Background: an optimization exercise with open tools, aiming at small area, a short achievable clock period and few clock cycles. Do not read the settings as production practice. At most, simulation tests tie the RTL to the original design; equivalence was not proved. The series may have gaps, and a smaller design here may also do less where the tests do not look. The RTL of runs 2 to 8 was laid out without a check of its function.

==> flow/design.v <==
`timescale 1ns/10ps
module geofence (clk, reset, X, Y, valid, is_inside);
input clk;
input reset;
input [9:0] X;
input [9:0] Y;
output reg valid;
output reg is_inside;
parameter INIT=3'd0, IN_DATA=3'd1, FIND_LEFT_POINT=3'd2, SLOPE_SORT=3'd3
          ,CROSS_PRODUCT=3'd4,CROSS_PRODUCT1=3'd5,FINAL=3'd6;
reg [3:0] state, next_state;
reg [19:0] data_y_x[0:7];
reg signed [21:0] multiply_result1,multiply_result2,
                  cross_pro_result1,cross_pro_result2,cross_pro_result3,cross_pro_result4;
reg [2:0] i, j, k,h;
reg [3:0] f;
mul_shift_add slope1(
    .a(data_y_x[i][19:10]), 
    .b(data_y_x[1][19:10]),
    .c(data_y_x[i+1][9:0]),
    .d(data_y_x[1][9:0]),
    .result(multiply_result1)
);
mul_shift_add slope2(
    .a(data_y_x[i+1][19:10]),
    .b(data_y_x[1][19:10]),
    .c(data_y_x[i][9:0]),
    .d(data_y_x[1][9:0]),
    .result(multiply_result2)
);
mul_shift_add cross_pro1(
    .a(data_y_x[j][9:0]),
    .b(data_y_x[0][9:0]),
    .c(data_y_x[j+1][19:10]),
    .d(data_y_x[0][19:10]),
    .result(cross_pro_result1)
);
mul_shift_add cross_pro2(
    .a(data_y_x[j][19:10]),
    .b(data_y_x[0][19:10]),
    .c(data_y_x[j+1][9:0]),
    .d(data_y_x[0][9:0]),
    .result(cross_pro_result2)
);
mul_shift_add cross_pro3(
    .a(data_y_x[1][19:10]),
    .b(data_y_x[0][19:10]),
    .c(data_y_x[7][9:0]),
    .d(data_y_x[0][9:0]),
    .result(cross_pro_result3)
);
mul_shift_add cross_pro4(
    .a(data_y_x[7][19:10]),
    .b(data_y_x[0][19:10]),
    .c(data_y_x[1][9:0]),
    .d(data_y_x[0][9:0]),
    .result(cross_pro_result4)
);
always @(posedge clk or posedge reset ) begin
  if(reset) state<=IN_DATA;
  else state<=next_state;
end
always @(*) begin
    case (state)
        INIT: next_state<=IN_DATA;
        IN_DATA: next_state<=(i>6)?FIND_LEFT_POINT:IN_DATA;
        FIND_LEFT_POINT:next_state<=(j>4)?SLOPE_SORT:FIND_LEFT_POINT;
        SLOPE_SORT:next_state<=(k>3)?CROSS_PRODUCT:SLOPE_SORT;
        CROSS_PRODUCT:next_state<=(j>5)?CROSS_PRODUCT1:CROSS_PRODUCT;
        CROSS_PRODUCT1:next_state<=FINAL;
        FINAL:next_state<=INIT;
        default: next_state<=INIT;
    endcase
end
always @(posedge clk or posedge reset) begin
    if (reset) begin
        i<=0;
        j<=0;
        k<=0;
        h<=0;
        valid<=0;
    end
    else begin
       case (state)
       INIT: begin
            i<=0;
            j<=0;
            k<=0;
            h<=0;
            valid<=0;          
        end
        IN_DATA: begin
            data_y_x[i][9:0]<=X;
            data_y_x[i][19:10]<=Y;
            i<=i+1;
        end
        FIND_LEFT_POINT: begin
            i<=2;
            data_y_x[1]<=(data_y_x[1][9:0]<data_y_x[j+2][9:0])?data_y_x[1]:data_y_x[j+2];
            data_y_x[j+2]<=(data_y_x[1][9:0]<data_y_x[j+2][9:0])?data_y_x[j+2]:data_y_x[1];
            j<=j+1;
        end
        SLOPE_SORT:begin
            j<=1;   
            data_y_x[i]<=(multiply_result1>multiply_result2)?data_y_x[i]:data_y_x[i+1];
            data_y_x[i+1]<=(multiply_result1>multiply_result2)?data_y_x[i+1]:data_y_x[i];
            k<=(i>5)?k+1:k;
            i<=(i>5)?2:i+1;
        end
        CROSS_PRODUCT:begin
            k<=0;
            h<=(cross_pro_result1<cross_pro_result2)?h+1:h;
            j<=j+1;
        end
        CROSS_PRODUCT1:begin
            h<=(cross_pro_result3<cross_pro_result4)?h+1:h;
        end
        FINAL:begin
            is_inside<=(h>6||h==0)?1:0;
            valid<=1;
        end
        default: begin
            i<=0;
            j<=0;
            k<=0;
            valid<=0;
            is_inside<=0;
        end   
    endcase
    end
end
endmodule
module mul_shift_add(
    input  [9:0] a,
    input  [9:0] b,
    input  [9:0] c,
    input  [9:0] d,
    output reg signed [21:0] result
);
    reg signed [10:0] a_b,c_d,a_abs, b_abs;
    reg  [21:0] accumulate1;
    always @(*) begin
            a_b=a-b;
            c_d=c-d;
            a_abs=(a_b < 0)?-a_b:a_b;
            b_abs=(c_d < 0)?-c_d:c_d;
            accumulate1= ((b_abs[0])?a_abs:0)+((b_abs[1])?a_abs<<1:0)+((b_abs[2])?a_abs<<2:0)+((b_abs[3])?a_abs<<3:0)+
                       ((b_abs[4])?a_abs<<4:0)+((b_abs[5])?a_abs<<5:0)+((b_abs[6])?a_abs<<6:0)+((b_abs[7])?a_abs<<7:0)+
                       ((b_abs[8])?a_abs<<8:0)+((b_abs[9])?a_abs<<9:0);
            result=((a_b < 0) ^ (c_d < 0))?-accumulate1:accumulate1;
    end
endmodule
==> flow/run.sh <==
#!/bin/bash
# synth_recipe.tcl (not shown) runs the flow's synth.tcl, then flattens the netlist and writes it again
# the make line also repeats each setting of config.mk as NAME=value (left out here)
make -C /OpenROAD-flow-scripts/flow DESIGN_CONFIG=/design/flow/config.mk WORK_HOME=/design/flow/orfs CLKGATE_MAP_FILE= SYNTH_SCRIPT=/design/flow/synth_recipe.tcl finish
==> flow/config.mk <==
export PLATFORM = sky130hd
export DESIGN_NAME = geofence
export DESIGN_NICKNAME = geofence
export VERILOG_FILES = /design/flow/design.v
export SDC_FILE = /design/flow/constraint.sdc
export NUM_CORES = 4
export LEC_CHECK = 0
export CAP_MARGIN = 20
export CORE_MARGIN = 2
export CORE_UTILIZATION = 40
export SLEW_MARGIN = 20
==> flow/constraint.sdc <==
create_clock -name core_clock -period 13.0 [get_ports {clk}]
set_input_delay 2.6000 -clock core_clock [delete_from_list [all_inputs] [get_ports {clk}]]
set_output_delay 2.6000 -clock core_clock [all_outputs]
set_load 0.01 [all_outputs]
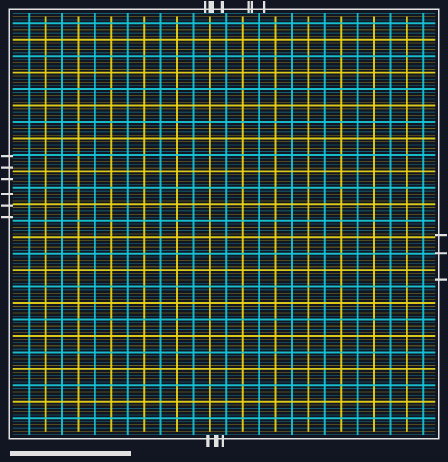
Figure 1: run 1, floorplan with the power grid.
Bar = 100 µm. Pins as bars on the die edge.
[VSS] cyan
[VDD] yellow
met1 rails: 129
signal pins: 24
rows: 128
met4 straps: 25
die width: 353.7 µm

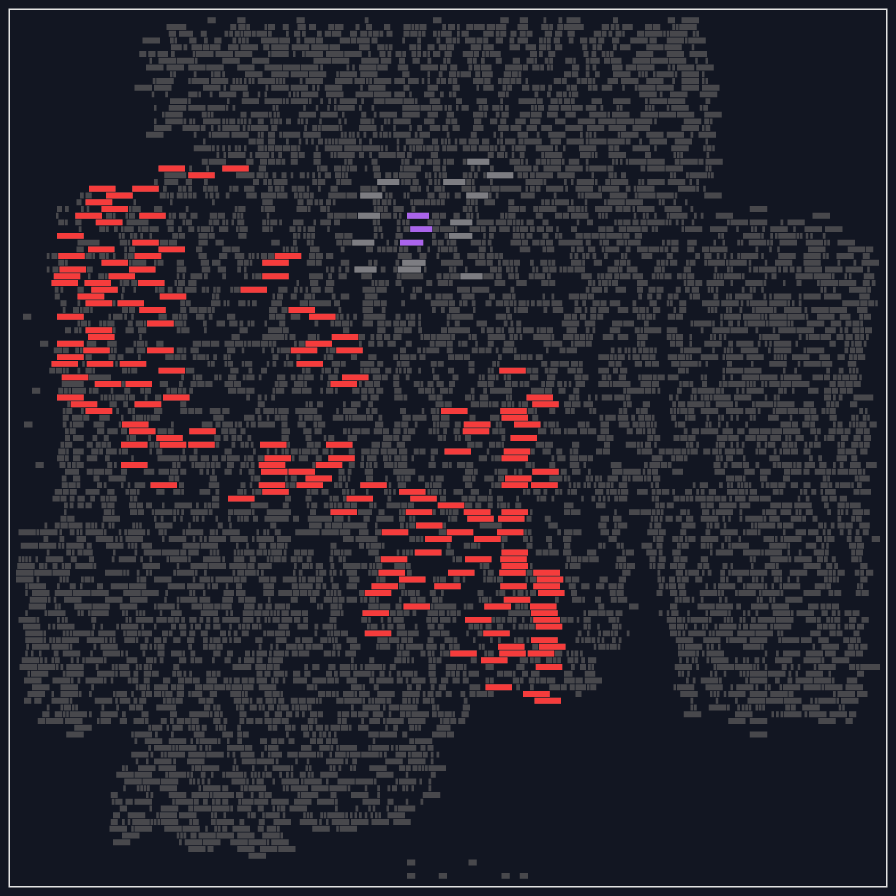
Figure 2: run 1, sequential cells coloured by netlist name.
Other sequential cells in the stronger grey, the rest of the logic in the fainter grey.
[`data_y_x`] red | sequential cells: 160
[`state`] purple | sequential cells: 3
sequential share of cell area: 0.09863
Reg area: 5240 µm²

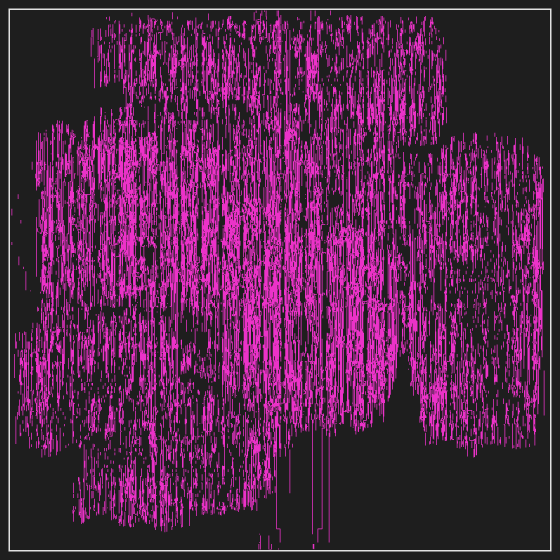
Figure 3: run 1, signal wires on met2.
longest straight run: 102 µm
nets with wire on the layer: 5,718
share of all routed wire: 44%
main direction: vertical
vias: 43.52k
drt total wl: 164,100 µm
global-route met2 utilization: 0.4098

==> metrics.md, run 1 <==
| Metric | Value |
|---|---|
| Run status | `complete, no violations` |
| Synth warn | `4` |
| Signal buffers | `approximately 240` |
| Adder and majority gate portion of the synthesized area | `0.3700` |
| Hold_ws | `~0.55 ns` |
| Most frequent cells in the layout | `inv_1 (658), fa_1 (642), nor2_1 (634), nand2_1 (616), ha_1 (412)` |
| Post-synthesis sequential area ratio | `0.1071` |
| Final setup viols | `0` |
| WL/cell | `around 22 µm` |
| Critical Path Stages | `47` |
| Worst Setup SP | `i[0]` |
| Dpl cells | `roughly 7.4k` |
| Initial antenna violation count | `6` |
| IO buf count | `23` |
| Achievable Freq | `a little over 80 MHz` |
| Worst Clk Skew | `roughly 0.018 ns` |
| Crit Path Max Fanout | `28` |
| Share of the synthesized area in the top cell type | `0.2628` |
| Slowest CP cell | `or4b_2` |
| M1 GR Usage | `0.3573` |
| Routed Antenna Nets | `0` |
| Largest net degree at the start of global routing | `roughly 90` |
| Cts repair resizes | `2` |
| Layout cell share with drive strength beyond 1 | `0.08112` |
| Clock Network Area Fraction | `0.01175` |
| Max-slew violations | `0` |
| Worst Hold End | `k[2]` |
| #MultiIn Comb | `4,683` |
| Initial DRC count | `5,007` |
| Setup TNS Final | `0 ns` |
| Fin crit share | `0.9554` |
| Final #Nets | `6,864` |
| Largest Register | `data_y_x` |
| Post-CTS setup buffers | `0` |
| Ant. Diodes | `0` |
| CP Capture Type | `flop` |
| Routed length on met3 | `approximately 15,000 µm` |
| Worst r2r src | `i[0]` |
| Number of global-route vias before repair | `about 43k` |
| Critical path class | `flop to flop` |
| Most common cell after layout, fill and taps aside | `inv_1` |
| Synthesized cell area | `between 40,000 and 50,000 µm²` |
| Max cap viols | `0` |
| FFs & Latches | `between 150 and 200` |
| Commonest cells post-synth | `inv_1 (661), fa_1 (642), nor2_1 (640)` |
| Worst-case reg-to-reg path depth | `47` |
| GRT Util Overall | `0.2609` |
Testbench counts for the RTL of run 1, summed over its fixed seeds: cycles 56,320.
Figure 4. Routing congestion (run 1).
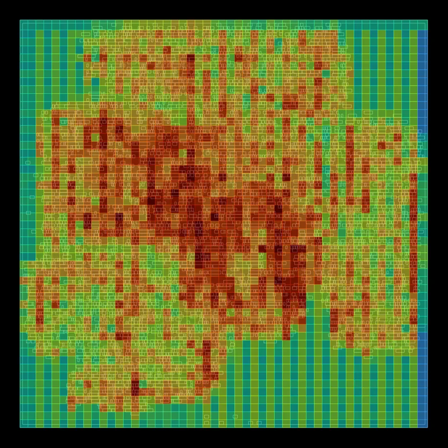

==> inputs of run 2 (changes only) <==
==> flow/design.v (replaced) <==
`timescale 1ns/10ps
module geofence (clk, reset, X, Y, valid, is_inside);
input clk;
input reset;
input [9:0] X;
input [9:0] Y;
output reg valid;
output reg is_inside;
localparam S0 = 3'd0, S1 = 3'd1, S2 = 3'd2, S3 = 3'd3, SF = 3'd4;
reg [3:0] cnt;           
reg [2:0] st;
reg [9:0] px, py;        
reg       wsx, wsy;      
reg [9:0] wmx, wmy;
reg       lsx, lsy, rsx, rsy;
reg [9:0] lmx, lmy, rmx, rmy;
wire       dsx = X < px;
wire       dsy = Y < py;
wire [9:0] dmx = dsx ? px - X : X - px;
wire [9:0] dmy = dsy ? py - Y : Y - py;
function automatic [1:0] cross_sign;    
    input       asx, asy; input [9:0] amx, amy;
    input       bsx, bsy; input [9:0] bmx, bmy;
    reg s1, s2;
    reg [19:0] m1, m2;
    reg [20:0] d;
    begin
        m1 = amx * bmy;
        m2 = amy * bmx;
        s1 = asx ^ bsy;
        s2 = asy ^ bsx;
        d  = {1'b0, m1} - {1'b0, m2};
        if (s1 != s2)
            cross_sign = (((amx == 0) || (bmy == 0)) && ((amy == 0) || (bmx == 0))) ? 2'b01 : {s1, 1'b0};
        else if (d == 0)
            cross_sign = 2'b01;
        else
            cross_sign = {s1 ^ d[20], 1'b0};
    end
endfunction
wire [1:0] ca = cross_sign(lsx, lsy, lmx, lmy, wsx, wsy, wmx, wmy);   
wire [1:0] cb = cross_sign(wsx, wsy, wmx, wmy, rsx, rsy, rmx, rmy);   
wire a_neg = ca[1], a_zero = ca[0], a_pos = !ca[1] && !ca[0];
wire b_neg = cb[1], b_zero = cb[0];
wire w_zero = (wmx == 0) && (wmy == 0);
wire opp = ((lmx != 0) && (lsx != wsx)) || ((lmy != 0) && (lsy != wsy));
reg [2:0] st_n;
reg       set_l, set_r, neg_l;
always @(*) begin
    st_n  = st;
    set_l = 1'b0;
    set_r = 1'b0;
    neg_l = 1'b0;
    if (!w_zero) begin
        case (st)
        S0: begin st_n = S1; set_l = 1'b1; set_r = 1'b1; end
        S1: begin
            if (a_neg && b_neg) st_n = SF;
            else if (a_neg) begin set_l = 1'b1; if (b_zero) st_n = S2; end
            else if (b_neg) begin set_r = 1'b1; if (a_zero) st_n = S2; end
            else if (a_zero && b_zero && opp) st_n = S3;
        end
        S2: if (a_neg) st_n = SF;
        S3: if (a_pos) st_n = S2;
            else if (a_neg) begin st_n = S2; neg_l = 1'b1; end
        default: st_n = SF;
        endcase
    end
end
wire proc = (cnt >= 4'd2) && (cnt <= 4'd8);
always @(posedge clk or posedge reset) begin
    if (reset) begin
        cnt <= 4'd0;
        st <= S0;
        valid <= 1'b0;
        is_inside <= 1'b0;
    end else begin
        cnt <= (cnt == 4'd9) ? 4'd0 : cnt + 4'd1;
        valid <= (cnt == 4'd8);
        if (cnt == 4'd8) is_inside <= (st_n == SF);
        if (proc) st <= st_n;
        else st <= S0;
    end
end
always @(posedge clk) begin
    if (cnt == 4'd0) begin
        px <= X;
        py <= Y;
    end
    if (cnt >= 4'd1 && cnt <= 4'd7) begin
        wsx <= dsx; wmx <= dmx;
        wsy <= dsy; wmy <= dmy;
    end
    if (proc && set_l) begin
        lsx <= wsx; lmx <= wmx;
        lsy <= wsy; lmy <= wmy;
    end else if (proc && neg_l) begin
        lsx <= !lsx;
        lsy <= !lsy;
    end
    if (proc && set_r) begin
        rsx <= wsx; rmx <= wmx;
        rsy <= wsy; rmy <= wmy;
    end
end
endmodule
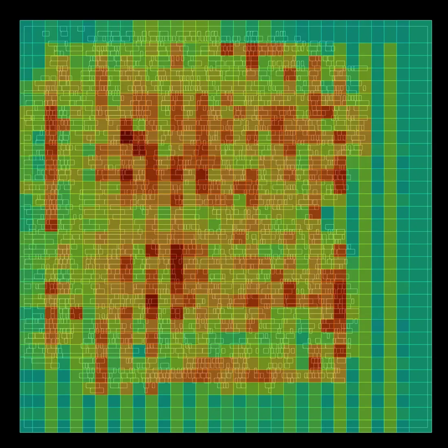
Figure 5: run 2, routing congestion.
GRT Util Overall: 0.1850
M1 GR Usage: 0.2511
GRT busiest layer: met2
fin util: 0.4257

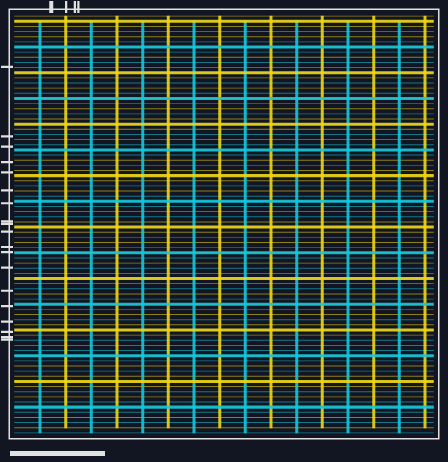
Figure 6: run 2, floorplan with the power grid.
Bar = 50 µm. Pins as bars on the die edge.
[VDD] yellow
[VSS] cyan
met1 rails: 82
signal pins: 24
die width: 226.3 µm
core area: 48,850 µm²
Die Height: 226.3 µm

==> run 2 against run 1 <==
Sequential share of layout area up 3.6 points. Hold slack worse by 0.013 ns. Highest routed layer is now met4.
==> metrics.md, run 2 <==
| Metric | Value |
|---|---|
| Run status | `complete, no violations` |
| Post-CTS setup buffers | `0` |
| CP Capture Type | `flop` |
| Largest net degree at the start of global routing | `24` |
| Worst skew pair latency | `0.35 ns` |
| Hold Crit Depth | `1` |
| Compound-Gate Fraction of Synth Area | `0.07749` |
| Max cap viols | `0` |
| Sequential share of cell area | `0.1350` |
| Hold_ws | `between 0.5 and 0.6 ns` |
| Routed length on met3 | `approximately 1900 µm` |
| Share of the synthesized area in the top cell type | `0.3322` |
| Multi-input logic area | `14,970 µm²` |
| Clock Network Area Fraction | `0.01348` |
| Signal buffers | `29` |
| Synth Flop Type | `edfxtp_1` |
| Number of clock sinks | `95` |
| RePlAce Congestion | `around 0.85` |
| Vias | `between 10k and 15k` |
| Ant. Diodes | `0` |
| First-pass GRT wire length | `roughly 76,000 µm` |
| Max-slew violations | `0` |
| Worst Hold End | `is_inside` |
| Setup TNS Final | `0 ns` |
| Most common cell after layout, fill and taps aside | `inv_1` |
| Achievable Freq | `between 100 and 150 MHz` |
| Final Hold Vio Count | `0` |
| WL met2 | `around 22,000 µm` |
| Synth warn | `1` |
| Synth area leaders | `fa_1 (33%), ha_1 (15%), edfxtp_1 (13%)` |
| Fin crit share | `0.6957` |
| Synthesized cell area | `about 20,000 µm²` |
| Post-Synthesis Net Count | `around 2.7k` |
| Clk_buf instances | `9` |
| Worst slew pin tran | `about 1.1 ns` |
| Yosys reg bits | `between 90 and 100` |
| Reg area | `2808 µm²` |
| Fraction of area in multi-input gates | `0.7198` |
| Final setup viols | `0` |
| Fin cells | `approximately 2.7k` |
| Clock Path Buffers | `2` |
| Slew margin rel. | `0.2547` |
| Post-synthesis sequential area ratio | `0.1421` |
| Routed Antenna Nets | `0` |
| Worst Clk Skew | `just under 0.01 ns` |
| Fin crit period | `approximately 9 ns` |
| Worst-case reg-to-reg path depth | `22` |
| Crit Path Max Fanout | `23` |
| #MultiIn Comb | `1,483` |
| Number of global-route vias before repair | `about 15k` |
| FILL cells | `4,872` |
| Initial antenna violation count | `0` |
| Main combinational cell family by area after synthesis | `adder cells` |
| Distinct cells, synth | `slightly below 80` |
| Top delay family on crit path | `adder cells` |
| Tap Cells | `about 660` |
| Adder and majority gate portion of the synthesized area | `0.4854` |
| Worst Setup SP | `wmx[4]` |
| Commonest cells post-synth | `inv_1 (435), fa_1 (328), ha_1 (242)` |
| Min-delay src | `is_inside` |
| TritonCTS Buffers | `9` |
| FFs & Latches | `95` |
| Initial DRC count | `between 700 and 800` |
| Final #Nets | `approximately 2.6k` |
| DRC viols | `0` |
| Gate Count Post-Synth | `2,108` |
| WL/cell | `16.26 µm` |
| Critical Path Stages | `22` |
| Layout cell share with drive strength beyond 1 | `0.02430` |
| Post-synthesis async set-or-reset flop share | `0.09474` |
| Post-Synth Simple-Gate Area | `0.1615` |
| Dpl cells | `~2.7k` |
| Most frequent cells in the layout | `inv_1 (435), fa_1 (328), ha_1 (242), nand2_1 (224), and2_1 (215)` |
| GRT overflow | `0` |
| Critical path class | `flop to flop` |
| Slowest CP cell | `edfxtp_1` |
| DP HPWL | `35,650 µm` |
| Worst r2r src | `wmx[4]` |
| Cell repeated most along the worst path | `fa_1` |
| Post-Place Worst Slack | `3.969 ns` |
| Cts repair resizes | `0` |
| Met1 wire length | `19,380 µm` |
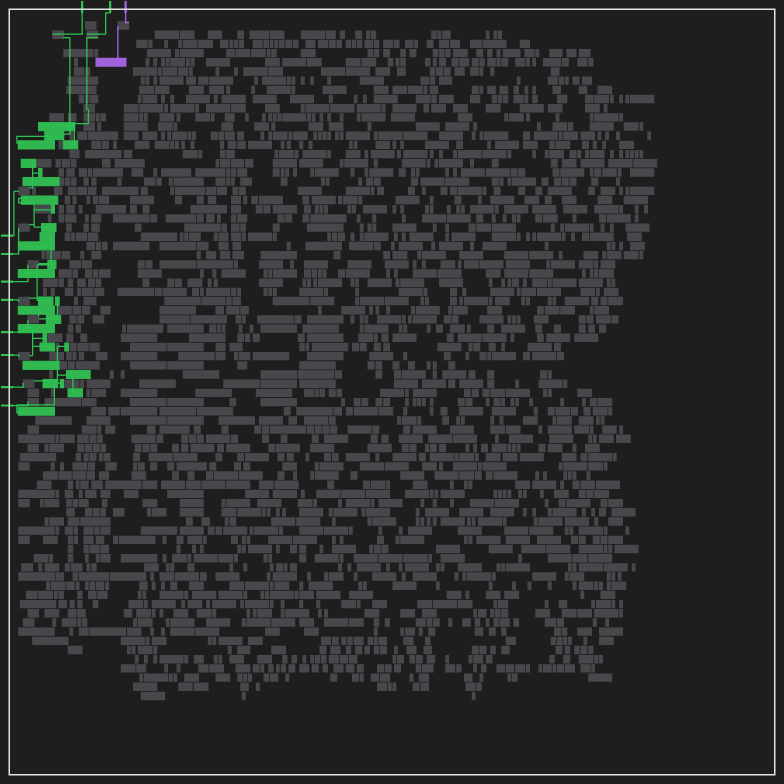
Figure 7: run 2, port wiring.
[`Y`] green | bits: 10 | direction: input | edge: 8 west, 2 north | end cells: 30 | wire: 373 µm
[`valid`] purple | bits: 1 | direction: output | edge: north | end cells: 1 | wire: 16.6 µm
Ports: 24
IO buf count: 23

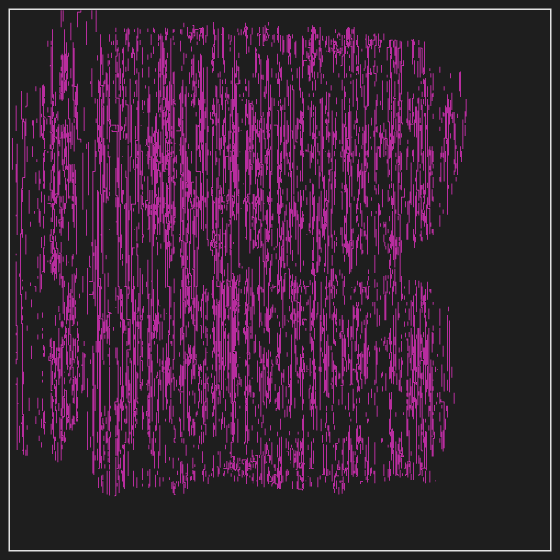
Figure 8: run 2, signal wires on met2.
main direction: vertical
longest straight run: 83.3 µm
global-route met2 utilization: 0.3295
drt total wl: 44,260 µm

Figure 9. Ports around the boundary (run 2).
Pins as bars across the die edge, other pins in grey.
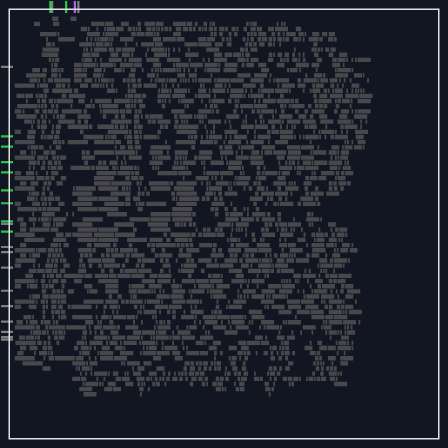

--- run 3 (changed files replaced; the others as in run 2) ---
removed: flow/run.sh
==> flow/design.v <==
`timescale 1ns/10ps
module geofence (clk, reset, X, Y, valid, is_inside);
input clk;
input reset;
input [9:0] X;
input [9:0] Y;
output reg valid;
output reg is_inside;
localparam S0 = 3'd0, S1 = 3'd1, S2 = 3'd2, S3 = 3'd3, SF = 3'd4;
reg [3:0] cnt;           
reg [2:0] st;
reg [9:0] px, py;        
reg       wsx, wsy;      
reg [9:0] wmx, wmy_n;        
wire [9:0] wmy = ~wmy_n;
reg       lsx, lsy, rsx, rsy;
reg [9:0] lmx_n, lmy, rmx_n, rmy;       
wire [9:0] lmx = ~lmx_n, rmx = ~rmx_n;
wire [10:0] dx = {1'b0, X} - {1'b0, px};
wire [10:0] dy = {1'b0, Y} - {1'b0, py};
wire       dsx = dx[10];
wire       dsy = dy[10];
wire [9:0] dmx = (dx[9:0] ^ {10{dsx}}) + {9'd0, dsx};
wire [9:0] dmy = (dy[9:0] ^ {10{dsy}}) + {9'd0, dsy};
wire       a_n, a_z, b_n, b_z;
xsign ua (.a(lmx), .b(wmy), .c(lmy), .d(wmx), .neg(a_n), .zero(a_z));   
xsign ub (.a(wmy), .b(rmx), .c(wmx), .d(rmy), .neg(b_n), .zero(b_z));   
wire lzx = lmx == 0, lzy = lmy == 0, wzx = wmx == 0, wzy = wmy == 0;
wire rzx = rmx == 0, rzy = rmy == 0;
wire a_s1 = lsx ^ wsy, a_s2 = lsy ^ wsx;
wire b_s1 = wsy ^ rsx, b_s2 = wsx ^ rsy;
wire [1:0] ca = (a_s1 != a_s2) ? (((lzx || wzy) && (lzy || wzx)) ? 2'b01 : {a_s1, 1'b0})
                               : (a_z ? 2'b01 : {a_s1 ^ a_n, 1'b0});
wire [1:0] cr = (b_s1 != b_s2) ? (((wzx || rzy) && (wzy || rzx)) ? 2'b01 : {b_s1, 1'b0})
                               : (b_z ? 2'b01 : {b_s1 ^ b_n, 1'b0});
wire a_neg = ca[1], a_zero = ca[0], a_pos = !ca[1] && !ca[0];
wire b_neg = !cr[1] && !cr[0], b_zero = cr[0];
wire w_zero = wzx && wzy;
wire opp = (!lzx && (lsx != wsx)) || (!lzy && (lsy != wsy));
reg [2:0] st_n;
reg       set_l, set_r, neg_l;
always @(*) begin
    st_n  = st;
    set_l = 1'b0;
    set_r = 1'b0;
    neg_l = 1'b0;
    if (!w_zero) begin
        case (st)
        S0: begin st_n = S1; set_l = 1'b1; set_r = 1'b1; end
        S1: begin
            if (a_neg && b_neg) st_n = SF;
            else if (a_neg) begin set_l = 1'b1; if (b_zero) st_n = S2; end
            else if (b_neg) begin set_r = 1'b1; if (a_zero) st_n = S2; end
            else if (a_zero && b_zero && opp) st_n = S3;
        end
        S2: if (a_neg) st_n = SF;
        S3: if (a_pos) st_n = S2;
            else if (a_neg) begin st_n = S2; neg_l = 1'b1; end
        default: st_n = SF;
        endcase
    end
end
wire proc = (cnt >= 4'd2) && (cnt <= 4'd8);
always @(posedge clk or posedge reset) begin
    if (reset) begin
        cnt <= 4'd0;
        st <= S0;
        valid <= 1'b0;
        is_inside <= 1'b0;
    end else begin
        cnt <= (cnt == 4'd9) ? 4'd0 : cnt + 4'd1;
        valid <= (cnt == 4'd8);
        if (cnt == 4'd8) is_inside <= (st_n == SF);
        if (proc) st <= st_n;
        else st <= S0;
    end
end
always @(posedge clk) begin
    if (cnt == 4'd0) begin
        px <= X;
        py <= Y;
    end
    wsx <= dsx; wmx <= dmx;
    wsy <= dsy; wmy_n <= ~dmy;
    if (proc && set_l) begin
        lsx <= wsx; lmx_n <= ~wmx;
        lsy <= wsy; lmy <= wmy;
    end else if (proc && neg_l) begin
        lsx <= !lsx;
        lsy <= !lsy;
    end
    if (proc && set_r) begin
        rsx <= wsx; rmx_n <= ~wmx;
        rsy <= wsy; rmy <= wmy;
    end
end
endmodule
module xsign (input [9:0] a, input [9:0] b, input [9:0] c, input [9:0] d, output neg, output zero);
wire t1, t2, t3, t4, t5, t6, t7, t8, t9, t10, t11, t12, t13, t14, t15, t16, t17, t18, t19, t20, t21, t22, t23, t24, t25, t26, t27, t28, t29, t30, t31, t32, t33, t34, t35, t36, t37, t38, t39, t40, t41, t42, t43, t44, t45, t46, t47, t48, t49, t50, t51, t52, t53, t54, t55, t56, t57, t58, t59, t60, t61, t62, t63, t64, t65, t66, t67, t68, t69, t70, t71, t72, t73, t74, t75, t76, t77, t78, t79, t80, t81, t82, t83, t84, t85, t86, t87, t88, t89, t90, t91, t92, t93, t94, t95, t96, t97, t98, t99, t100, t101, t102, t103, t104, t105, t106, t107, t108, t109, t110, t111, t112, t113, t114, t115, t116, t117, t118, t119, t120, t121, t122, t123, t124, t125, t126, t127, t128, t129, t130, t131, t132, t133, t134, t135, t136, t137, t138, t139, t140, t141, t142, t143, t144, t145, t146, t147, t148, t149, t150, t151, t152, t153, t154, t155, t156, t157, t158, t159, t160, t161, t162, t163, t164, t165, t166, t167, t168, t169, t170, t171, t172, t173, t174, t175, t176, t177, t178, t179, t180, t181, t182, t183, t184, t185, t186, t187, t188, t189, t190, t191, t192, t193, t194, t195, t196, t197, t198, t199, t200, t201, t202, t203, t204, t205, t206, t207, t208, t209, t210, t211, t212, t213, t214, t215, t216, t217, t218, t219, t220, t221, t222, t223, t224, t225, t226, t227, t228, t229, t230, t231, t232, t233, t234, t235, t236, t237, t238, t239, t240, t241, t242, t243, t244, t245, t246, t247, t248, t249, t250, t251, t252, t253, t254, t255, t256, t257, t258, t259, t260, t261, t262, t263, t264, t265, t266, t267, t268, t269, t270, t271, t272, t273, t274, t275, t276, t277, t278, t279, t280, t281, t282, t283, t284, t285, t286, t287, t288, t289, t290, t291, t292, t293, t294, t295, t296, t297, t298, t299, t300, t301, t302, t303, t304, t305, t306, t307, t308, t309, t310, t311, t312, t313, t314, t315, t316, t317, t318, t319, t320, t321, t322, t323, t324, t325, t326, t327, t328, t329, t330, t331, t332, t333, t334, t335, t336, t337, t338, t339, t340, t341, t342, t343, t344, t345, t346, t347, t348, t349, t350, t351, t352, t353, t354, t355, t356, t357, t358, t359, t360, t361, t362, t363, t364, t365, t366, t367, t368, t369, t370, t371, t372, t373, t374, t375, t376, t377, t378, t379, t380, t381, t382, t383, t384, t385, t386, t387, t388, t389, t390, t391, t392, t393, t394, t395, t396, t397, t398, t399, t400, t401, t402, t403, t404, t405, t406, t407, t408, t409, t410, t411, t412, t413, t414, t415, t416, t417, t418, t419, t420, t421, t422, t423, t424, t425, t426, t427, t428, t429, t430, t431, t432, t433, t434, t435, t436, t437, t438, t439, t440, t441, t442, t443, t444, t445, t446, t447, t448, t449, t450, t451, t452, t453, t454, t455, t456, t457, t458, t459, t460, t461, t462, t463, t464, t465, t466, t467, t468, t469, t470, t471, t472, t473, t474, t475, t476, t477, t478, t479, t480, t481, t482, t483, t484, t485, t486, t487, t488, t489, t490, t491, t492, t493, t494, t495, t496, t497, t498, t499, t500, t501, t502, t503, t504, t505, t506, t507, t508, t509, t510, t511, t512, t513, t514, t515, t516, t517, t518, t519, t520, t521, t522, t523, t524, t525, t526, t527, t528, t529, t530, t531, t532, t533, t534, t535, t536, t537, t538, t539, t540, t541, t542, t543, t544, t545, t546, t547, t548, t549, t550, t551, t552, t553, t554, t555, t556, t557, t558, t559, t560, t561, t562, t563, t564, t565, t566;
assign t1 = (a[0] & b[0]);
assign t2 = ~(c[0] & d[0]);
assign t3 = (a[0] & b[1]);
assign t4 = (a[1] & b[0]);
assign t5 = ~(c[1] & d[0]);
assign t6 = ~(c[0] & d[1]);
assign t7 = (a[0] & b[2]);
assign t8 = (a[1] & b[1]);
assign t9 = (a[2] & b[0]);
assign t10 = ~(c[2] & d[0]);
assign t11 = ~(c[1] & d[1]);
assign t12 = ~(c[0] & d[2]);
assign t13 = (a[0] & b[3]);
assign t14 = (a[1] & b[2]);
assign t15 = (a[2] & b[1]);
assign t16 = (a[3] & b[0]);
assign t17 = ~(c[3] & d[0]);
assign t18 = ~(c[2] & d[1]);
assign t19 = ~(c[1] & d[2]);
assign t20 = ~(c[0] & d[3]);
assign t21 = (a[0] & b[4]);
assign t22 = (a[1] & b[3]);
assign t23 = (a[2] & b[2]);
assign t24 = (a[3] & b[1]);
assign t25 = (a[4] & b[0]);
assign t26 = ~(c[4] & d[0]);
assign t27 = ~(c[3] & d[1]);
assign t28 = ~(c[2] & d[2]);
assign t29 = ~(c[1] & d[3]);
assign t30 = ~(c[0] & d[4]);
assign t31 = (a[0] & b[5]);
assign t32 = (a[1] & b[4]);
assign t33 = (a[2] & b[3]);
assign t34 = (a[3] & b[2]);
assign t35 = (a[4] & b[1]);
assign t36 = (a[5] & b[0]);
assign t37 = ~(c[5] & d[0]);
assign t38 = ~(c[4] & d[1]);
assign t39 = ~(c[3] & d[2]);
assign t40 = ~(c[2] & d[3]);
assign t41 = ~(c[1] & d[4]);
assign t42 = ~(c[0] & d[5]);
assign t43 = (a[0] & b[6]);
assign t44 = (a[1] & b[5]);
assign t45 = (a[2] & b[4]);
assign t46 = (a[3] & b[3]);
assign t47 = (a[4] & b[2]);
assign t48 = (a[5] & b[1]);
assign t49 = (a[6] & b[0]);
assign t50 = ~(c[6] & d[0]);
assign t51 = ~(c[5] & d[1]);
assign t52 = ~(c[4] & d[2]);
assign t53 = ~(c[3] & d[3]);
assign t54 = ~(c[2] & d[4]);
assign t55 = ~(c[1] & d[5]);
assign t56 = ~(c[0] & d[6]);
assign t57 = (a[0] & b[7]);
assign t58 = (a[1] & b[6]);
assign t59 = (a[2] & b[5]);
assign t60 = (a[3] & b[4]);
assign t61 = (a[4] & b[3]);
assign t62 = (a[5] & b[2]);
assign t63 = (a[6] & b[1]);
assign t64 = (a[7] & b[0]);
assign t65 = ~(c[7] & d[0]);
assign t66 = ~(c[6] & d[1]);
assign t67 = ~(c[5] & d[2]);
assign t68 = ~(c[4] & d[3]);
assign t69 = ~(c[3] & d[4]);
assign t70 = ~(c[2] & d[5]);
assign t71 = ~(c[1] & d[6]);
assign t72 = ~(c[0] & d[7]);
assign t73 = (a[0] & b[8]);
assign t74 = (a[1] & b[7]);
assign t75 = (a[2] & b[6]);
assign t76 = (a[3] & b[5]);
assign t77 = (a[4] & b[4]);
assign t78 = (a[5] & b[3]);
assign t79 = (a[6] & b[2]);
assign t80 = (a[7] & b[1]);
assign t81 = (a[8] & b[0]);
assign t82 = ~(c[8] & d[0]);
assign t83 = ~(c[7] & d[1]);
assign t84 = ~(c[6] & d[2]);
assign t85 = ~(c[5] & d[3]);
assign t86 = ~(c[4] & d[4]);
assign t87 = ~(c[3] & d[5]);
assign t88 = ~(c[2] & d[6]);
assign t89 = ~(c[1] & d[7]);
assign t90 = ~(c[0] & d[8]);
assign t91 = (a[0] & b[9]);
assign t92 = (a[1] & b[8]);
assign t93 = (a[2] & b[7]);
assign t94 = (a[3] & b[6]);
assign t95 = (a[4] & b[5]);
assign t96 = (a[5] & b[4]);
assign t97 = (a[6] & b[3]);
assign t98 = (a[7] & b[2]);
assign t99 = (a[8] & b[1]);
assign t100 = (a[9] & b[0]);
assign t101 = ~(c[9] & d[0]);
assign t102 = ~(c[8] & d[1]);
assign t103 = ~(c[7] & d[2]);
assign t104 = ~(c[6] & d[3]);
assign t105 = ~(c[5] & d[4]);
assign t106 = ~(c[4] & d[5]);
assign t107 = ~(c[3] & d[6]);
assign t108 = ~(c[2] & d[7]);
assign t109 = ~(c[1] & d[8]);
assign t110 = ~(c[0] & d[9]);
assign t111 = (a[1] & b[9]);
assign t112 = (a[2] & b[8]);
assign t113 = (a[3] & b[7]);
assign t114 = (a[4] & b[6]);
assign t115 = (a[5] & b[5]);
assign t116 = (a[6] & b[4]);
assign t117 = (a[7] & b[3]);
assign t118 = (a[8] & b[2]);
assign t119 = (a[9] & b[1]);
assign t120 = ~(c[9] & d[1]);
assign t121 = ~(c[8] & d[2]);
assign t122 = ~(c[7] & d[3]);
assign t123 = ~(c[6] & d[4]);
assign t124 = ~(c[5] & d[5]);
assign t125 = ~(c[4] & d[6]);
assign t126 = ~(c[3] & d[7]);
assign t127 = ~(c[2] & d[8]);
assign t128 = ~(c[1] & d[9]);
assign t129 = (a[2] & b[9]);
assign t130 = (a[3] & b[8]);
assign t131 = (a[4] & b[7]);
assign t132 = (a[5] & b[6]);
assign t133 = (a[6] & b[5]);
assign t134 = (a[7] & b[4]);
assign t135 = (a[8] & b[3]);
assign t136 = (a[9] & b[2]);
assign t137 = ~(c[9] & d[2]);
assign t138 = ~(c[8] & d[3]);
assign t139 = ~(c[7] & d[4]);
assign t140 = ~(c[6] & d[5]);
assign t141 = ~(c[5] & d[6]);
assign t142 = ~(c[4] & d[7]);
assign t143 = ~(c[3] & d[8]);
assign t144 = ~(c[2] & d[9]);
assign t145 = (a[3] & b[9]);
assign t146 = (a[4] & b[8]);
assign t147 = (a[5] & b[7]);
assign t148 = (a[6] & b[6]);
assign t149 = (a[7] & b[5]);
assign t150 = (a[8] & b[4]);
assign t151 = (a[9] & b[3]);
assign t152 = ~(c[9] & d[3]);
assign t153 = ~(c[8] & d[4]);
assign t154 = ~(c[7] & d[5]);
assign t155 = ~(c[6] & d[6]);
assign t156 = ~(c[5] & d[7]);
assign t157 = ~(c[4] & d[8]);
assign t158 = ~(c[3] & d[9]);
assign t159 = (a[4] & b[9]);
assign t160 = (a[5] & b[8]);
assign t161 = (a[6] & b[7]);
assign t162 = (a[7] & b[6]);
assign t163 = (a[8] & b[5]);
assign t164 = (a[9] & b[4]);
assign t165 = ~(c[9] & d[4]);
assign t166 = ~(c[8] & d[5]);
assign t167 = ~(c[7] & d[6]);
assign t168 = ~(c[6] & d[7]);
assign t169 = ~(c[5] & d[8]);
assign t170 = ~(c[4] & d[9]);
assign t171 = (a[5] & b[9]);
assign t172 = (a[6] & b[8]);
assign t173 = (a[7] & b[7]);
assign t174 = (a[8] & b[6]);
assign t175 = (a[9] & b[5]);
assign t176 = ~(c[9] & d[5]);
assign t177 = ~(c[8] & d[6]);
assign t178 = ~(c[7] & d[7]);
assign t179 = ~(c[6] & d[8]);
assign t180 = ~(c[5] & d[9]);
assign t181 = (a[6] & b[9]);
assign t182 = (a[7] & b[8]);
assign t183 = (a[8] & b[7]);
assign t184 = (a[9] & b[6]);
assign t185 = ~(c[9] & d[6]);
assign t186 = ~(c[8] & d[7]);
assign t187 = ~(c[7] & d[8]);
assign t188 = ~(c[6] & d[9]);
assign t189 = (a[7] & b[9]);
assign t190 = (a[8] & b[8]);
assign t191 = (a[9] & b[7]);
assign t192 = ~(c[9] & d[7]);
assign t193 = ~(c[8] & d[8]);
assign t194 = ~(c[7] & d[9]);
assign t195 = (a[8] & b[9]);
assign t196 = (a[9] & b[8]);
assign t197 = ~(c[9] & d[8]);
assign t198 = ~(c[8] & d[9]);
assign t199 = (a[9] & b[9]);
assign t200 = ~(c[9] & d[9]);
assign {t202, t201} = {1'b0, t91} + {1'b0, t92} + {1'b0, t93};
assign t203 = t111 ^ t112;
assign t204 = t111 & t112;
assign {t206, t205} = {1'b0, t43} + {1'b0, t44} + {1'b0, t45};
assign {t208, t207} = {1'b0, t57} + {1'b0, t58} + {1'b0, t59};
assign {t210, t209} = {1'b0, t60} + {1'b0, t61} + {1'b0, t62};
assign t211 = t63 ^ t64;
assign t212 = t63 & t64;
assign {t214, t213} = {1'b0, t73} + {1'b0, t74} + {1'b0, t75};
assign {t216, t215} = {1'b0, t76} + {1'b0, t77} + {1'b0, t78};
assign {t218, t217} = {1'b0, t79} + {1'b0, t80} + {1'b0, t81};
assign {t220, t219} = {1'b0, t82} + {1'b0, t83} + {1'b0, t84};
assign t221 = t85 ^ t86;
assign t222 = t85 & t86;
assign {t224, t223} = {1'b0, t94} + {1'b0, t95} + {1'b0, t96};
assign {t226, t225} = {1'b0, t97} + {1'b0, t98} + {1'b0, t99};
assign {t228, t227} = {1'b0, t100} + {1'b0, t101} + {1'b0, t102};
assign {t230, t229} = {1'b0, t103} + {1'b0, t104} + {1'b0, t105};
assign {t232, t231} = {1'b0, t106} + {1'b0, t107} + {1'b0, t108};
assign t233 = t109 ^ t110;
assign t234 = t109 & t110;
assign {t236, t235} = {1'b0, t113} + {1'b0, t114} + {1'b0, t115};
assign {t238, t237} = {1'b0, t116} + {1'b0, t117} + {1'b0, t118};
assign {t240, t239} = {1'b0, t119} + {1'b0, t120} + {1'b0, t121};
assign {t242, t241} = {1'b0, t122} + {1'b0, t123} + {1'b0, t124};
assign {t244, t243} = {1'b0, t125} + {1'b0, t126} + {1'b0, t127};
assign t245 = ~(t128 ^ t203);
assign t246 = t128 | t203;
assign {t248, t247} = {1'b0, t129} + {1'b0, t130} + {1'b0, t131};
assign {t250, t249} = {1'b0, t132} + {1'b0, t133} + {1'b0, t134};
assign {t252, t251} = {1'b0, t135} + {1'b0, t136} + {1'b0, t137};
assign {t254, t253} = {1'b0, t138} + {1'b0, t139} + {1'b0, t140};
assign {t256, t255} = {1'b0, t141} + {1'b0, t142} + {1'b0, t143};
assign {t258, t257} = {1'b0, t145} + {1'b0, t146} + {1'b0, t147};
assign {t260, t259} = {1'b0, t148} + {1'b0, t149} + {1'b0, t150};
assign {t262, t261} = {1'b0, t151} + {1'b0, t152} + {1'b0, t153};
assign {t264, t263} = {1'b0, t159} + {1'b0, t160} + {1'b0, t161};
assign {t266, t265} = {1'b0, t21} + {1'b0, t22} + {1'b0, t23};
assign {t268, t267} = {1'b0, t31} + {1'b0, t32} + {1'b0, t33};
assign {t270, t269} = {1'b0, t34} + {1'b0, t35} + {1'b0, t36};
assign t271 = t37 ^ t38;
assign t272 = t37 & t38;
assign {t274, t273} = {1'b0, t46} + {1'b0, t47} + {1'b0, t48};
assign {t276, t275} = {1'b0, t49} + {1'b0, t50} + {1'b0, t51};
assign {t278, t277} = {1'b0, t52} + {1'b0, t53} + {1'b0, t54};
assign t279 = t55 ^ t56;
assign t280 = t55 & t56;
assign {t282, t281} = {1'b0, t65} + {1'b0, t66} + {1'b0, t67};
assign {t284, t283} = {1'b0, t68} + {1'b0, t69} + {1'b0, t70};
assign t285 = ~(t71 ^ t72);
assign t286 = t71 | t72;
assign {t288, t287} = {1'b0, t207} + {1'b0, t209} + {1'b0, t211};
assign {t290, t289} = {1'b0, t87} + {1'b0, t88} + {1'b0, t89};
assign t291 = ~(t90 ^ t213);
assign t292 = t90 | t213;
assign {t294, t293} = {1'b0, t215} + {1'b0, t217} + {1'b0, t219};
assign {t296, t295} = {1'b0, t221} + {1'b0, t208} + {1'b0, t210};
assign t297 = ~(t223 ^ t201);
assign t298 = t223 | t201;
assign {t300, t299} = {1'b0, t225} + {1'b0, t227} + {1'b0, t229};
assign {t302, t301} = {1'b0, t231} + {1'b0, t233} + {1'b0, t214};
assign {t304, t303} = {1'b0, t216} + {1'b0, t218} + {1'b0, t220};
assign {t306, t305} = {1'b0, t202} + {1'b0, t235} + {1'b0, t237};
assign {t308, t307} = {1'b0, t239} + {1'b0, t241} + {1'b0, t243};
assign {t310, t309} = {1'b0, t245} + {1'b0, t224} + {1'b0, t226};
assign {t312, t311} = {1'b0, t228} + {1'b0, t230} + {1'b0, t232};
assign {t314, t313} = {1'b0, t144} + {1'b0, t204} + {1'b0, t247};
assign {t316, t315} = {1'b0, t249} + {1'b0, t251} + {1'b0, t253};
assign {t318, t317} = {1'b0, t255} + {1'b0, t236} + {1'b0, t238};
assign {t320, t319} = {1'b0, t240} + {1'b0, t242} + {1'b0, t244};
assign {t322, t321} = {1'b0, t154} + {1'b0, t155} + {1'b0, t156};
assign {t324, t323} = {1'b0, t157} + {1'b0, t158} + {1'b0, t257};
assign {t326, t325} = {1'b0, t259} + {1'b0, t261} + {1'b0, t248};
assign {t328, t327} = {1'b0, t250} + {1'b0, t252} + {1'b0, t254};
assign {t330, t329} = {1'b0, t162} + {1'b0, t163} + {1'b0, t164};
assign {t332, t331} = {1'b0, t165} + {1'b0, t166} + {1'b0, t167};
assign {t334, t333} = {1'b0, t168} + {1'b0, t169} + {1'b0, t170};
assign {t336, t335} = {1'b0, t263} + {1'b0, t258} + {1'b0, t260};
assign {t338, t337} = {1'b0, t171} + {1'b0, t172} + {1'b0, t173};
assign {t340, t339} = {1'b0, t174} + {1'b0, t175} + {1'b0, t176};
assign {t342, t341} = {1'b0, t177} + {1'b0, t178} + {1'b0, t179};
assign {t344, t343} = {1'b0, t181} + {1'b0, t182} + {1'b0, t183};
assign t345 = t7 ^ t8;
assign t346 = t7 & t8;
assign {t348, t347} = {1'b0, t13} + {1'b0, t14} + {1'b0, t15};
assign {t350, t349} = {1'b0, t16} + {1'b0, t17} + {1'b0, t18};
assign {t352, t351} = {1'b0, t24} + {1'b0, t25} + {1'b0, t26};
assign {t354, t353} = {1'b0, t27} + {1'b0, t28} + {1'b0, t29};
assign t355 = ~t30;
assign t356 = t30;
assign {t358, t357} = {1'b0, t39} + {1'b0, t40} + {1'b0, t41};
assign t359 = ~(t42 ^ t267);
assign t360 = t42 | t267;
assign {t362, t361} = {1'b0, t269} + {1'b0, t271} + {1'b0, t266};
assign t363 = ~(t273 ^ t205);
assign t364 = t273 | t205;
assign {t366, t365} = {1'b0, t275} + {1'b0, t277} + {1'b0, t279};
assign {t368, t367} = {1'b0, t268} + {1'b0, t270} + {1'b0, t272};
assign {t370, t369} = {1'b0, t206} + {1'b0, t281} + {1'b0, t283};
assign {t372, t371} = {1'b0, t285} + {1'b0, t287} + {1'b0, t274};
assign {t374, t373} = {1'b0, t276} + {1'b0, t278} + {1'b0, t280};
assign {t376, t375} = {1'b0, t212} + {1'b0, t289} + {1'b0, t291};
assign {t378, t377} = {1'b0, t293} + {1'b0, t295} + {1'b0, t282};
assign {t380, t379} = {1'b0, t284} + {1'b0, t286} + {1'b0, t288};
assign {t382, t381} = {1'b0, t222} + {1'b0, t297} + {1'b0, t299};
assign {t384, t383} = {1'b0, t301} + {1'b0, t303} + {1'b0, t290};
assign {t386, t385} = {1'b0, t292} + {1'b0, t294} + {1'b0, t296};
assign {t388, t387} = {1'b0, t234} + {1'b0, t305} + {1'b0, t307};
assign {t390, t389} = {1'b0, t309} + {1'b0, t311} + {1'b0, t298};
assign {t392, t391} = {1'b0, t300} + {1'b0, t302} + {1'b0, t304};
assign {t394, t393} = {1'b0, t246} + {1'b0, t313} + {1'b0, t315};
assign {t396, t395} = {1'b0, t317} + {1'b0, t319} + {1'b0, t306};
assign {t398, t397} = {1'b0, t308} + {1'b0, t310} + {1'b0, t312};
assign {t400, t399} = {1'b0, t256} + {1'b0, t321} + {1'b0, t323};
assign {t402, t401} = {1'b0, t325} + {1'b0, t327} + {1'b0, t314};
assign {t404, t403} = {1'b0, t316} + {1'b0, t318} + {1'b0, t320};
assign {t406, t405} = {1'b0, t262} + {1'b0, t329} + {1'b0, t331};
assign {t408, t407} = {1'b0, t333} + {1'b0, t335} + {1'b0, t322};
assign {t410, t409} = {1'b0, t324} + {1'b0, t326} + {1'b0, t328};
assign {t412, t411} = {1'b0, t180} + {1'b0, t264} + {1'b0, t337};
assign {t414, t413} = {1'b0, t339} + {1'b0, t341} + {1'b0, t330};
assign {t416, t415} = {1'b0, t332} + {1'b0, t334} + {1'b0, t336};
assign {t418, t417} = {1'b0, t184} + {1'b0, t185} + {1'b0, t186};
assign {t420, t419} = {1'b0, t187} + {1'b0, t188} + {1'b0, t343};
assign {t422, t421} = {1'b0, t338} + {1'b0, t340} + {1'b0, t342};
assign {t424, t423} = {1'b0, t189} + {1'b0, t190} + {1'b0, t191};
assign {t426, t425} = {1'b0, t192} + {1'b0, t193} + {1'b0, t194};
assign t427 = t3 ^ t4;
assign t428 = t3 & t4;
assign {t430, t429} = {1'b0, t9} + {1'b0, t10} + {1'b0, t11};
assign t431 = ~t12;
assign t432 = t12;
assign t433 = ~(t19 ^ t20);
assign t434 = t19 | t20;
assign {t436, t435} = {1'b0, t347} + {1'b0, t349} + {1'b0, t346};
assign {t438, t437} = {1'b0, t265} + {1'b0, t351} + {1'b0, t353};
assign {t440, t439} = {1'b0, t355} + {1'b0, t348} + {1'b0, t350};
assign {t442, t441} = {1'b0, t357} + {1'b0, t359} + {1'b0, t361};
assign {t444, t443} = {1'b0, t352} + {1'b0, t354} + {1'b0, t356};
assign {t446, t445} = {1'b0, t363} + {1'b0, t365} + {1'b0, t367};
assign {t448, t447} = {1'b0, t358} + {1'b0, t360} + {1'b0, t362};
assign {t450, t449} = {1'b0, t369} + {1'b0, t371} + {1'b0, t373};
assign {t452, t451} = {1'b0, t364} + {1'b0, t366} + {1'b0, t368};
assign {t454, t453} = {1'b0, t375} + {1'b0, t377} + {1'b0, t379};
assign {t456, t455} = {1'b0, t370} + {1'b0, t372} + {1'b0, t374};
assign {t458, t457} = {1'b0, t381} + {1'b0, t383} + {1'b0, t385};
assign {t460, t459} = {1'b0, t376} + {1'b0, t378} + {1'b0, t380};
assign {t462, t461} = {1'b0, t387} + {1'b0, t389} + {1'b0, t391};
assign {t464, t463} = {1'b0, t382} + {1'b0, t384} + {1'b0, t386};
assign {t466, t465} = {1'b0, t393} + {1'b0, t395} + {1'b0, t397};
assign {t468, t467} = {1'b0, t388} + {1'b0, t390} + {1'b0, t392};
assign {t470, t469} = {1'b0, t399} + {1'b0, t401} + {1'b0, t403};
assign {t472, t471} = {1'b0, t394} + {1'b0, t396} + {1'b0, t398};
assign {t474, t473} = {1'b0, t405} + {1'b0, t407} + {1'b0, t409};
assign {t476, t475} = {1'b0, t400} + {1'b0, t402} + {1'b0, t404};
assign {t478, t477} = {1'b0, t411} + {1'b0, t413} + {1'b0, t415};
assign {t480, t479} = {1'b0, t406} + {1'b0, t408} + {1'b0, t410};
assign {t482, t481} = {1'b0, t417} + {1'b0, t419} + {1'b0, t421};
assign {t484, t483} = {1'b0, t412} + {1'b0, t414} + {1'b0, t416};
assign {t486, t485} = {1'b0, t344} + {1'b0, t423} + {1'b0, t425};
assign {t488, t487} = {1'b0, t418} + {1'b0, t420} + {1'b0, t422};
assign {t490, t489} = {1'b0, t195} + {1'b0, t196} + {1'b0, t197};
assign {t492, t491} = {1'b0, t198} + {1'b0, t424} + {1'b0, t426};
assign t493 = t5 ^ t6;
assign t494 = t5 & t6;
assign {t496, t495} = {1'b0, t345} + {1'b0, t429} + {1'b0, t431};
assign {t498, t497} = {1'b0, t433} + {1'b0, t435} + {1'b0, t430};
assign {t500, t499} = {1'b0, t437} + {1'b0, t439} + {1'b0, t434};
assign {t502, t501} = {1'b0, t441} + {1'b0, t443} + {1'b0, t438};
assign {t504, t503} = {1'b0, t445} + {1'b0, t447} + {1'b0, t442};
assign {t506, t505} = {1'b0, t449} + {1'b0, t451} + {1'b0, t446};
assign {t508, t507} = {1'b0, t453} + {1'b0, t455} + {1'b0, t450};
assign {t510, t509} = {1'b0, t457} + {1'b0, t459} + {1'b0, t454};
assign {t512, t511} = {1'b0, t461} + {1'b0, t463} + {1'b0, t458};
assign {t514, t513} = {1'b0, t465} + {1'b0, t467} + {1'b0, t462};
assign {t516, t515} = {1'b0, t469} + {1'b0, t471} + {1'b0, t466};
assign {t518, t517} = {1'b0, t473} + {1'b0, t475} + {1'b0, t470};
assign {t520, t519} = {1'b0, t477} + {1'b0, t479} + {1'b0, t474};
assign {t522, t521} = {1'b0, t481} + {1'b0, t483} + {1'b0, t478};
assign {t524, t523} = {1'b0, t485} + {1'b0, t487} + {1'b0, t482};
assign {t526, t525} = {1'b0, t489} + {1'b0, t491} + {1'b0, t486};
assign {t528, t527} = {1'b0, t199} + {1'b0, t200} + {1'b0, t490};
assign t529 = t1 ^ t2;
assign t530 = t1 & t2;
assign t531 = ~(t493 ^ t427);
assign t532 = t493 | t427;
assign {t534, t533} = {1'b0, t428} + {1'b0, t495} + {1'b0, t494};
assign {t536, t535} = {1'b0, t432} + {1'b0, t497} + {1'b0, t496};
assign {t538, t537} = {1'b0, t436} + {1'b0, t499} + {1'b0, t498};
assign {t540, t539} = {1'b0, t440} + {1'b0, t501} + {1'b0, t500};
assign {t542, t541} = {1'b0, t444} + {1'b0, t503} + {1'b0, t502};
assign {t544, t543} = {1'b0, t448} + {1'b0, t505} + {1'b0, t504};
assign {t546, t545} = {1'b0, t452} + {1'b0, t507} + {1'b0, t506};
assign {t548, t547} = {1'b0, t456} + {1'b0, t509} + {1'b0, t508};
assign {t550, t549} = {1'b0, t460} + {1'b0, t511} + {1'b0, t510};
assign {t552, t551} = {1'b0, t464} + {1'b0, t513} + {1'b0, t512};
assign {t554, t553} = {1'b0, t468} + {1'b0, t515} + {1'b0, t514};
assign {t556, t555} = {1'b0, t472} + {1'b0, t517} + {1'b0, t516};
assign {t558, t557} = {1'b0, t476} + {1'b0, t519} + {1'b0, t518};
assign {t560, t559} = {1'b0, t480} + {1'b0, t521} + {1'b0, t520};
assign {t562, t561} = {1'b0, t484} + {1'b0, t523} + {1'b0, t522};
assign {t564, t563} = {1'b0, t488} + {1'b0, t525} + {1'b0, t524};
assign {t566, t565} = {1'b0, t492} + {1'b0, t527} + {1'b0, t526};
wire [20:0] r1 = {1'b1, t528, t565, t563, t561, t559, t557, t555, t553, t551, t549, t547, t545, t543, t541, t539, t537, t535, t533, t531, 1'b1};
wire [20:0] r2 = {1'b0, t566, t564, t562, t560, t558, t556, t554, t552, t550, t548, t546, t544, t542, t540, t538, t536, t534, t532, t530, t529};
wire cg0_0 = (r1[1] & r2[1]) | ((r1[1] | r2[1]) & (r1[0] & r2[0]));
wire cp0_0 = (r1[1] | r2[1]) & (r1[0] | r2[0]);
wire cg0_2 = (r1[3] & r2[3]) | ((r1[3] | r2[3]) & (r1[2] & r2[2]));
wire cp0_2 = (r1[3] | r2[3]) & (r1[2] | r2[2]);
wire cg0_4 = (r1[5] & r2[5]) | ((r1[5] | r2[5]) & (r1[4] & r2[4]));
wire cp0_4 = (r1[5] | r2[5]) & (r1[4] | r2[4]);
wire cg0_6 = (r1[7] & r2[7]) | ((r1[7] | r2[7]) & (r1[6] & r2[6]));
wire cp0_6 = (r1[7] | r2[7]) & (r1[6] | r2[6]);
wire cg0_8 = (r1[9] & r2[9]) | ((r1[9] | r2[9]) & (r1[8] & r2[8]));
wire cp0_8 = (r1[9] | r2[9]) & (r1[8] | r2[8]);
wire cg0_10 = (r1[11] & r2[11]) | ((r1[11] | r2[11]) & (r1[10] & r2[10]));
wire cp0_10 = (r1[11] | r2[11]) & (r1[10] | r2[10]);
wire cg0_12 = (r1[13] & r2[13]) | ((r1[13] | r2[13]) & (r1[12] & r2[12]));
wire cp0_12 = (r1[13] | r2[13]) & (r1[12] | r2[12]);
wire cg0_14 = (r1[15] & r2[15]) | ((r1[15] | r2[15]) & (r1[14] & r2[14]));
wire cp0_14 = (r1[15] | r2[15]) & (r1[14] | r2[14]);
wire cg0_16 = (r1[17] & r2[17]) | ((r1[17] | r2[17]) & (r1[16] & r2[16]));
wire cp0_16 = (r1[17] | r2[17]) & (r1[16] | r2[16]);
wire cg0_18 = (r1[19] & r2[19]) | ((r1[19] | r2[19]) & (r1[18] & r2[18]));
wire cp0_18 = (r1[19] | r2[19]) & (r1[18] | r2[18]);
wire cg1_0 = cg0_2 | (cp0_2 & cg0_0);
wire cp1_0 = cp0_2 & cp0_0;
wire cg1_2 = cg0_6 | (cp0_6 & cg0_4);
wire cp1_2 = cp0_6 & cp0_4;
wire cg1_4 = cg0_10 | (cp0_10 & cg0_8);
wire cp1_4 = cp0_10 & cp0_8;
wire cg1_6 = cg0_14 | (cp0_14 & cg0_12);
wire cp1_6 = cp0_14 & cp0_12;
wire cg1_8 = cg0_18 | (cp0_18 & cg0_16);
wire cp1_8 = cp0_18 & cp0_16;
wire cg2_0 = cg1_2 | (cp1_2 & cg1_0);
wire cp2_0 = cp1_2 & cp1_0;
wire cg2_2 = cg1_6 | (cp1_6 & cg1_4);
wire cp2_2 = cp1_6 & cp1_4;
wire cg3_0 = cg2_2 | (cp2_2 & cg2_0);
wire cp3_0 = cp2_2 & cp2_0;
wire cg4_0 = cg1_8 | (cp1_8 & cg3_0);
wire cp4_0 = cp1_8 & cp3_0;
assign neg = r1[20] ^ r2[20] ^ cg4_0;
wire [20:0] zc = {r1[19:0] | r2[19:0], 1'b0};
assign zero = ((r1 ^ r2) == zc);
endmodule
==> flow/flow/run.sh <==
#!/bin/bash
# Standard ORFS layout with two additions (same clock period and constraints):
#  1. after the standard synthesis, flow/polarity.py removes the inverters that
#     Yosys's full-adder extraction leaves between adders (logic unchanged);
#  2. timing repair aims at a larger setup slack than the default.
set -euo pipefail
RES="$PWD/orfs/results/$FLOW_PLATFORM/geofence/base"
LIB="$FLOW_HOME/platforms/$FLOW_PLATFORM/lib/sky130_fd_sc_hd__tt_025C_1v80.lib"
bash standard.sh "$RES/1_2_yosys.v" > synth.log 2>&1
cp "$RES/1_2_yosys.v" 1_2_yosys.before_polarity.v
python3 flow/polarity.py "$RES/1_2_yosys.v" "$LIB" > polarity.log 2>&1
bash standard.sh SETUP_SLACK_MARGIN=7 finish > layout.log 2>&1
==> flow/flow/polarity.py <==
#!/usr/bin/env python3
"""Inverter clean-up for a Yosys-mapped sky130hd netlist (flat, one module).

A full adder is self-dual: FA(~a, ~b, ~c) = (~sum, ~cout).  Simple gates have
an output-complemented twin with the same pins (and2/nand2, or2/nor2, ...).
This pass removes every inverter, then picks for each full adder and each such
gate whether it works in complemented polarity, so that as few signals as
possible need an inverter, re-adding one inverter per signal that still needs
its complement.  The logic function of the netlist is unchanged.

usage: polarity.py netlist.v liberty.lib [out.v]
"""
import re, sys, random

src, libf = sys.argv[1], sys.argv[2]
dst = sys.argv[3] if len(sys.argv) > 3 else src
P = "sky130_fd_sc_hd__"
OUTPINS = {"X", "Y", "Q", "Q_N", "SUM", "COUT", "HI", "LO"}
PAIRS = [("and2", "nand2"), ("or2", "nor2"), ("xor2", "xnor2"), ("a21o", "a21oi"),
         ("o21a", "o21ai"), ("a22o", "a22oi"), ("o22a", "o22ai"), ("and3", "nand3"),
         ("or3", "nor3"), ("and4", "nand4"), ("or4", "nor4"), ("a211o", "a211oi"),
         ("o211a", "o211ai"), ("a31o", "a31oi"), ("o31a", "o31ai"), ("and2b", "nand2b"),
         ("or2b", "nor2b"), ("mux2", "mux2i")]
COMP = {}
for a, b in PAIRS:
    COMP[a] = b
    COMP[b] = a

lib = open(libf).read()
area = {}
cpos = [(m.start(), m.group(1)) for m in re.finditer(r'cell \("(' + P + r'\w+)"\)', lib)]
for i, (pos, name) in enumerate(cpos):
    end = cpos[i + 1][0] if i + 1 < len(cpos) else len(lib)
    m = re.search(r'\n\s*area : ([0-9.]+);', lib[pos:end])
    if m:
        area[name] = float(m.group(1))
dont_use = {"sky130_fd_sc_hd__probe_p_8", "sky130_fd_sc_hd__probec_p_8"}

def family(t):
    m = re.match(P + r'(\w+?)_(\d+)$', t)
    return (m.group(1), int(m.group(2))) if m else (None, None)

def comp_type(t):
    fam, _ = family(t)
    c = COMP.get(fam)
    if not c:
        return None
    for size in (1, 2, 0, 4):
        name = f"{P}{c}_{size}"
        if name in area:
            return name
    return None

text = open(src).read()
mstart = text.index("module ")
hdr_end = text.index(";", mstart) + 1
endm = text.rindex("endmodule")
body = text[hdr_end:endm]
inst_re = re.compile(r'\n(\s*)(' + P + r'\w+)\s+(\S+)\s*\((.*?)\);', re.S)
pin_re = re.compile(r'\.(\w+)\(\s*((?:\\\S+\s)|[^()\s]*)\s*\)')
cells = []
for m in inst_re.finditer(body):
    pins = [(p, n.strip()) for p, n in pin_re.findall(m.group(4))]
    cells.append({"type": m.group(2), "name": m.group(3), "pins": pins, "span": m.span()})
ports = set()
for m in re.finditer(r'\n\s*(?:input|output|inout)\s+(?:\[[^\]]*\]\s*)?([^;]+);', body):
    for n in m.group(1).split(","):
        ports.add(n.strip())
def netbase(n):
    return n.split("[")[0].strip() if not n.startswith("\\") else n

drv = {}
for i, c in enumerate(cells):
    for p, n in c["pins"]:
        if p in OUTPINS and n:
            drv[n] = (i, p)

def is_inv(c):
    fam, _ = family(c["type"])
    return fam in ("inv", "clkinv")

removable = set()
for i, c in enumerate(cells):
    if is_inv(c):
        y = dict(c["pins"]).get("Y")
        a = dict(c["pins"]).get("A")
        if y and a and netbase(y) not in ports and not y.startswith("1'") and not a.startswith("1'"):
            removable.add(i)

memo = {}
def base(n):
    if n in memo:
        return memo[n]
    d = drv.get(n)
    if d and d[0] in removable:
        a = dict(cells[d[0]]["pins"])["A"]
        b, q = base(a)
        r = (b, q ^ 1)
    else:
        r = (n, 0)
    memo[n] = r
    return r

flip_kind = {}
for i, c in enumerate(cells):
    if i in removable:
        continue
    fam, _ = family(c["type"])
    if fam == "fa":
        flip_kind[i] = "fa"
    elif fam in COMP and comp_type(c["type"]):
        flip_kind[i] = "gate"
flip = {i: 0 for i in flip_kind}

# consumer pins
cons = {}      # base -> list of (cell, pin index, q)
for i, c in enumerate(cells):
    if i in removable:
        continue
    for k, (p, n) in enumerate(c["pins"]):
        if p in OUTPINS or not n or n.startswith("1'"):
            continue
        b, q = base(n)
        cons.setdefault(b, []).append((i, k, q))
cell_in_bases = {}
for b, lst in cons.items():
    for i, k, q in lst:
        cell_in_bases.setdefault(i, set()).add(b)
cell_out_bases = {}
for n, (i, p) in drv.items():
    if i not in removable:
        cell_out_bases.setdefault(i, set()).add(n)

def fdrv(b):
    d = drv.get(b)
    return flip.get(d[0], 0) if d else 0

def needs(b):
    fd = fdrv(b)
    for i, k, q in cons.get(b, ()):
        fc = flip[i] if flip_kind.get(i) == "fa" else 0
        if q ^ fc ^ fd:
            return 1
    return 0

INV = area[P + "inv_1"]
def gate_cost(i):
    if flip_kind.get(i) == "gate" and flip[i]:
        return area[comp_type(cells[i]["type"])] - area[cells[i]["type"]]
    return 0.0

def affected(i):
    s = set(cell_out_bases.get(i, ()))
    if flip_kind[i] == "fa":
        s |= cell_in_bases.get(i, set())
    return s

def total():
    return INV * sum(needs(b) for b in cons) + sum(gate_cost(i) for i in flip_kind)

start = total()
before_inv = len(removable)
rng = random.Random(1)
order = list(flip_kind)

def local_cost(i):
    aff = affected(i)
    return INV * sum(needs(b) for b in aff) + gate_cost(i)

def greedy():
    improved = True
    passes = 0
    while improved and passes < 50:
        improved = False
        passes += 1
        rng.shuffle(order)
        for i in order:
            c0 = local_cost(i)
            flip[i] ^= 1
            c1 = local_cost(i)
            if c1 < c0 - 1e-9:
                improved = True
            else:
                flip[i] ^= 1

# simulated annealing over flips of single cells and of a full adder together
# with the simple gates that drive its inputs
groups = [[i] for i in order]
for i in order:
    if flip_kind[i] != "fa":
        continue
    g = [i]
    for p, n in cells[i]["pins"]:
        if p in OUTPINS:
            continue
        d = drv.get(base(n)[0]) if n else None
        if d and flip_kind.get(d[0]) == "gate" and d[0] not in g:
            g.append(d[0])
    if len(g) > 1:
        groups.append(g)

def group_cost(g):
    aff = set()
    for i in g:
        aff |= affected(i)
    return INV * sum(needs(b) for b in aff) + sum(gate_cost(i) for i in g)

import math
cur = total()
best, bestflip = cur, dict(flip)
T0, T1 = 4.0, 0.05
steps = 400 * len(groups) if groups else 0
for s_ in range(steps):
    T = T0 * (T1 / T0) ** (s_ / max(1, steps - 1))
    g = groups[rng.randrange(len(groups))]
    c0 = group_cost(g)
    for i in g:
        flip[i] ^= 1
    c1 = group_cost(g)
    d = c1 - c0
    if d <= 0 or rng.random() < math.exp(-d / T):
        cur += d
        if cur < best - 1e-9:
            best, bestflip = cur, dict(flip)
    else:
        for i in g:
            flip[i] ^= 1
flip.update(bestflip)
greedy()
end = total()

# rewrite
newpins = {i: list(c["pins"]) for i, c in enumerate(cells)}
newtype = {i: c["type"] for i, c in enumerate(cells)}
for i, k in flip_kind.items():
    if k == "gate" and flip[i]:
        t = comp_type(cells[i]["type"])
        newtype[i] = t
        outp = "Y" if family(t)[0] in [b for a, b in PAIRS] and family(t)[0] != "mux2" or family(t)[0] == "mux2i" else "X"
        # inverting families use Y, non-inverting use X
        fam = family(t)[0]
        outp = "Y" if fam in ("nand2", "nor2", "xnor2", "a21oi", "o21ai", "a22oi", "o22ai", "nand3", "nor3", "nand4", "nor4", "a211oi", "o211ai", "a31oi", "o31ai", "nand2b", "nor2b", "mux2i") else "X"
        newpins[i] = [((outp if p in ("X", "Y") else p), n) for p, n in newpins[i]]
newinv = []
newwires = []
cnt = 0
for b, lst in cons.items():
    fd = fdrv(b)
    invnet = None
    for i, k, q in lst:
        fc = flip[i] if flip_kind.get(i) == "fa" else 0
        if q ^ fc ^ fd:
            if invnet is None:
                cnt += 1
                invnet = f"_pol{cnt}_"
                newwires.append(invnet)
                newinv.append((f"_polinv{cnt}_", b, invnet))
            n = invnet
        else:
            n = b
        p, _ = newpins[i][k]
        newpins[i][k] = (p, n)

def fmt(n):
    return n + " " if n.startswith("\\") else n
out = []
pos = 0
for i, c in enumerate(cells):
    s, e = c["span"]
    out.append(body[pos:s])
    pos = e
    if i in removable:
        continue
    ind = "\n  "
    pins = ",\n".join(f"    .{p}({fmt(n)})" for p, n in newpins[i])
    out.append(f"{ind}{newtype[i]} {c['name']} (\n{pins}\n  );")
out.append(body[pos:])
for name, a, y in newinv:
    out.append(f"  {P}inv_1 {name} (\n    .A({fmt(a)}),\n    .Y({y})\n  );\n")
nb = "".join(out)
decl = "".join(f"\n  wire {w};" for w in newwires)
res = text[:hdr_end] + decl + nb + text[endm:]
open(dst, "w").write(res)
nflip = sum(1 for i in flip if flip[i])
print(f"polarity: removed {before_inv} inverters, added {len(newinv)}; flipped {nflip} cells; cost {start:.1f} -> {end:.1f} (um2, inverters + gate swaps)")
==> flow/standard.sh <==
#!/bin/bash
# synth_recipe.tcl (not shown) runs the flow's synth.tcl, then flattens the netlist and writes it again
# the make line also repeats each setting of config.mk as NAME=value (left out here)
make -C /OpenROAD-flow-scripts/flow DESIGN_CONFIG=/design/flow/config.mk WORK_HOME=/design/flow/orfs CLKGATE_MAP_FILE= SYNTH_SCRIPT=/design/flow/synth_recipe.tcl "${@:-finish}"
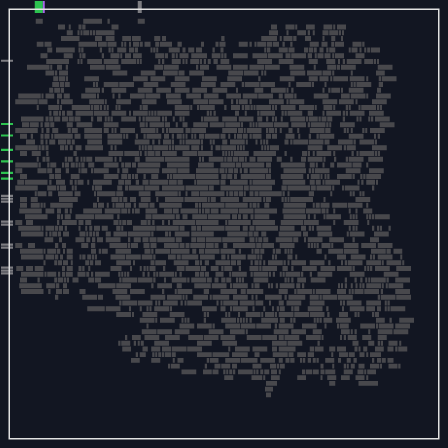
Figure 10: run 3, ports around the boundary.
Pins as bars across the die edge, other pins in grey.
[`valid`] purple | pins: 1 | direction: output | edge: north
[`Y`] green | pins: 10 | direction: input | edge: 6 west, 4 north
all pins by edge: 17 west, 7 north
Die Height: 202.5 µm
die width: 202.5 µm

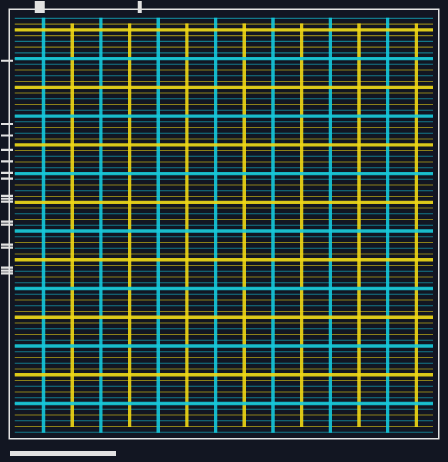
Figure 11: run 3, floorplan with the power grid.
Bar = 50 µm. Pins as bars on the die edge.
[VSS] cyan
[VDD] yellow
met1 rails: 73
met4 straps: 14
met5 straps: 14
rows: 72
core area: 38,740 µm²

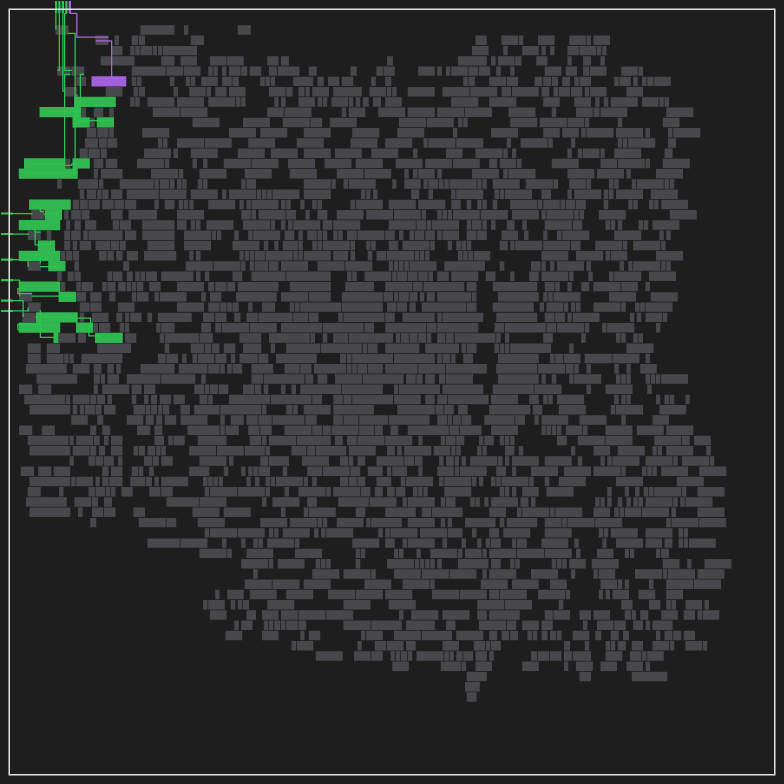
Figure 12: run 3, port wiring.

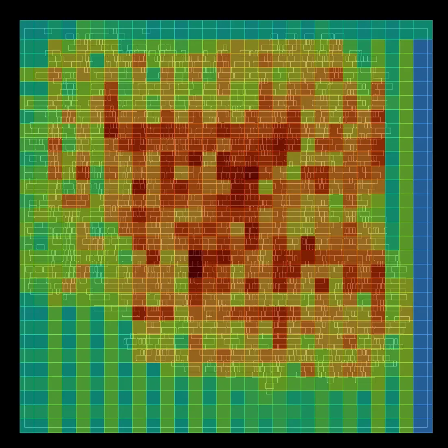
Figure 13: run 3, routing congestion.
GR Util met3: 0.04302
fin util: 0.4778
global-route met2 utilization: 0.3603

==> run 3 against run 2 <==
Count of clock-buffer cells in the layout unchanged. Final cell count down 18%. Critical path depth down 2. First-iteration DRC count up 38%. Flip-flop and latch count unchanged. Non-clock buffer count up 135. Global-route usage up 3.6 points. Die area down 20%. Setup slack better by 2.4 ns. Largest cell class unchanged. Highest routed layer unchanged.
==> metrics.md, run 3 <==
| Metric | Value |
|---|---|
| Synthesized cell area | `approximately 16,000 µm²` |
| Slowest CP cell | `fa_1` |
| Clock Path Buffers | `2` |
| Dpl cells | `~2.1k` |
| Slew margin rel. | `0.4303` |
| Reg area | `2636 µm²` |
| Worst Setup SP | `wmy_n[5]` |
| Vias | `between 10k and 15k` |
| Worst Hold End | `cnt[2]` |
| Ant. Diodes | `0` |
| Fin crit period | `6.645 ns` |
| Achievable Freq | `between 150 and 200 MHz` |
| Routed Antenna Nets | `0` |
| Worst slew pin tran | `between 0.8 and 0.9 ns` |
| FFs & Latches | `between 90 and 100` |
| #MultiIn Comb | `between 1k and 1.5k` |
| DP HPWL | `just over 30,000 µm` |
| Critical Path Stages | `20` |
| RePlAce Congestion | `0.8794` |
| Layout cell share with drive strength beyond 1 | `0.1367` |
| Worst r2r src | `wmy_n[5]` |
| Worst Clk Skew | `roughly 0.012 ns` |
| CP Capture Type | `flop` |
| Final #Nets | `between 2k and 2.5k` |
| Setup TNS Final | `0 ns` |
| Gate Count Post-Synth | `approximately 1.6k` |
| Largest net degree at the start of global routing | `23` |
| Fraction of area in multi-input gates | `0.6718` |
| Initial DRC count | `~1k` |
| GRT Util Overall | `0.2209` |
| Clk_buf instances | `9` |
| Drt total wl | `around 44,000 µm` |
| Run status | `complete, no violations` |
| Number of clock sinks | `95` |
| Crit Path Max Fanout | `11` |
| Cell repeated most along the worst path | `fa_1` |
| Final Hold Vio Count | `0` |
Figure 14. Signal wires on met2 (run 3).
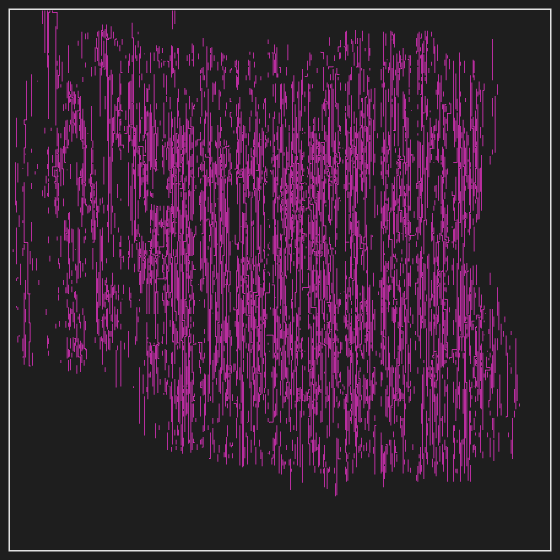

==> inputs of run 4 (changes only) <==
--- a/flow/flow/run.sh
+++ b/flow/flow/run.sh
@@ -11,2 +11,2 @@
 python3 flow/polarity.py "$RES/1_2_yosys.v" "$LIB" > polarity.log 2>&1
-bash standard.sh SETUP_SLACK_MARGIN=7 finish > layout.log 2>&1
+bash standard.sh SETUP_SLACK_MARGIN=6 finish > layout.log 2>&1
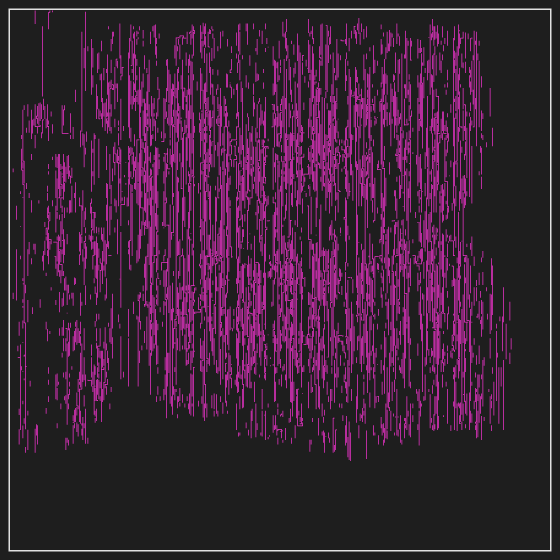
Figure 15: run 4, signal wires on met2.
main direction: vertical
nets with wire on the layer: 1,830
share of all routed wire: 48%
global-route met2 utilization: 0.3472
vias: 11.45k
drt total wl: 41,650 µm

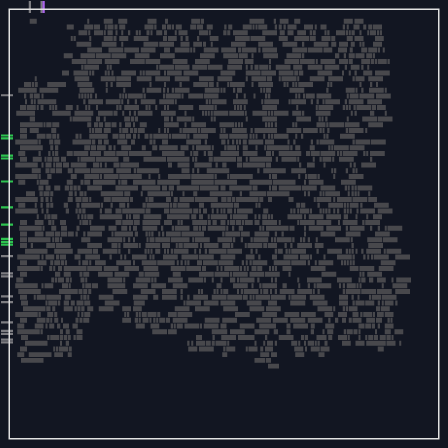
Figure 16: run 4, ports around the boundary.
Pins as bars across the die edge, other pins in grey.
[`valid`] purple | pins: 1 | direction: output | edge: north
[`Y`] green | pins: 10 | direction: input | edge: west

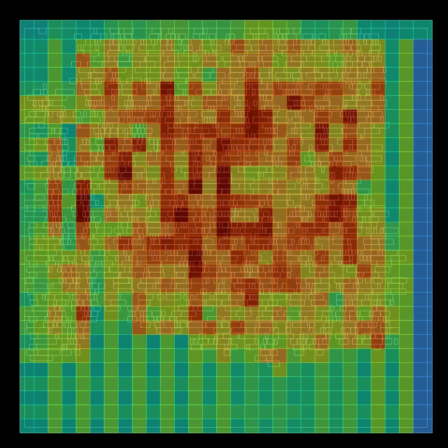
Figure 17: run 4, routing congestion.
GRT Util Overall: 0.2110
M1 GR Usage: 0.2871

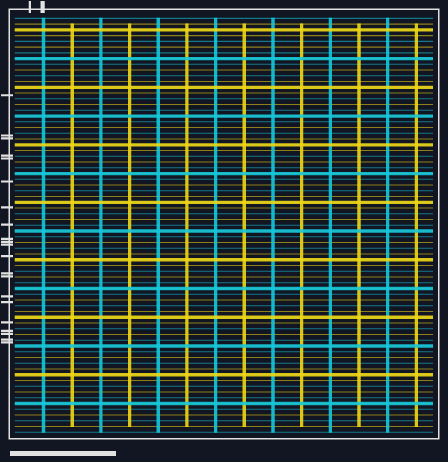
Figure 18: run 4, floorplan with the power grid.
Bar = 50 µm. Pins as bars on the die edge.

==> run 4 against run 3 <==
Utilization is 2.2 points lower. Register-to-register slack worse by 0.21 ns. Flip-flop and latch count stayed put. Clock skew is 0.0034 ns higher. Count of clock-buffer cells in the layout is 1 higher. Setup slack worse by 0.21 ns. Via count is 3.7% lower. Hold slack worse by 0.029 ns. Highest routed layer unchanged. Sequential share of layout area is 0.60 points higher. Non-clock buffer count is 60 lower. Maximum frequency is 3.0% lower.
==> metrics.md, run 4 <==
| Metric | Value |
|---|---|
| Ports | `24` |
| Number of clock sinks | `95` |
| Run status | `complete, no violations` |
| Clock Network Area Fraction | `0.01707` |
| Reg area | `2621 µm²` |
| Fin cells | `about 2.2k` |
| Slew margin rel. | `0.4849` |
| Synthesized cell area | `~16,000 µm²` |
| Core area | `~39,000 µm²` |
| Crit Path Max Fanout | `21` |
| Worst Clk Skew | `~0.016 ns` |
| Worst slew pin tran | `a little under 0.8 ns` |
| Critical path class | `flop to flop` |
| FILL cells | `3,661` |
| Most frequent cells in the layout | `fa_1 (322), nor2_1 (230), nand2_1 (215), inv_1 (207), ha_1 (131)` |
| Ant. Diodes | `0` |
| First-pass GRT wire length | `~67,000 µm` |
| Met1 wire length | `roughly 17,000 µm` |
| Fin crit period | `approximately 6.9 ns` |
| Post-Place Worst Slack | `around 4.3 ns` |
| Critical Path Stages | `20` |
| Cell repeated most along the worst path | `fa_1` |
| Worst Setup SP | `wmy_n[9]` |
| Cts repair resizes | `43` |
| WL/cell | `roughly 19 µm` |
| Sequential share of cell area | `0.1484` |
| DP HPWL | `roughly 30,000 µm` |
| GRT busiest layer | `met2` |
| Min-delay src | `is_inside` |
| Hold_ws | `roughly 0.54 ns` |
| IO buf count | `23` |
| Slowest CP cell | `fa_1` |
| Final setup viols | `0` |
| Die width | `202.5 µm` |
| Signal buffers | `104` |
| Worst-case reg-to-reg path depth | `20` |
| Routed length on met3 | `about 3200 µm` |
| Initial antenna violation count | `0` |
| Gate Count Post-Synth | `about 1.6k` |
| TritonCTS Buffers | `9` |
| Worst skew pair latency | `around 0.36 ns` |
| GRT overflow | `0` |
| Max cap viols | `0` |
| Synth warn | `1` |
| Tap Cells | `518` |
| GR Util met3 | `0.03258` |
| Fin crit share | `0.5270` |
Figure 19. Port wiring (run 4).
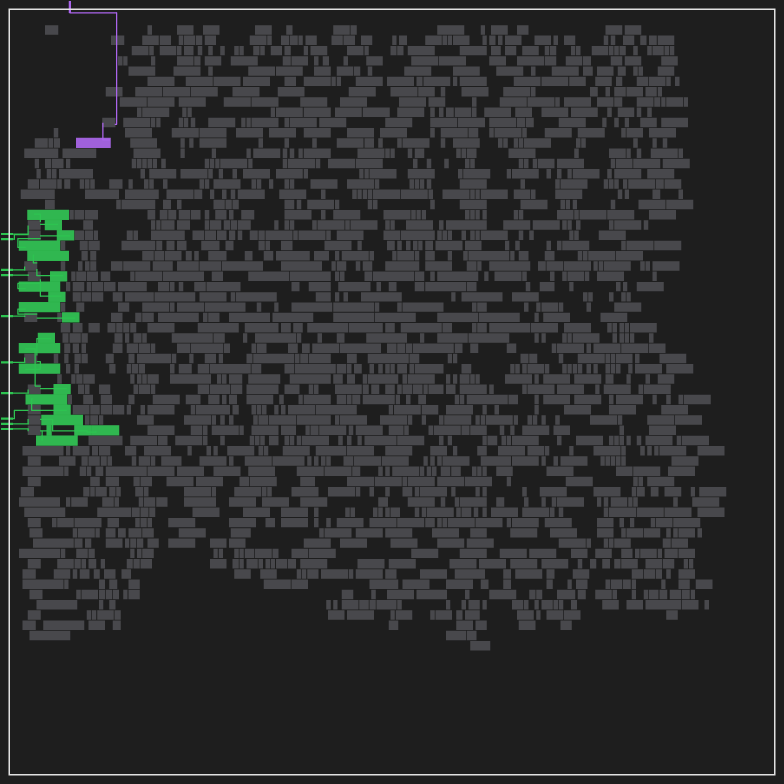

==> inputs of run 5 (changes only) <==
--- a/flow/flow/run.sh
+++ b/flow/flow/run.sh
@@ -11,2 +11,2 @@
 python3 flow/polarity.py "$RES/1_2_yosys.v" "$LIB" > polarity.log 2>&1
-bash standard.sh SETUP_SLACK_MARGIN=6 finish > layout.log 2>&1
+bash standard.sh SETUP_SLACK_MARGIN=5.5 finish > layout.log 2>&1
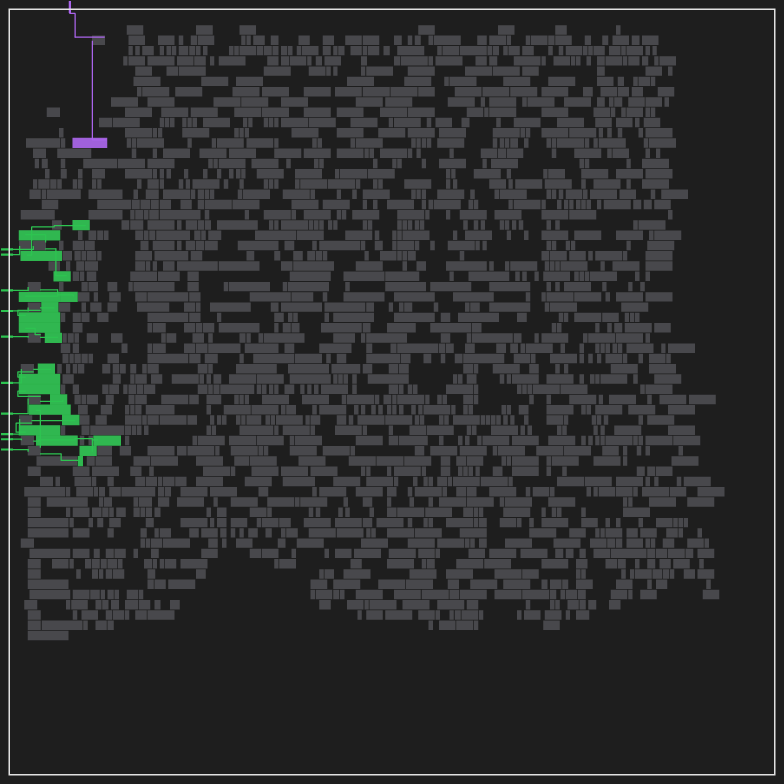
Figure 20: run 5, port wiring.

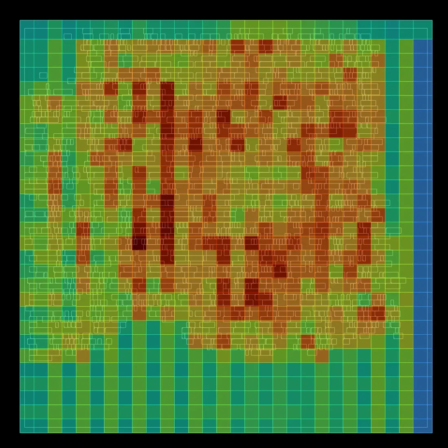
Figure 21: run 5, routing congestion.
GRT Util Overall: 0.2055
global-route met2 utilization: 0.3392
M1 GR Usage: 0.2820

==> run 5 against run 4 <==
Wire length decreased by 5.5%. Cell area is 2.6% lower. Die area stayed put. Via count shrank 2.6%. Non-clock buffer count fell by 24. Area after synthesis is the same. Maximum frequency shrank 6.1%.
==> metrics.md, run 5 <==
| Metric | Value |
|---|---|
| Fin crit period | `between 7 and 8 ns` |
| DP HPWL | `30,250 µm` |
| Clk_buf instances | `9` |
| Signal buffers | `80` |
| Hold Crit Depth | `1` |
| Most frequent cells in the layout | `fa_1 (328), nor2_1 (236), nand2_1 (215), inv_1 (207), ha_1 (134)` |
| Core area | `~39,000 µm²` |
| Clock Network Area Fraction | `0.01804` |
| Initial antenna violation count | `0` |
| Worst Setup SP | `lmy[9]` |
| Routed length on met3 | `2910 µm` |
| Top delay family on crit path | `adder cells` |
| Dpl cells | `between 2k and 2.5k` |
| DRC viols | `0` |
| Layout cell share with drive strength beyond 1 | `0.05799` |
| Cell repeated most along the worst path | `fa_1` |
| Ports | `24` |
| Critical path class | `flop to flop` |
| #MultiIn Comb | `~1.2k` |
| Synthesized cell area | `about 16,000 µm²` |
| Post-CTS setup buffers | `7` |
| Reg area | `roughly 2600 µm²` |
| Clock Path Buffers | `2` |
| Worst Hold End | `is_inside` |
| Number of global-route vias before repair | `between 10k and 15k` |
| Final Hold Vio Count | `0` |
| Worst r2r src | `lmy[9]` |
| Multi-input logic area | `between 10,000 and 15,000 µm²` |
| Fin util | `0.4441` |
| Met1 wire length | `16,920 µm` |
| WL/cell | `18.41 µm` |
| Largest net degree at the start of global routing | `23` |
| Routed Antenna Nets | `0` |
| Max-slew violations | `0` |
| First-pass GRT wire length | `between 60,000 and 70,000 µm` |
| Die Height | `~200 µm` |
| Critical Path Stages | `19` |
| FILL cells | `3,761` |
| Run status | `complete, no violations` |
| Most common cell after layout, fill and taps aside | `fa_1` |
| Final setup viols | `0` |
| Fraction of area in multi-input gates | `0.7076` |
| Final #Nets | `between 2k and 2.5k` |
| Cts repair resizes | `12` |
| Slowest CP cell | `edfxtp_1` |
| Tap Cells | `about 520` |
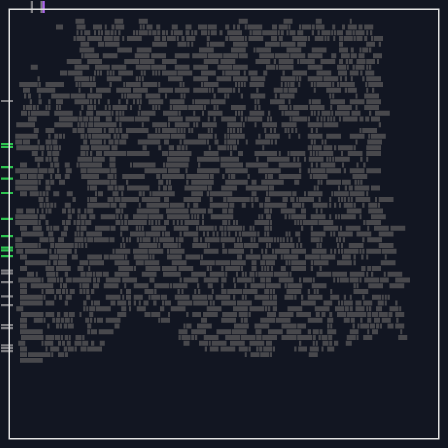
Figure 22: run 5, ports around the boundary.
Pins as bars across the die edge, other pins in grey.

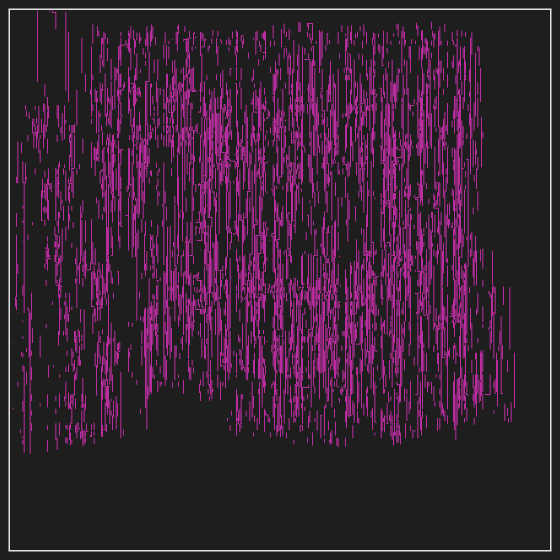
Figure 23: run 5, signal wires on met2.
vias: 11.14k
drt total wl: 39,370 µm

Figure 24. Floorplan with the power grid (run 5).
Bar = 50 µm. Pins as bars on the die edge.
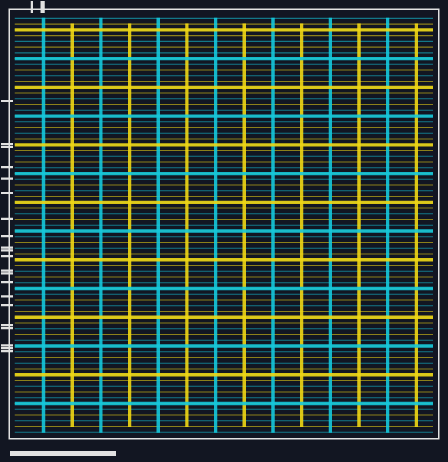

==> inputs of run 6 (changes only) <==
--- a/flow/flow/run.sh
+++ b/flow/flow/run.sh
@@ -11,2 +11,2 @@
 python3 flow/polarity.py "$RES/1_2_yosys.v" "$LIB" > polarity.log 2>&1
-bash standard.sh SETUP_SLACK_MARGIN=5.5 finish > layout.log 2>&1
+bash standard.sh SETUP_SLACK_MARGIN=6.5 finish > layout.log 2>&1
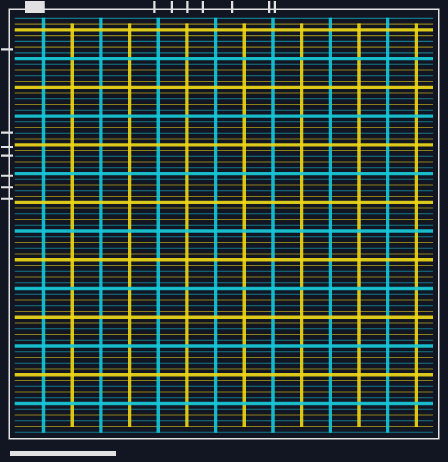
Figure 25: run 6, floorplan with the power grid.
Bar = 50 µm. Pins as bars on the die edge.
[VSS] cyan
[VDD] yellow
signal pins: 24
met5 straps: 14
met1 rails: 73

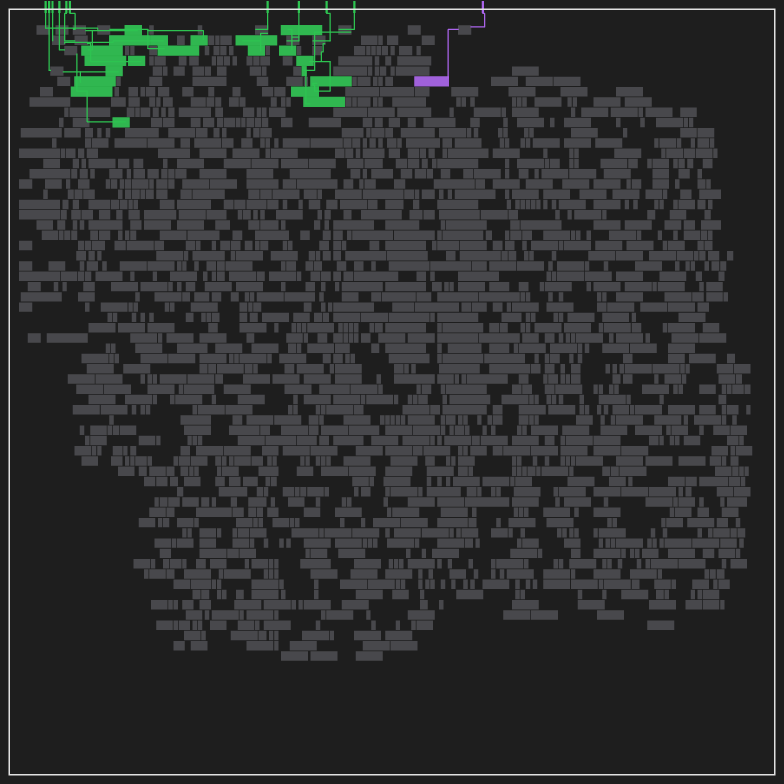
Figure 26: run 6, port wiring.
[`valid`] purple | bits: 1 | direction: output | edge: north | end cells: 1 | wire: 24.1 µm
[`Y`] green | bits: 10 | direction: input | edge: north | end cells: 21 | wire: 346 µm

==> run 6 against run 5 <==
Still clean on timing, DRC and antenna. Non-clock buffer count rose by 72. Wire length grew 15%. Setup slack better by 0.55 ns. Maximum frequency up 8.2%. Hold slack improved by 0.020 ns. Final cell count is 3.4% higher. Sequential share of layout area shrank 0.88 points. Count of clock-buffer cells in the layout is the same. Critical path type unchanged. Highest routed layer unchanged.
==> metrics.md, run 6 <==
| Metric | Value |
|---|---|
| #MultiIn Comb | `~1.2k` |
| Initial antenna violation count | `0` |
| DRC viols | `0` |
| Core area | `38,740 µm²` |
| GR Util met3 | `0.03836` |
| Synth warn | `1` |
| Number of clock sinks | `95` |
| FFs & Latches | `95` |
| Cell repeated most along the worst path | `fa_1` |
| Gate Count Post-Synth | `around 1.6k` |
| Met1 wire length | `roughly 18,000 µm` |
| Fraction of area in multi-input gates | `0.6718` |
| Dpl cells | `between 2k and 2.5k` |
| Slew margin rel. | `0.3266` |
| Worst Hold End | `is_inside` |
| Fin util | `0.4752` |
| DP HPWL | `between 30,000 and 40,000 µm` |
| Hold_ws | `roughly 0.53 ns` |
| M1 GR Usage | `0.2982` |
| GRT overflow | `0` |
| WL/cell | `20.54 µm` |
| Clk_buf instances | `9` |
| FILL cells | `between 3k and 4k` |
| Post-CTS setup buffers | `67` |
| Most frequent cells in the layout | `fa_1 (317), nor2_1 (216), nand2_1 (213), inv_1 (206), ha_1 (131)` |
| Worst-case reg-to-reg path depth | `21` |
| Synthesized cell area | `around 16,000 µm²` |
| Most common cell after layout, fill and taps aside | `fa_1` |
| Ports | `24` |
| Multi-input logic area | `between 10,000 and 15,000 µm²` |
| Min-delay src | `is_inside` |
| Critical Path Stages | `21` |
| Sequential share of cell area | `0.1428` |
| First-pass GRT wire length | `between 70,000 and 80,000 µm` |
| WL met2 | `roughly 22,000 µm` |
| Fin cells | `2,211` |
| Worst slew pin tran | `between 1 and 1.5 ns` |
| Clock Network Area Fraction | `0.01693` |
| Tap Cells | `approximately 520` |
| Run status | `complete, no violations` |
| GRT Util Overall | `0.2270` |
| Top delay family on crit path | `adder cells` |
| RePlAce Congestion | `about 0.87` |
| Number of global-route vias before repair | `13.14k` |
| Final Hold Vio Count | `0` |
| Routed length on met3 | `roughly 4000 µm` |
| Final #Nets | `2,172` |
| Setup TNS Final | `0 ns` |
| Die Height | `~200 µm` |
| Signal buffers | `152` |
| Max-slew violations | `0` |
| Fin crit period | `about 6.7 ns` |
| Achievable Freq | `between 100 and 150 MHz` |
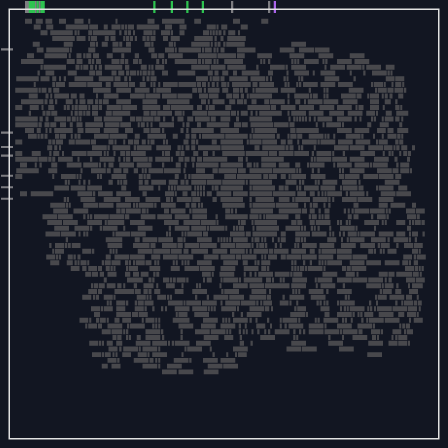
Figure 27: run 6, ports around the boundary.
Pins as bars across the die edge, other pins in grey.
[`valid`] purple | pins: 1 | direction: output | edge: north
[`Y`] green | pins: 10 | direction: input | edge: north

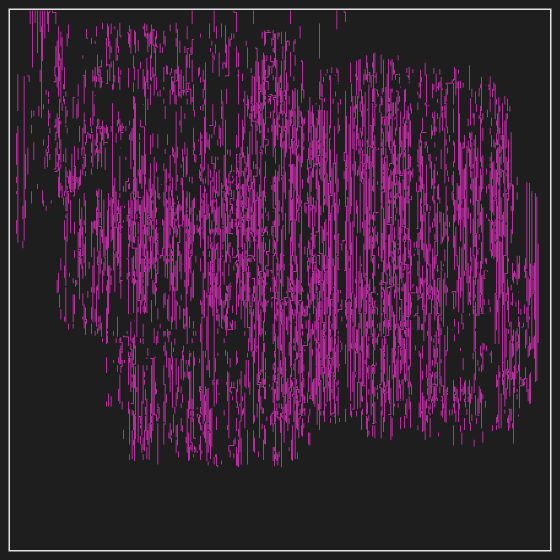
Figure 28: run 6, signal wires on met2.
drt total wl: 45,420 µm
global-route met2 utilization: 0.3754
vias: 11.96k

Figure 29. Routing congestion (run 6).
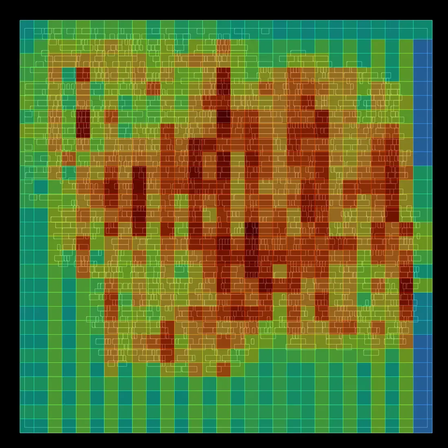

==> inputs of run 7 (changes only) <==
--- a/flow/design.v
+++ b/flow/design.v
@@ -40,20 +40,14 @@
 reg [2:0] st_n;
-reg       set_l, set_r, neg_l;
 always @(*) begin
-    st_n  = st;
-    set_l = 1'b0;
-    set_r = 1'b0;
-    neg_l = 1'b0;
+    st_n = st;
     if (!w_zero) begin
         case (st)
-        S0: begin st_n = S1; set_l = 1'b1; set_r = 1'b1; end
+        S0: st_n = S1;
         S1: begin
             if (a_neg && b_neg) st_n = SF;
-            else if (a_neg) begin set_l = 1'b1; if (b_zero) st_n = S2; end
-            else if (b_neg) begin set_r = 1'b1; if (a_zero) st_n = S2; end
-            else if (a_zero && b_zero && opp) st_n = S3;
+            else if ((a_neg && b_zero) || (b_neg && a_zero)) st_n = S2;
+            else if (!a_neg && !b_neg && a_zero && b_zero && opp) st_n = S3;
         end
         S2: if (a_neg) st_n = SF;
-        S3: if (a_pos) st_n = S2;
-            else if (a_neg) begin st_n = S2; neg_l = 1'b1; end
+        S3: if (!a_zero) st_n = S2;
         default: st_n = SF;
@@ -62,2 +56,5 @@
 end
+wire set_l = ((st == S0) && !w_zero) || ((st == S1) && a_neg);
+wire set_r = ((st == S0) && !w_zero) || ((st == S1) && b_neg);
+wire neg_l = (st == S3) && a_neg;
 wire proc = (cnt >= 4'd2) && (cnt <= 4'd8);
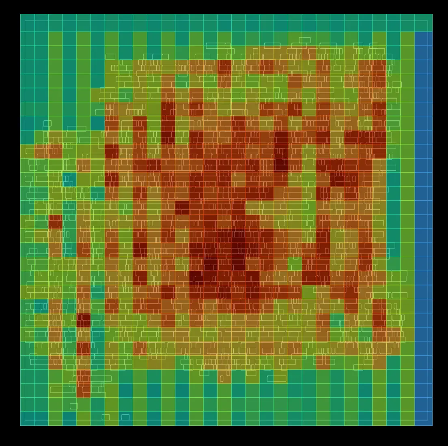
Figure 30: run 7, routing congestion.
fin util: 0.4855
WL/cell: 19.64 µm
GRT Util Overall: 0.2195
GR Util met3: 0.04337
M1 GR Usage: 0.2904

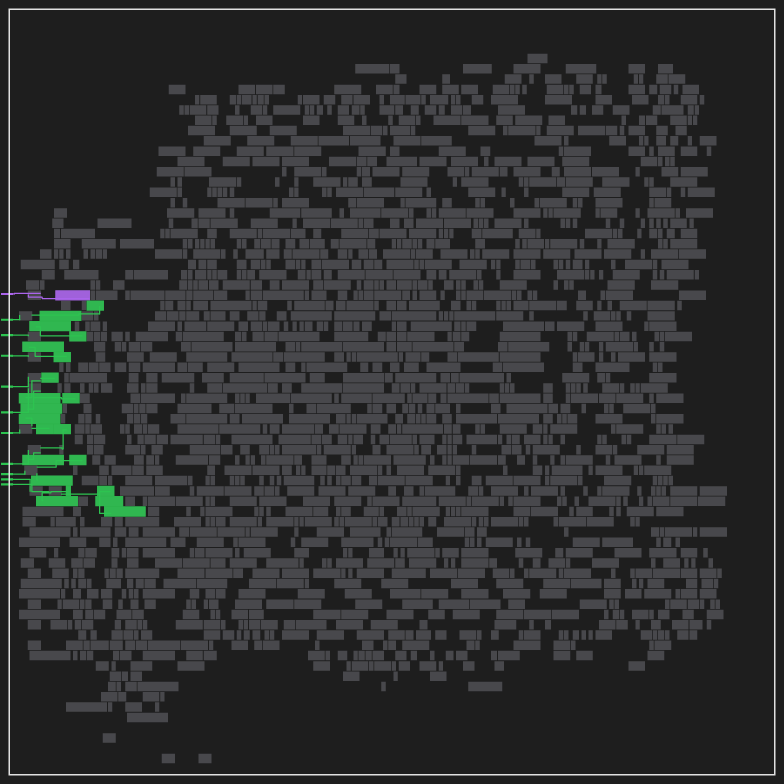
Figure 31: run 7, port wiring.

==> run 7 against run 6 <==
Sequential share of layout area decreased by 0.13 points. First-iteration DRC count shrank 8.8%. Flip-flop and latch count did not move. Critical path type unchanged. Largest cell class unchanged.
==> metrics.md, run 7 <==
| Metric | Value |
|---|---|
| Reg area | `2655 µm²` |
| Max-slew violations | `0` |
| Most common cell after layout, fill and taps aside | `fa_1` |
| Clock Network Area Fraction | `0.01614` |
| Worst skew pair latency | `roughly 0.35 ns` |
| Slowest CP cell | `fa_2` |
| Fin crit period | `approximately 6.6 ns` |
| Run status | `complete, no violations` |
| Fraction of area in multi-input gates | `0.6653` |
| Post-Synthesis Net Count | `around 2.1k` |
| Met1 wire length | `about 17,000 µm` |
| Fin cells | `roughly 2.2k` |
| Initial antenna violation count | `0` |
| Worst r2r src | `rmx_n[9]` |
| Sequential share of cell area | `0.1415` |
| #MultiIn Comb | `roughly 1.2k` |
| Clk_buf instances | `10` |
| Dpl cells | `between 2k and 2.5k` |
| Multi-input logic area | `around 12,000 µm²` |
| Final setup viols | `0` |
| Final Hold Vio Count | `0` |
| Critical path class | `flop to flop` |
| CP Capture Type | `flop` |
| First-pass GRT wire length | `between 60,000 and 70,000 µm` |
| Number of clock sinks | `95` |
| Global-route met2 utilization | `0.3639` |
| Hold Crit Depth | `2` |
| Worst Clk Skew | `between 0.01 and 0.015 ns` |
| GRT overflow | `0` |
| Clock Path Buffers | `2` |
| Achievable Freq | `around 150 MHz` |
| Vias | `between 10k and 15k` |
| Routed Antenna Nets | `0` |
| Largest net degree at the start of global routing | `23` |
| Worst-case reg-to-reg path depth | `25` |
| Slew margin rel. | `0.4559` |
| RePlAce Congestion | `about 0.83` |
| Synthesized cell area | `~16,000 µm²` |
| GRT busiest layer | `met2` |
| Synth warn | `1` |
| Ports | `24` |
| Signal buffers | `approximately 200` |
| Cts repair resizes | `81` |
| Worst Hold End | `is_inside` |
| Routed length on met3 | `~4300 µm` |
| DRC viols | `0` |
| WL met2 | `just over 20,000 µm` |
| Most frequent cells in the layout | `fa_1 (299), nor2_1 (207), nand2_1 (205), inv_1 (194), buf_4 (136)` |
| Tap Cells | `518` |
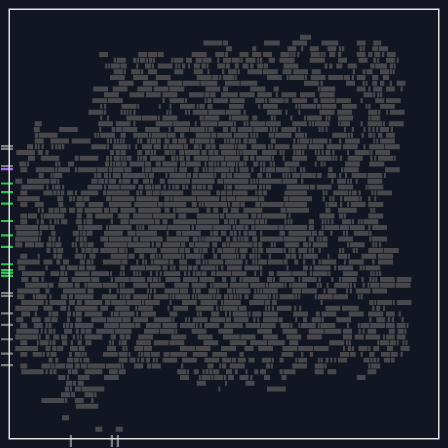
Figure 32: run 7, ports around the boundary.
Pins as bars across the die edge, other pins in grey.
[`valid`] purple | pins: 1 | direction: output | edge: west
[`Y`] green | pins: 10 | direction: input | edge: west
all pins by edge: 21 west, 3 south
die width: 201.9 µm
Die Height: 201.9 µm

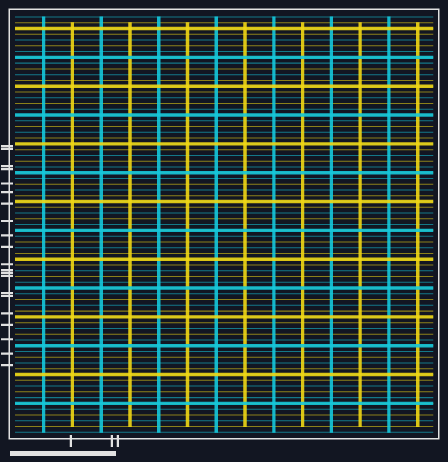
Figure 33: run 7, floorplan with the power grid.
Bar = 50 µm. Pins as bars on the die edge.
[VSS] cyan
[VDD] yellow
met4 straps: 14
rows: 72
signal pins: 24
core area: 38,650 µm²

Figure 34. Signal wires on met2 (run 7).
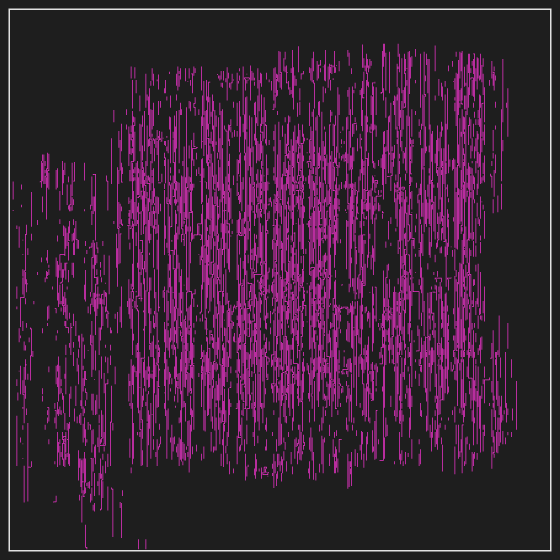

==> inputs of run 8 (changes only) <==
--- a/flow/flow/run.sh
+++ b/flow/flow/run.sh
@@ -11,2 +11,2 @@
 python3 flow/polarity.py "$RES/1_2_yosys.v" "$LIB" > polarity.log 2>&1
-bash standard.sh SETUP_SLACK_MARGIN=6.5 finish > layout.log 2>&1
+bash standard.sh SETUP_SLACK_MARGIN=6 finish > layout.log 2>&1
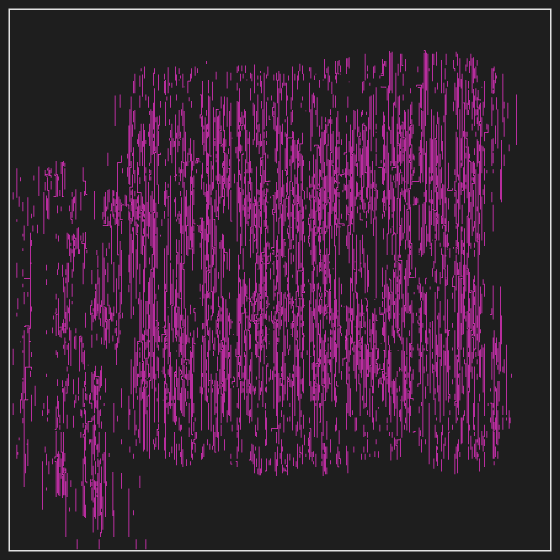
Figure 35: run 8, signal wires on met2.
longest straight run: 76.2 µm
share of all routed wire: 48%
vias: 11.39k
drt total wl: 40,490 µm
global-route met2 utilization: 0.3443

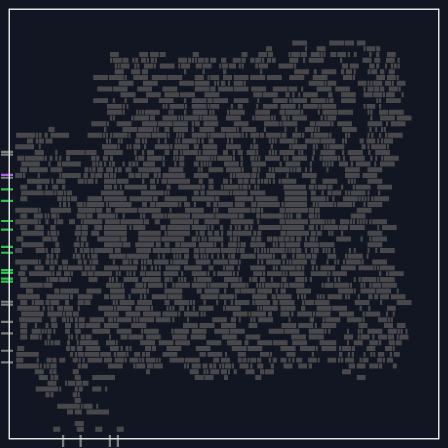
Figure 36: run 8, ports around the boundary.
Pins as bars across the die edge, other pins in grey.
[`valid`] purple | pins: 1 | direction: output | edge: west
[`Y`] green | pins: 10 | direction: input | edge: west

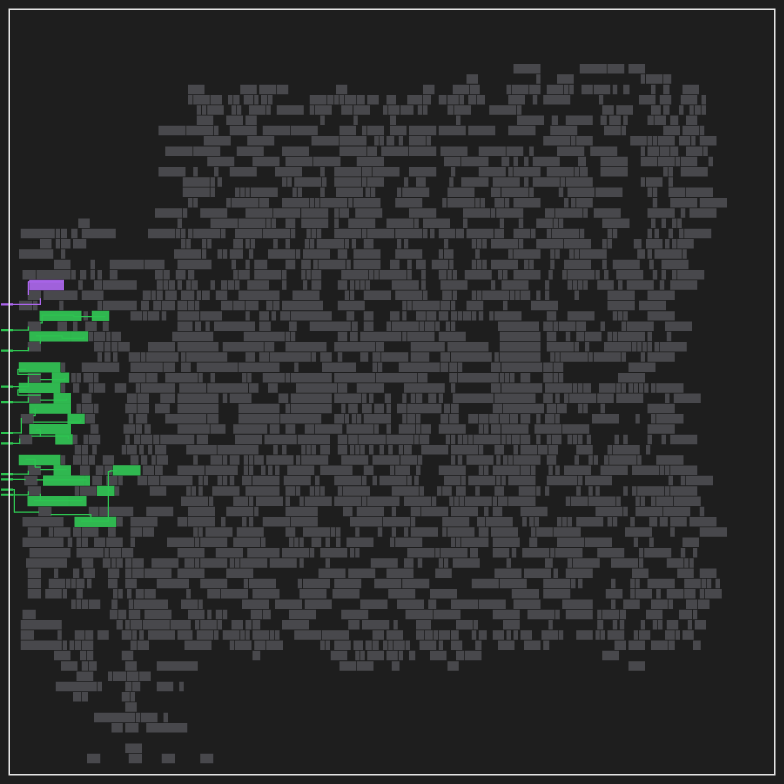
Figure 37: run 8, port wiring.
[`Y`] green | bits: 10 | direction: input | edge: west | end cells: 21 | wire: 232 µm
[`valid`] purple | bits: 1 | direction: output | edge: west | end cells: 1 | wire: 21.7 µm

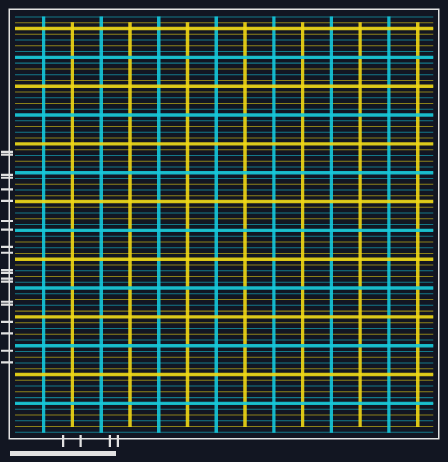
Figure 38: run 8, floorplan with the power grid.
Bar = 50 µm. Pins as bars on the die edge.
[VDD] yellow
[VSS] cyan
signal pins: 24
met5 straps: 14
met4 straps: 14
met1 rails: 73
rows: 72

==> run 8 against run 7 <==
Count of clock-buffer cells in the layout did not move. Critical path depth shrank 2. Utilization fell by 2.7 points. Register-to-register slack worse by 0.18 ns. Non-clock buffer count fell by 57. Sequential share of layout area increased by 0.76 points. Final cell count decreased by 2.6%. First-iteration DRC count decreased by 19%. Die area is the same. Critical endpoint is now is_inside.
==> metrics.md, run 8 <==
| Metric | Value |
|---|---|
| Run status | `complete, no violations` |
| Ports | `24` |
| Crit Path Max Fanout | `8` |
| Clock Network Area Fraction | `0.01703` |
| Worst Hold End | `is_inside` |
| Initial DRC count | `around 770` |
| Layout cell share with drive strength beyond 1 | `0.1025` |
| Max-slew violations | `0` |
| Cell repeated most along the worst path | `fa_1` |
| Min-delay src | `is_inside` |
| Die Height | `201.9 µm` |
| Fin util | `0.4581` |
| Signal buffers | `~140` |
| Number of global-route vias before repair | `~12k` |
| Gate Count Post-Synth | `between 1.5k and 2k` |
| Synth warn | `1` |
| Most frequent cells in the layout | `fa_1 (326), nor2_1 (238), nand2_1 (208), inv_1 (202), ha_1 (134)` |
| Initial antenna violation count | `0` |
| Routed length on met3 | `about 3000 µm` |
| DP HPWL | `29,210 µm` |
| Setup TNS Final | `0 ns` |
| Clock Path Buffers | `2` |
| Most common cell after layout, fill and taps aside | `fa_1` |
| Post-Synthesis Net Count | `around 2.1k` |
| IO buf count | `23` |
| Hold_ws | `just over 0.5 ns` |
| FILL cells | `3,588` |
| Final Hold Vio Count | `0` |
| Number of clock sinks | `95` |
| #MultiIn Comb | `1,202` |
| Core area | `38,650 µm²` |
| WL/cell | `between 15 and 20 µm` |
| RePlAce Congestion | `~0.86` |
| Cts repair resizes | `36` |
| Worst Clk Skew | `about 0.0095 ns` |
| GRT Util Overall | `0.2042` |
| Clk_buf instances | `10` |
| Sequential share of cell area | `0.1491` |
| Worst r2r src | `rmx_n[7]` |
| Largest net degree at the start of global routing | `23` |
| Worst-case reg-to-reg path depth | `23` |
| Slowest CP cell | `edfxtp_1` |
| GRT overflow | `0` |
| Worst slew pin tran | `0.8960 ns` |
| Critical path class | `flop to flop` |
| Post-Place Worst Slack | `slightly below 5 ns` |
| GRT busiest layer | `met2` |
| Final #Nets | `roughly 2.1k` |
| M1 GR Usage | `0.2738` |
| DRC viols | `0` |
| Die width | `between 200 and 250 µm` |
| Met1 wire length | `~17,000 µm` |
| Critical Path Stages | `23` |
| Post-CTS setup buffers | `36` |
| Worst Setup SP | `rmx_n[7]` |
| Top delay family on crit path | `adder cells` |
| Multi-input logic area | `12,110 µm²` |
| Tap Cells | `around 520` |
| First-pass GRT wire length | `roughly 65,000 µm` |
| GR Util met3 | `0.02870` |
| Slew margin rel. | `0.3986` |
| CP Capture Type | `flop` |
| Max cap viols | `0` |
Figure 39. Routing congestion (run 8).
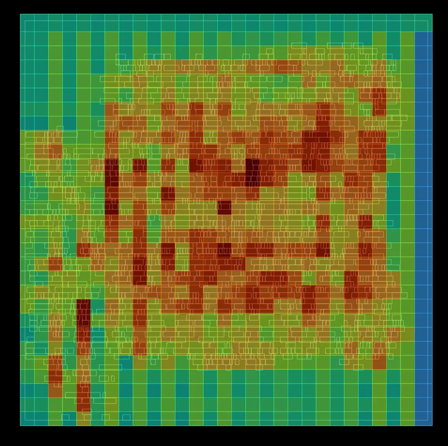

==> run 9: too many edits to list; what changed since run 8 <==
flow/design.v: 543 -> 530 lines; modules unchanged: 0
  geofence: edited, 93 -> 94 lines
  xsign: edited, 449 -> 435 lines
==> module geofence as of run 9 <==
module geofence (clk, reset, X, Y, valid, is_inside);
input clk;
input reset;
input [9:0] X;
input [9:0] Y;
output reg valid;
output reg is_inside;
localparam S0 = 3'd0, S1 = 3'd1, S2 = 3'd2, S3 = 3'd3, SF = 3'd4;
reg [3:0] cnt;           
reg [2:0] st;
reg [9:0] px, py;        
reg       wsx, wsy;      
reg [9:0] wmx, wmy;
reg       lsx, lsy, rsx, rsy;
reg [9:0] lmx, lmy, rmx, rmy;
wire [10:0] dx = {1'b0, X} - {1'b0, px};
wire [10:0] dy = {1'b0, Y} - {1'b0, py};
wire       dsx = dx[10];
wire       dsy = dy[10];
wire [9:0] dmx = (dx[9:0] ^ {10{dsx}}) + {9'd0, dsx};
wire [9:0] dmy = (dy[9:0] ^ {10{dsy}}) + {9'd0, dsy};
wire       a_n, a_z, b_n, b_z;
xsign ua (.a(lmx), .b(wmy), .c(lmy), .d(wmx), .neg(a_n), .zero(a_z));   
xsign ub (.a(wmx), .b(rmy), .c(wmy), .d(rmx), .neg(b_n), .zero(b_z));   
wire lzx = lmx == 0, lzy = lmy == 0, wzx = wmx == 0, wzy = wmy == 0;
wire rzx = rmx == 0, rzy = rmy == 0;
wire a_s1 = lsx ^ wsy, a_s2 = lsy ^ wsx;
wire b_s1 = wsx ^ rsy, b_s2 = wsy ^ rsx;
wire [1:0] ca = (a_s1 != a_s2) ? (((lzx || wzy) && (lzy || wzx)) ? 2'b01 : {a_s1, 1'b0})
                               : (a_z ? 2'b01 : {a_s1 ^ a_n, 1'b0});
wire [1:0] cb = (b_s1 != b_s2) ? (((wzx || rzy) && (wzy || rzx)) ? 2'b01 : {b_s1, 1'b0})
                               : (b_z ? 2'b01 : {b_s1 ^ b_n, 1'b0});
wire a_neg = ca[1], a_zero = ca[0], a_pos = !ca[1] && !ca[0];
wire b_neg = cb[1], b_zero = cb[0];
wire w_zero = wzx && wzy;
wire opp = (!lzx && (lsx != wsx)) || (!lzy && (lsy != wsy));
reg [2:0] st_n;
reg       set_l, set_r, neg_l;
always @(*) begin
    st_n  = st;
    set_l = 1'b0;
    set_r = 1'b0;
    neg_l = 1'b0;
    if (!w_zero) begin
        case (st)
        S0: begin st_n = S1; set_l = 1'b1; set_r = 1'b1; end
        S1: begin
            if (a_neg && b_neg) st_n = SF;
            else if (a_neg) begin set_l = 1'b1; if (b_zero) st_n = S2; end
            else if (b_neg) begin set_r = 1'b1; if (a_zero) st_n = S2; end
            else if (a_zero && b_zero && opp) st_n = S3;
        end
        S2: if (a_neg) st_n = SF;
        S3: if (a_pos) st_n = S2;
            else if (a_neg) begin st_n = S2; neg_l = 1'b1; end
        default: st_n = SF;
        endcase
    end
end
wire proc = (cnt >= 4'd2) && (cnt <= 4'd8);
always @(posedge clk or posedge reset) begin
    if (reset) begin
        cnt <= 4'd0;
        st <= S0;
        valid <= 1'b0;
        is_inside <= 1'b0;
    end else begin
        cnt <= (cnt == 4'd9) ? 4'd0 : cnt + 4'd1;
        valid <= (cnt == 4'd8);
        if (cnt == 4'd8) is_inside <= (st_n == SF);
        if (proc) st <= st_n;
        else st <= S0;
    end
end
always @(posedge clk) begin
    if (cnt == 4'd0) begin
        px <= X;
        py <= Y;
    end
    wsx <= dsx; wmx <= dmx;
    wsy <= dsy; wmy <= dmy;
    if (proc && set_l) begin
        lsx <= wsx; lmx <= wmx;
        lsy <= wsy; lmy <= wmy;
    end else if (proc && neg_l) begin
        lsx <= !lsx;
        lsy <= !lsy;
    end
    if (proc && set_r) begin
        rsx <= wsx; rmx <= wmx;
        rsy <= wsy; rmy <= wmy;
    end
end
endmodule
==> flow/run.sh (new file) <==
#!/bin/bash
# synth_recipe.tcl (not shown) runs the flow's synth.tcl, then flattens the netlist and writes it again
# the make line also repeats each setting of config.mk as NAME=value (left out here)
make -C /OpenROAD-flow-scripts/flow DESIGN_CONFIG=/design/flow/config.mk WORK_HOME=/design/flow/orfs CLKGATE_MAP_FILE= SYNTH_SCRIPT=/design/flow/synth_recipe.tcl finish
removed: flow/flow/run.sh
removed: flow/flow/polarity.py
removed: flow/standard.sh
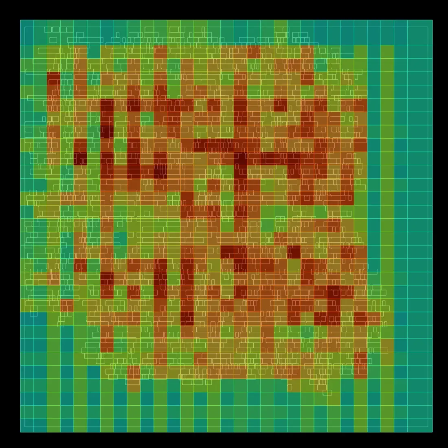
Figure 40: run 9, routing congestion.
GR Util met3: 0.02662
GRT Util Overall: 0.2068

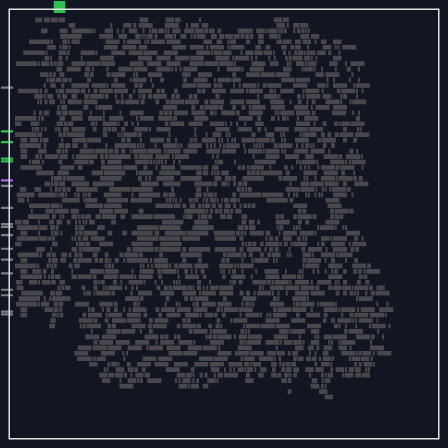
Figure 41: run 9, ports around the boundary.
Pins as bars across the die edge, other pins in grey.
Die Height: 213.0 µm
die width: 213.0 µm

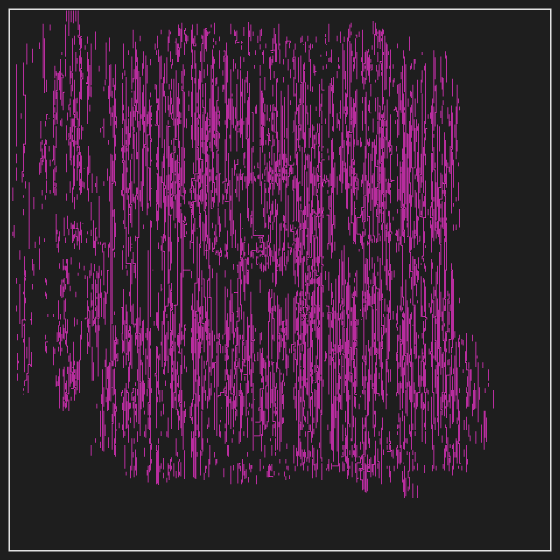
Figure 42: run 9, signal wires on met2.
vias: 11.91k
drt total wl: 43,820 µm
global-route met2 utilization: 0.3559

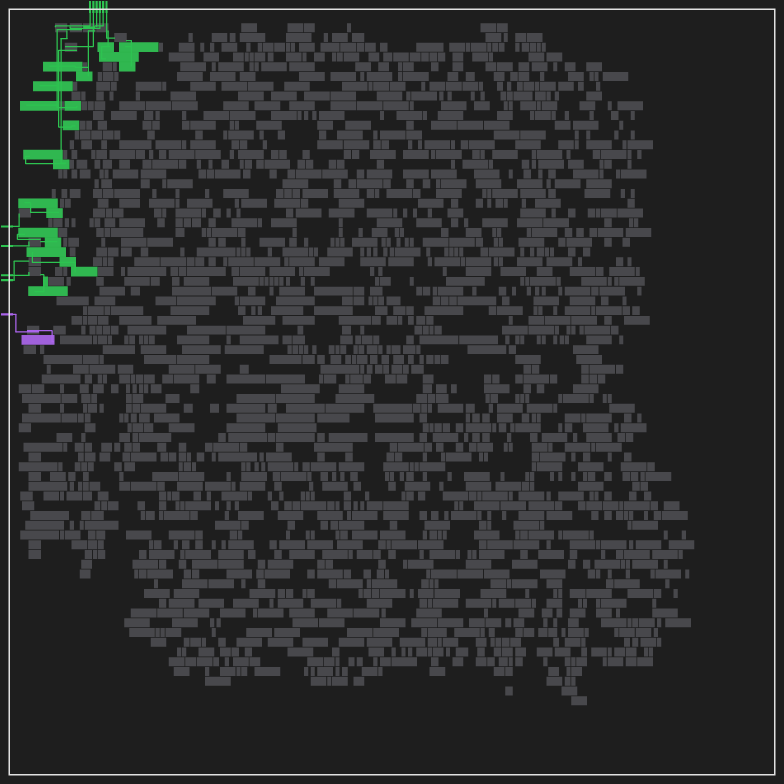
Figure 43: run 9, port wiring.
[`Y`] green | bits: 10 | direction: input | edge: 6 north, 4 west | end cells: 21 | wire: 331 µm
[`valid`] purple | bits: 1 | direction: output | edge: west | end cells: 1 | wire: 22.9 µm

==> run 9 against run 8 <==
Global-route usage grew 0.25 points. Cell area up 5.2%. Die area increased by 11%. Setup slack got worse by 0.89 ns. Hold slack better by 0.044 ns. Final cell count up 6.8%.
==> metrics.md, run 9 <==
| Metric | Value |
|---|---|
| TritonCTS Buffers | `9` |
| Fin crit share | `0.5886` |
| Met1 wire length | `approximately 18,000 µm` |
| Post-synthesis async set-or-reset flop share | `0.09474` |
| Distinct cells, synth | `67` |
| Signal buffers | `45` |
| Fin crit period | `~7.7 ns` |
| Final setup viols | `0` |
| Slew margin rel. | `0.4592` |
| Worst r2r src | `wmx[1]` |
| Post-synthesis sequential area ratio | `0.1481` |
| FILL cells | `~4.1k` |
| Yosys reg bits | `95` |
| Worst skew pair latency | `0.35 ns` |
| Number of global-route vias before repair | `~13k` |
| Sequential share of cell area | `0.1389` |
| Routed Antenna Nets | `0` |
| Number of clock sinks | `95` |
| FFs & Latches | `95` |
| Ant. Diodes | `0` |
| Fin util | `0.4324` |
| Synth area leaders | `fa_1 (41%), edfxtp_1 (11%), ha_1 (8.9%)` |
| Crit Path Max Fanout | `21` |
| Dpl cells | `between 2k and 2.5k` |
| Reg area | `roughly 2600 µm²` |
| Top delay family on crit path | `adder cells` |
| WL/cell | `around 19 µm` |
| DRC viols | `0` |
| Worst Clk Skew | `approximately 0.012 ns` |
| Initial antenna violation count | `0` |
| Post-CTS setup buffers | `0` |
| Setup TNS Final | `0 ns` |
| Worst Hold End | `is_inside` |
| Clock Path Buffers | `2` |
| Routed length on met3 | `~2600 µm` |
| Synth Flop Type | `edfxtp_1` |
| M1 GR Usage | `0.2749` |
| Post-Synth Simple-Gate Area | `0.1755` |
| Adder and majority gate portion of the synthesized area | `0.5012` |
| WL met2 | `between 20,000 and 25,000 µm` |
| Post-Place Worst Slack | `5.425 ns` |
| GRT overflow | `0` |
| Worst slew pin tran | `0.8038 ns` |
| Largest net degree at the start of global routing | `26` |
| Commonest cells post-synth | `fa_1 (360), inv_1 (332), nand2_1 (135)` |
| Fin cells | `~2.3k` |
| Hold_ws | `0.5482 ns` |
| GRT busiest layer | `met2` |
| Synth warn | `1` |
| Cell repeated most along the worst path | `fa_1` |
| Critical Path Stages | `21` |
| Run status | `complete, no violations` |
| Max cap viols | `0` |
| Core area | `approximately 43,000 µm²` |
| CP Capture Type | `flop` |
| Slowest CP cell | `dfxtp_1` |
| Worst Setup SP | `wmx[1]` |
| IO buf count | `23` |
| First-pass GRT wire length | `a little over 70,000 µm` |
| #MultiIn Comb | `between 1k and 1.5k` |
| RePlAce Congestion | `0.8593` |
| Main combinational cell family by area after synthesis | `adder cells` |
Testbench counts for the RTL of run 9, summed over its fixed seeds: cycles 12,800.

-- what the ideal ports hide --
In the flow no input, the clock included, has a driving cell. The finished layouts below were timed again as built, in two steps. Step 1 assumes that a clkbuf_16 drives the clock port and a buf_2 every other input. Step 2 times the ports against the registers' clock, not the clock port: input delays grow and output delays shrink by t, the midpoint of the rising clock arrivals with the driver on. Slacks: ideal ports / drivers / drivers and shift; pairs: ideal ports / drivers.
| run | t, ns | setup WS [ns] | worst setup path at the end | worst slew at a driven data input, ns |
|---|---|---|---|---|
| run 1 | 0.560 | 0.580 / 0.580 / 0.580 | register to register | 0.11 |
| run 2 | 0.380 | 3.956 / 3.956 / 3.956 | register to register | 0.03 |
| run 3 | 0.391 | 6.355 / 6.355 / 6.355 | register to register | 0.04 |
| run 4 | 0.392 | 6.149 / 6.149 / 6.149 | register to register | 0.03 |
| run 5 | 0.387 | 5.704 / 5.704 / 5.704 | register to register | 0.04 |
| run 6 | 0.399 | 6.257 / 6.257 / 6.257 | register to register | 0.04 |
| run 7 | 0.387 | 6.419 / 6.419 / 6.419 | register to register | 0.03 |
| run 8 | 0.402 | 6.235 / 6.235 / 5.934 | input to register | 0.03 |
| run 9 | 0.392 | 5.349 / 5.349 / 5.349 | register to register | 0.03 |
After both steps setup and hold are still met in every run listed. For run 8, which loses most, drivers alone change the setup slack by 0.000 ns; drivers and shift together by -0.301 ns.
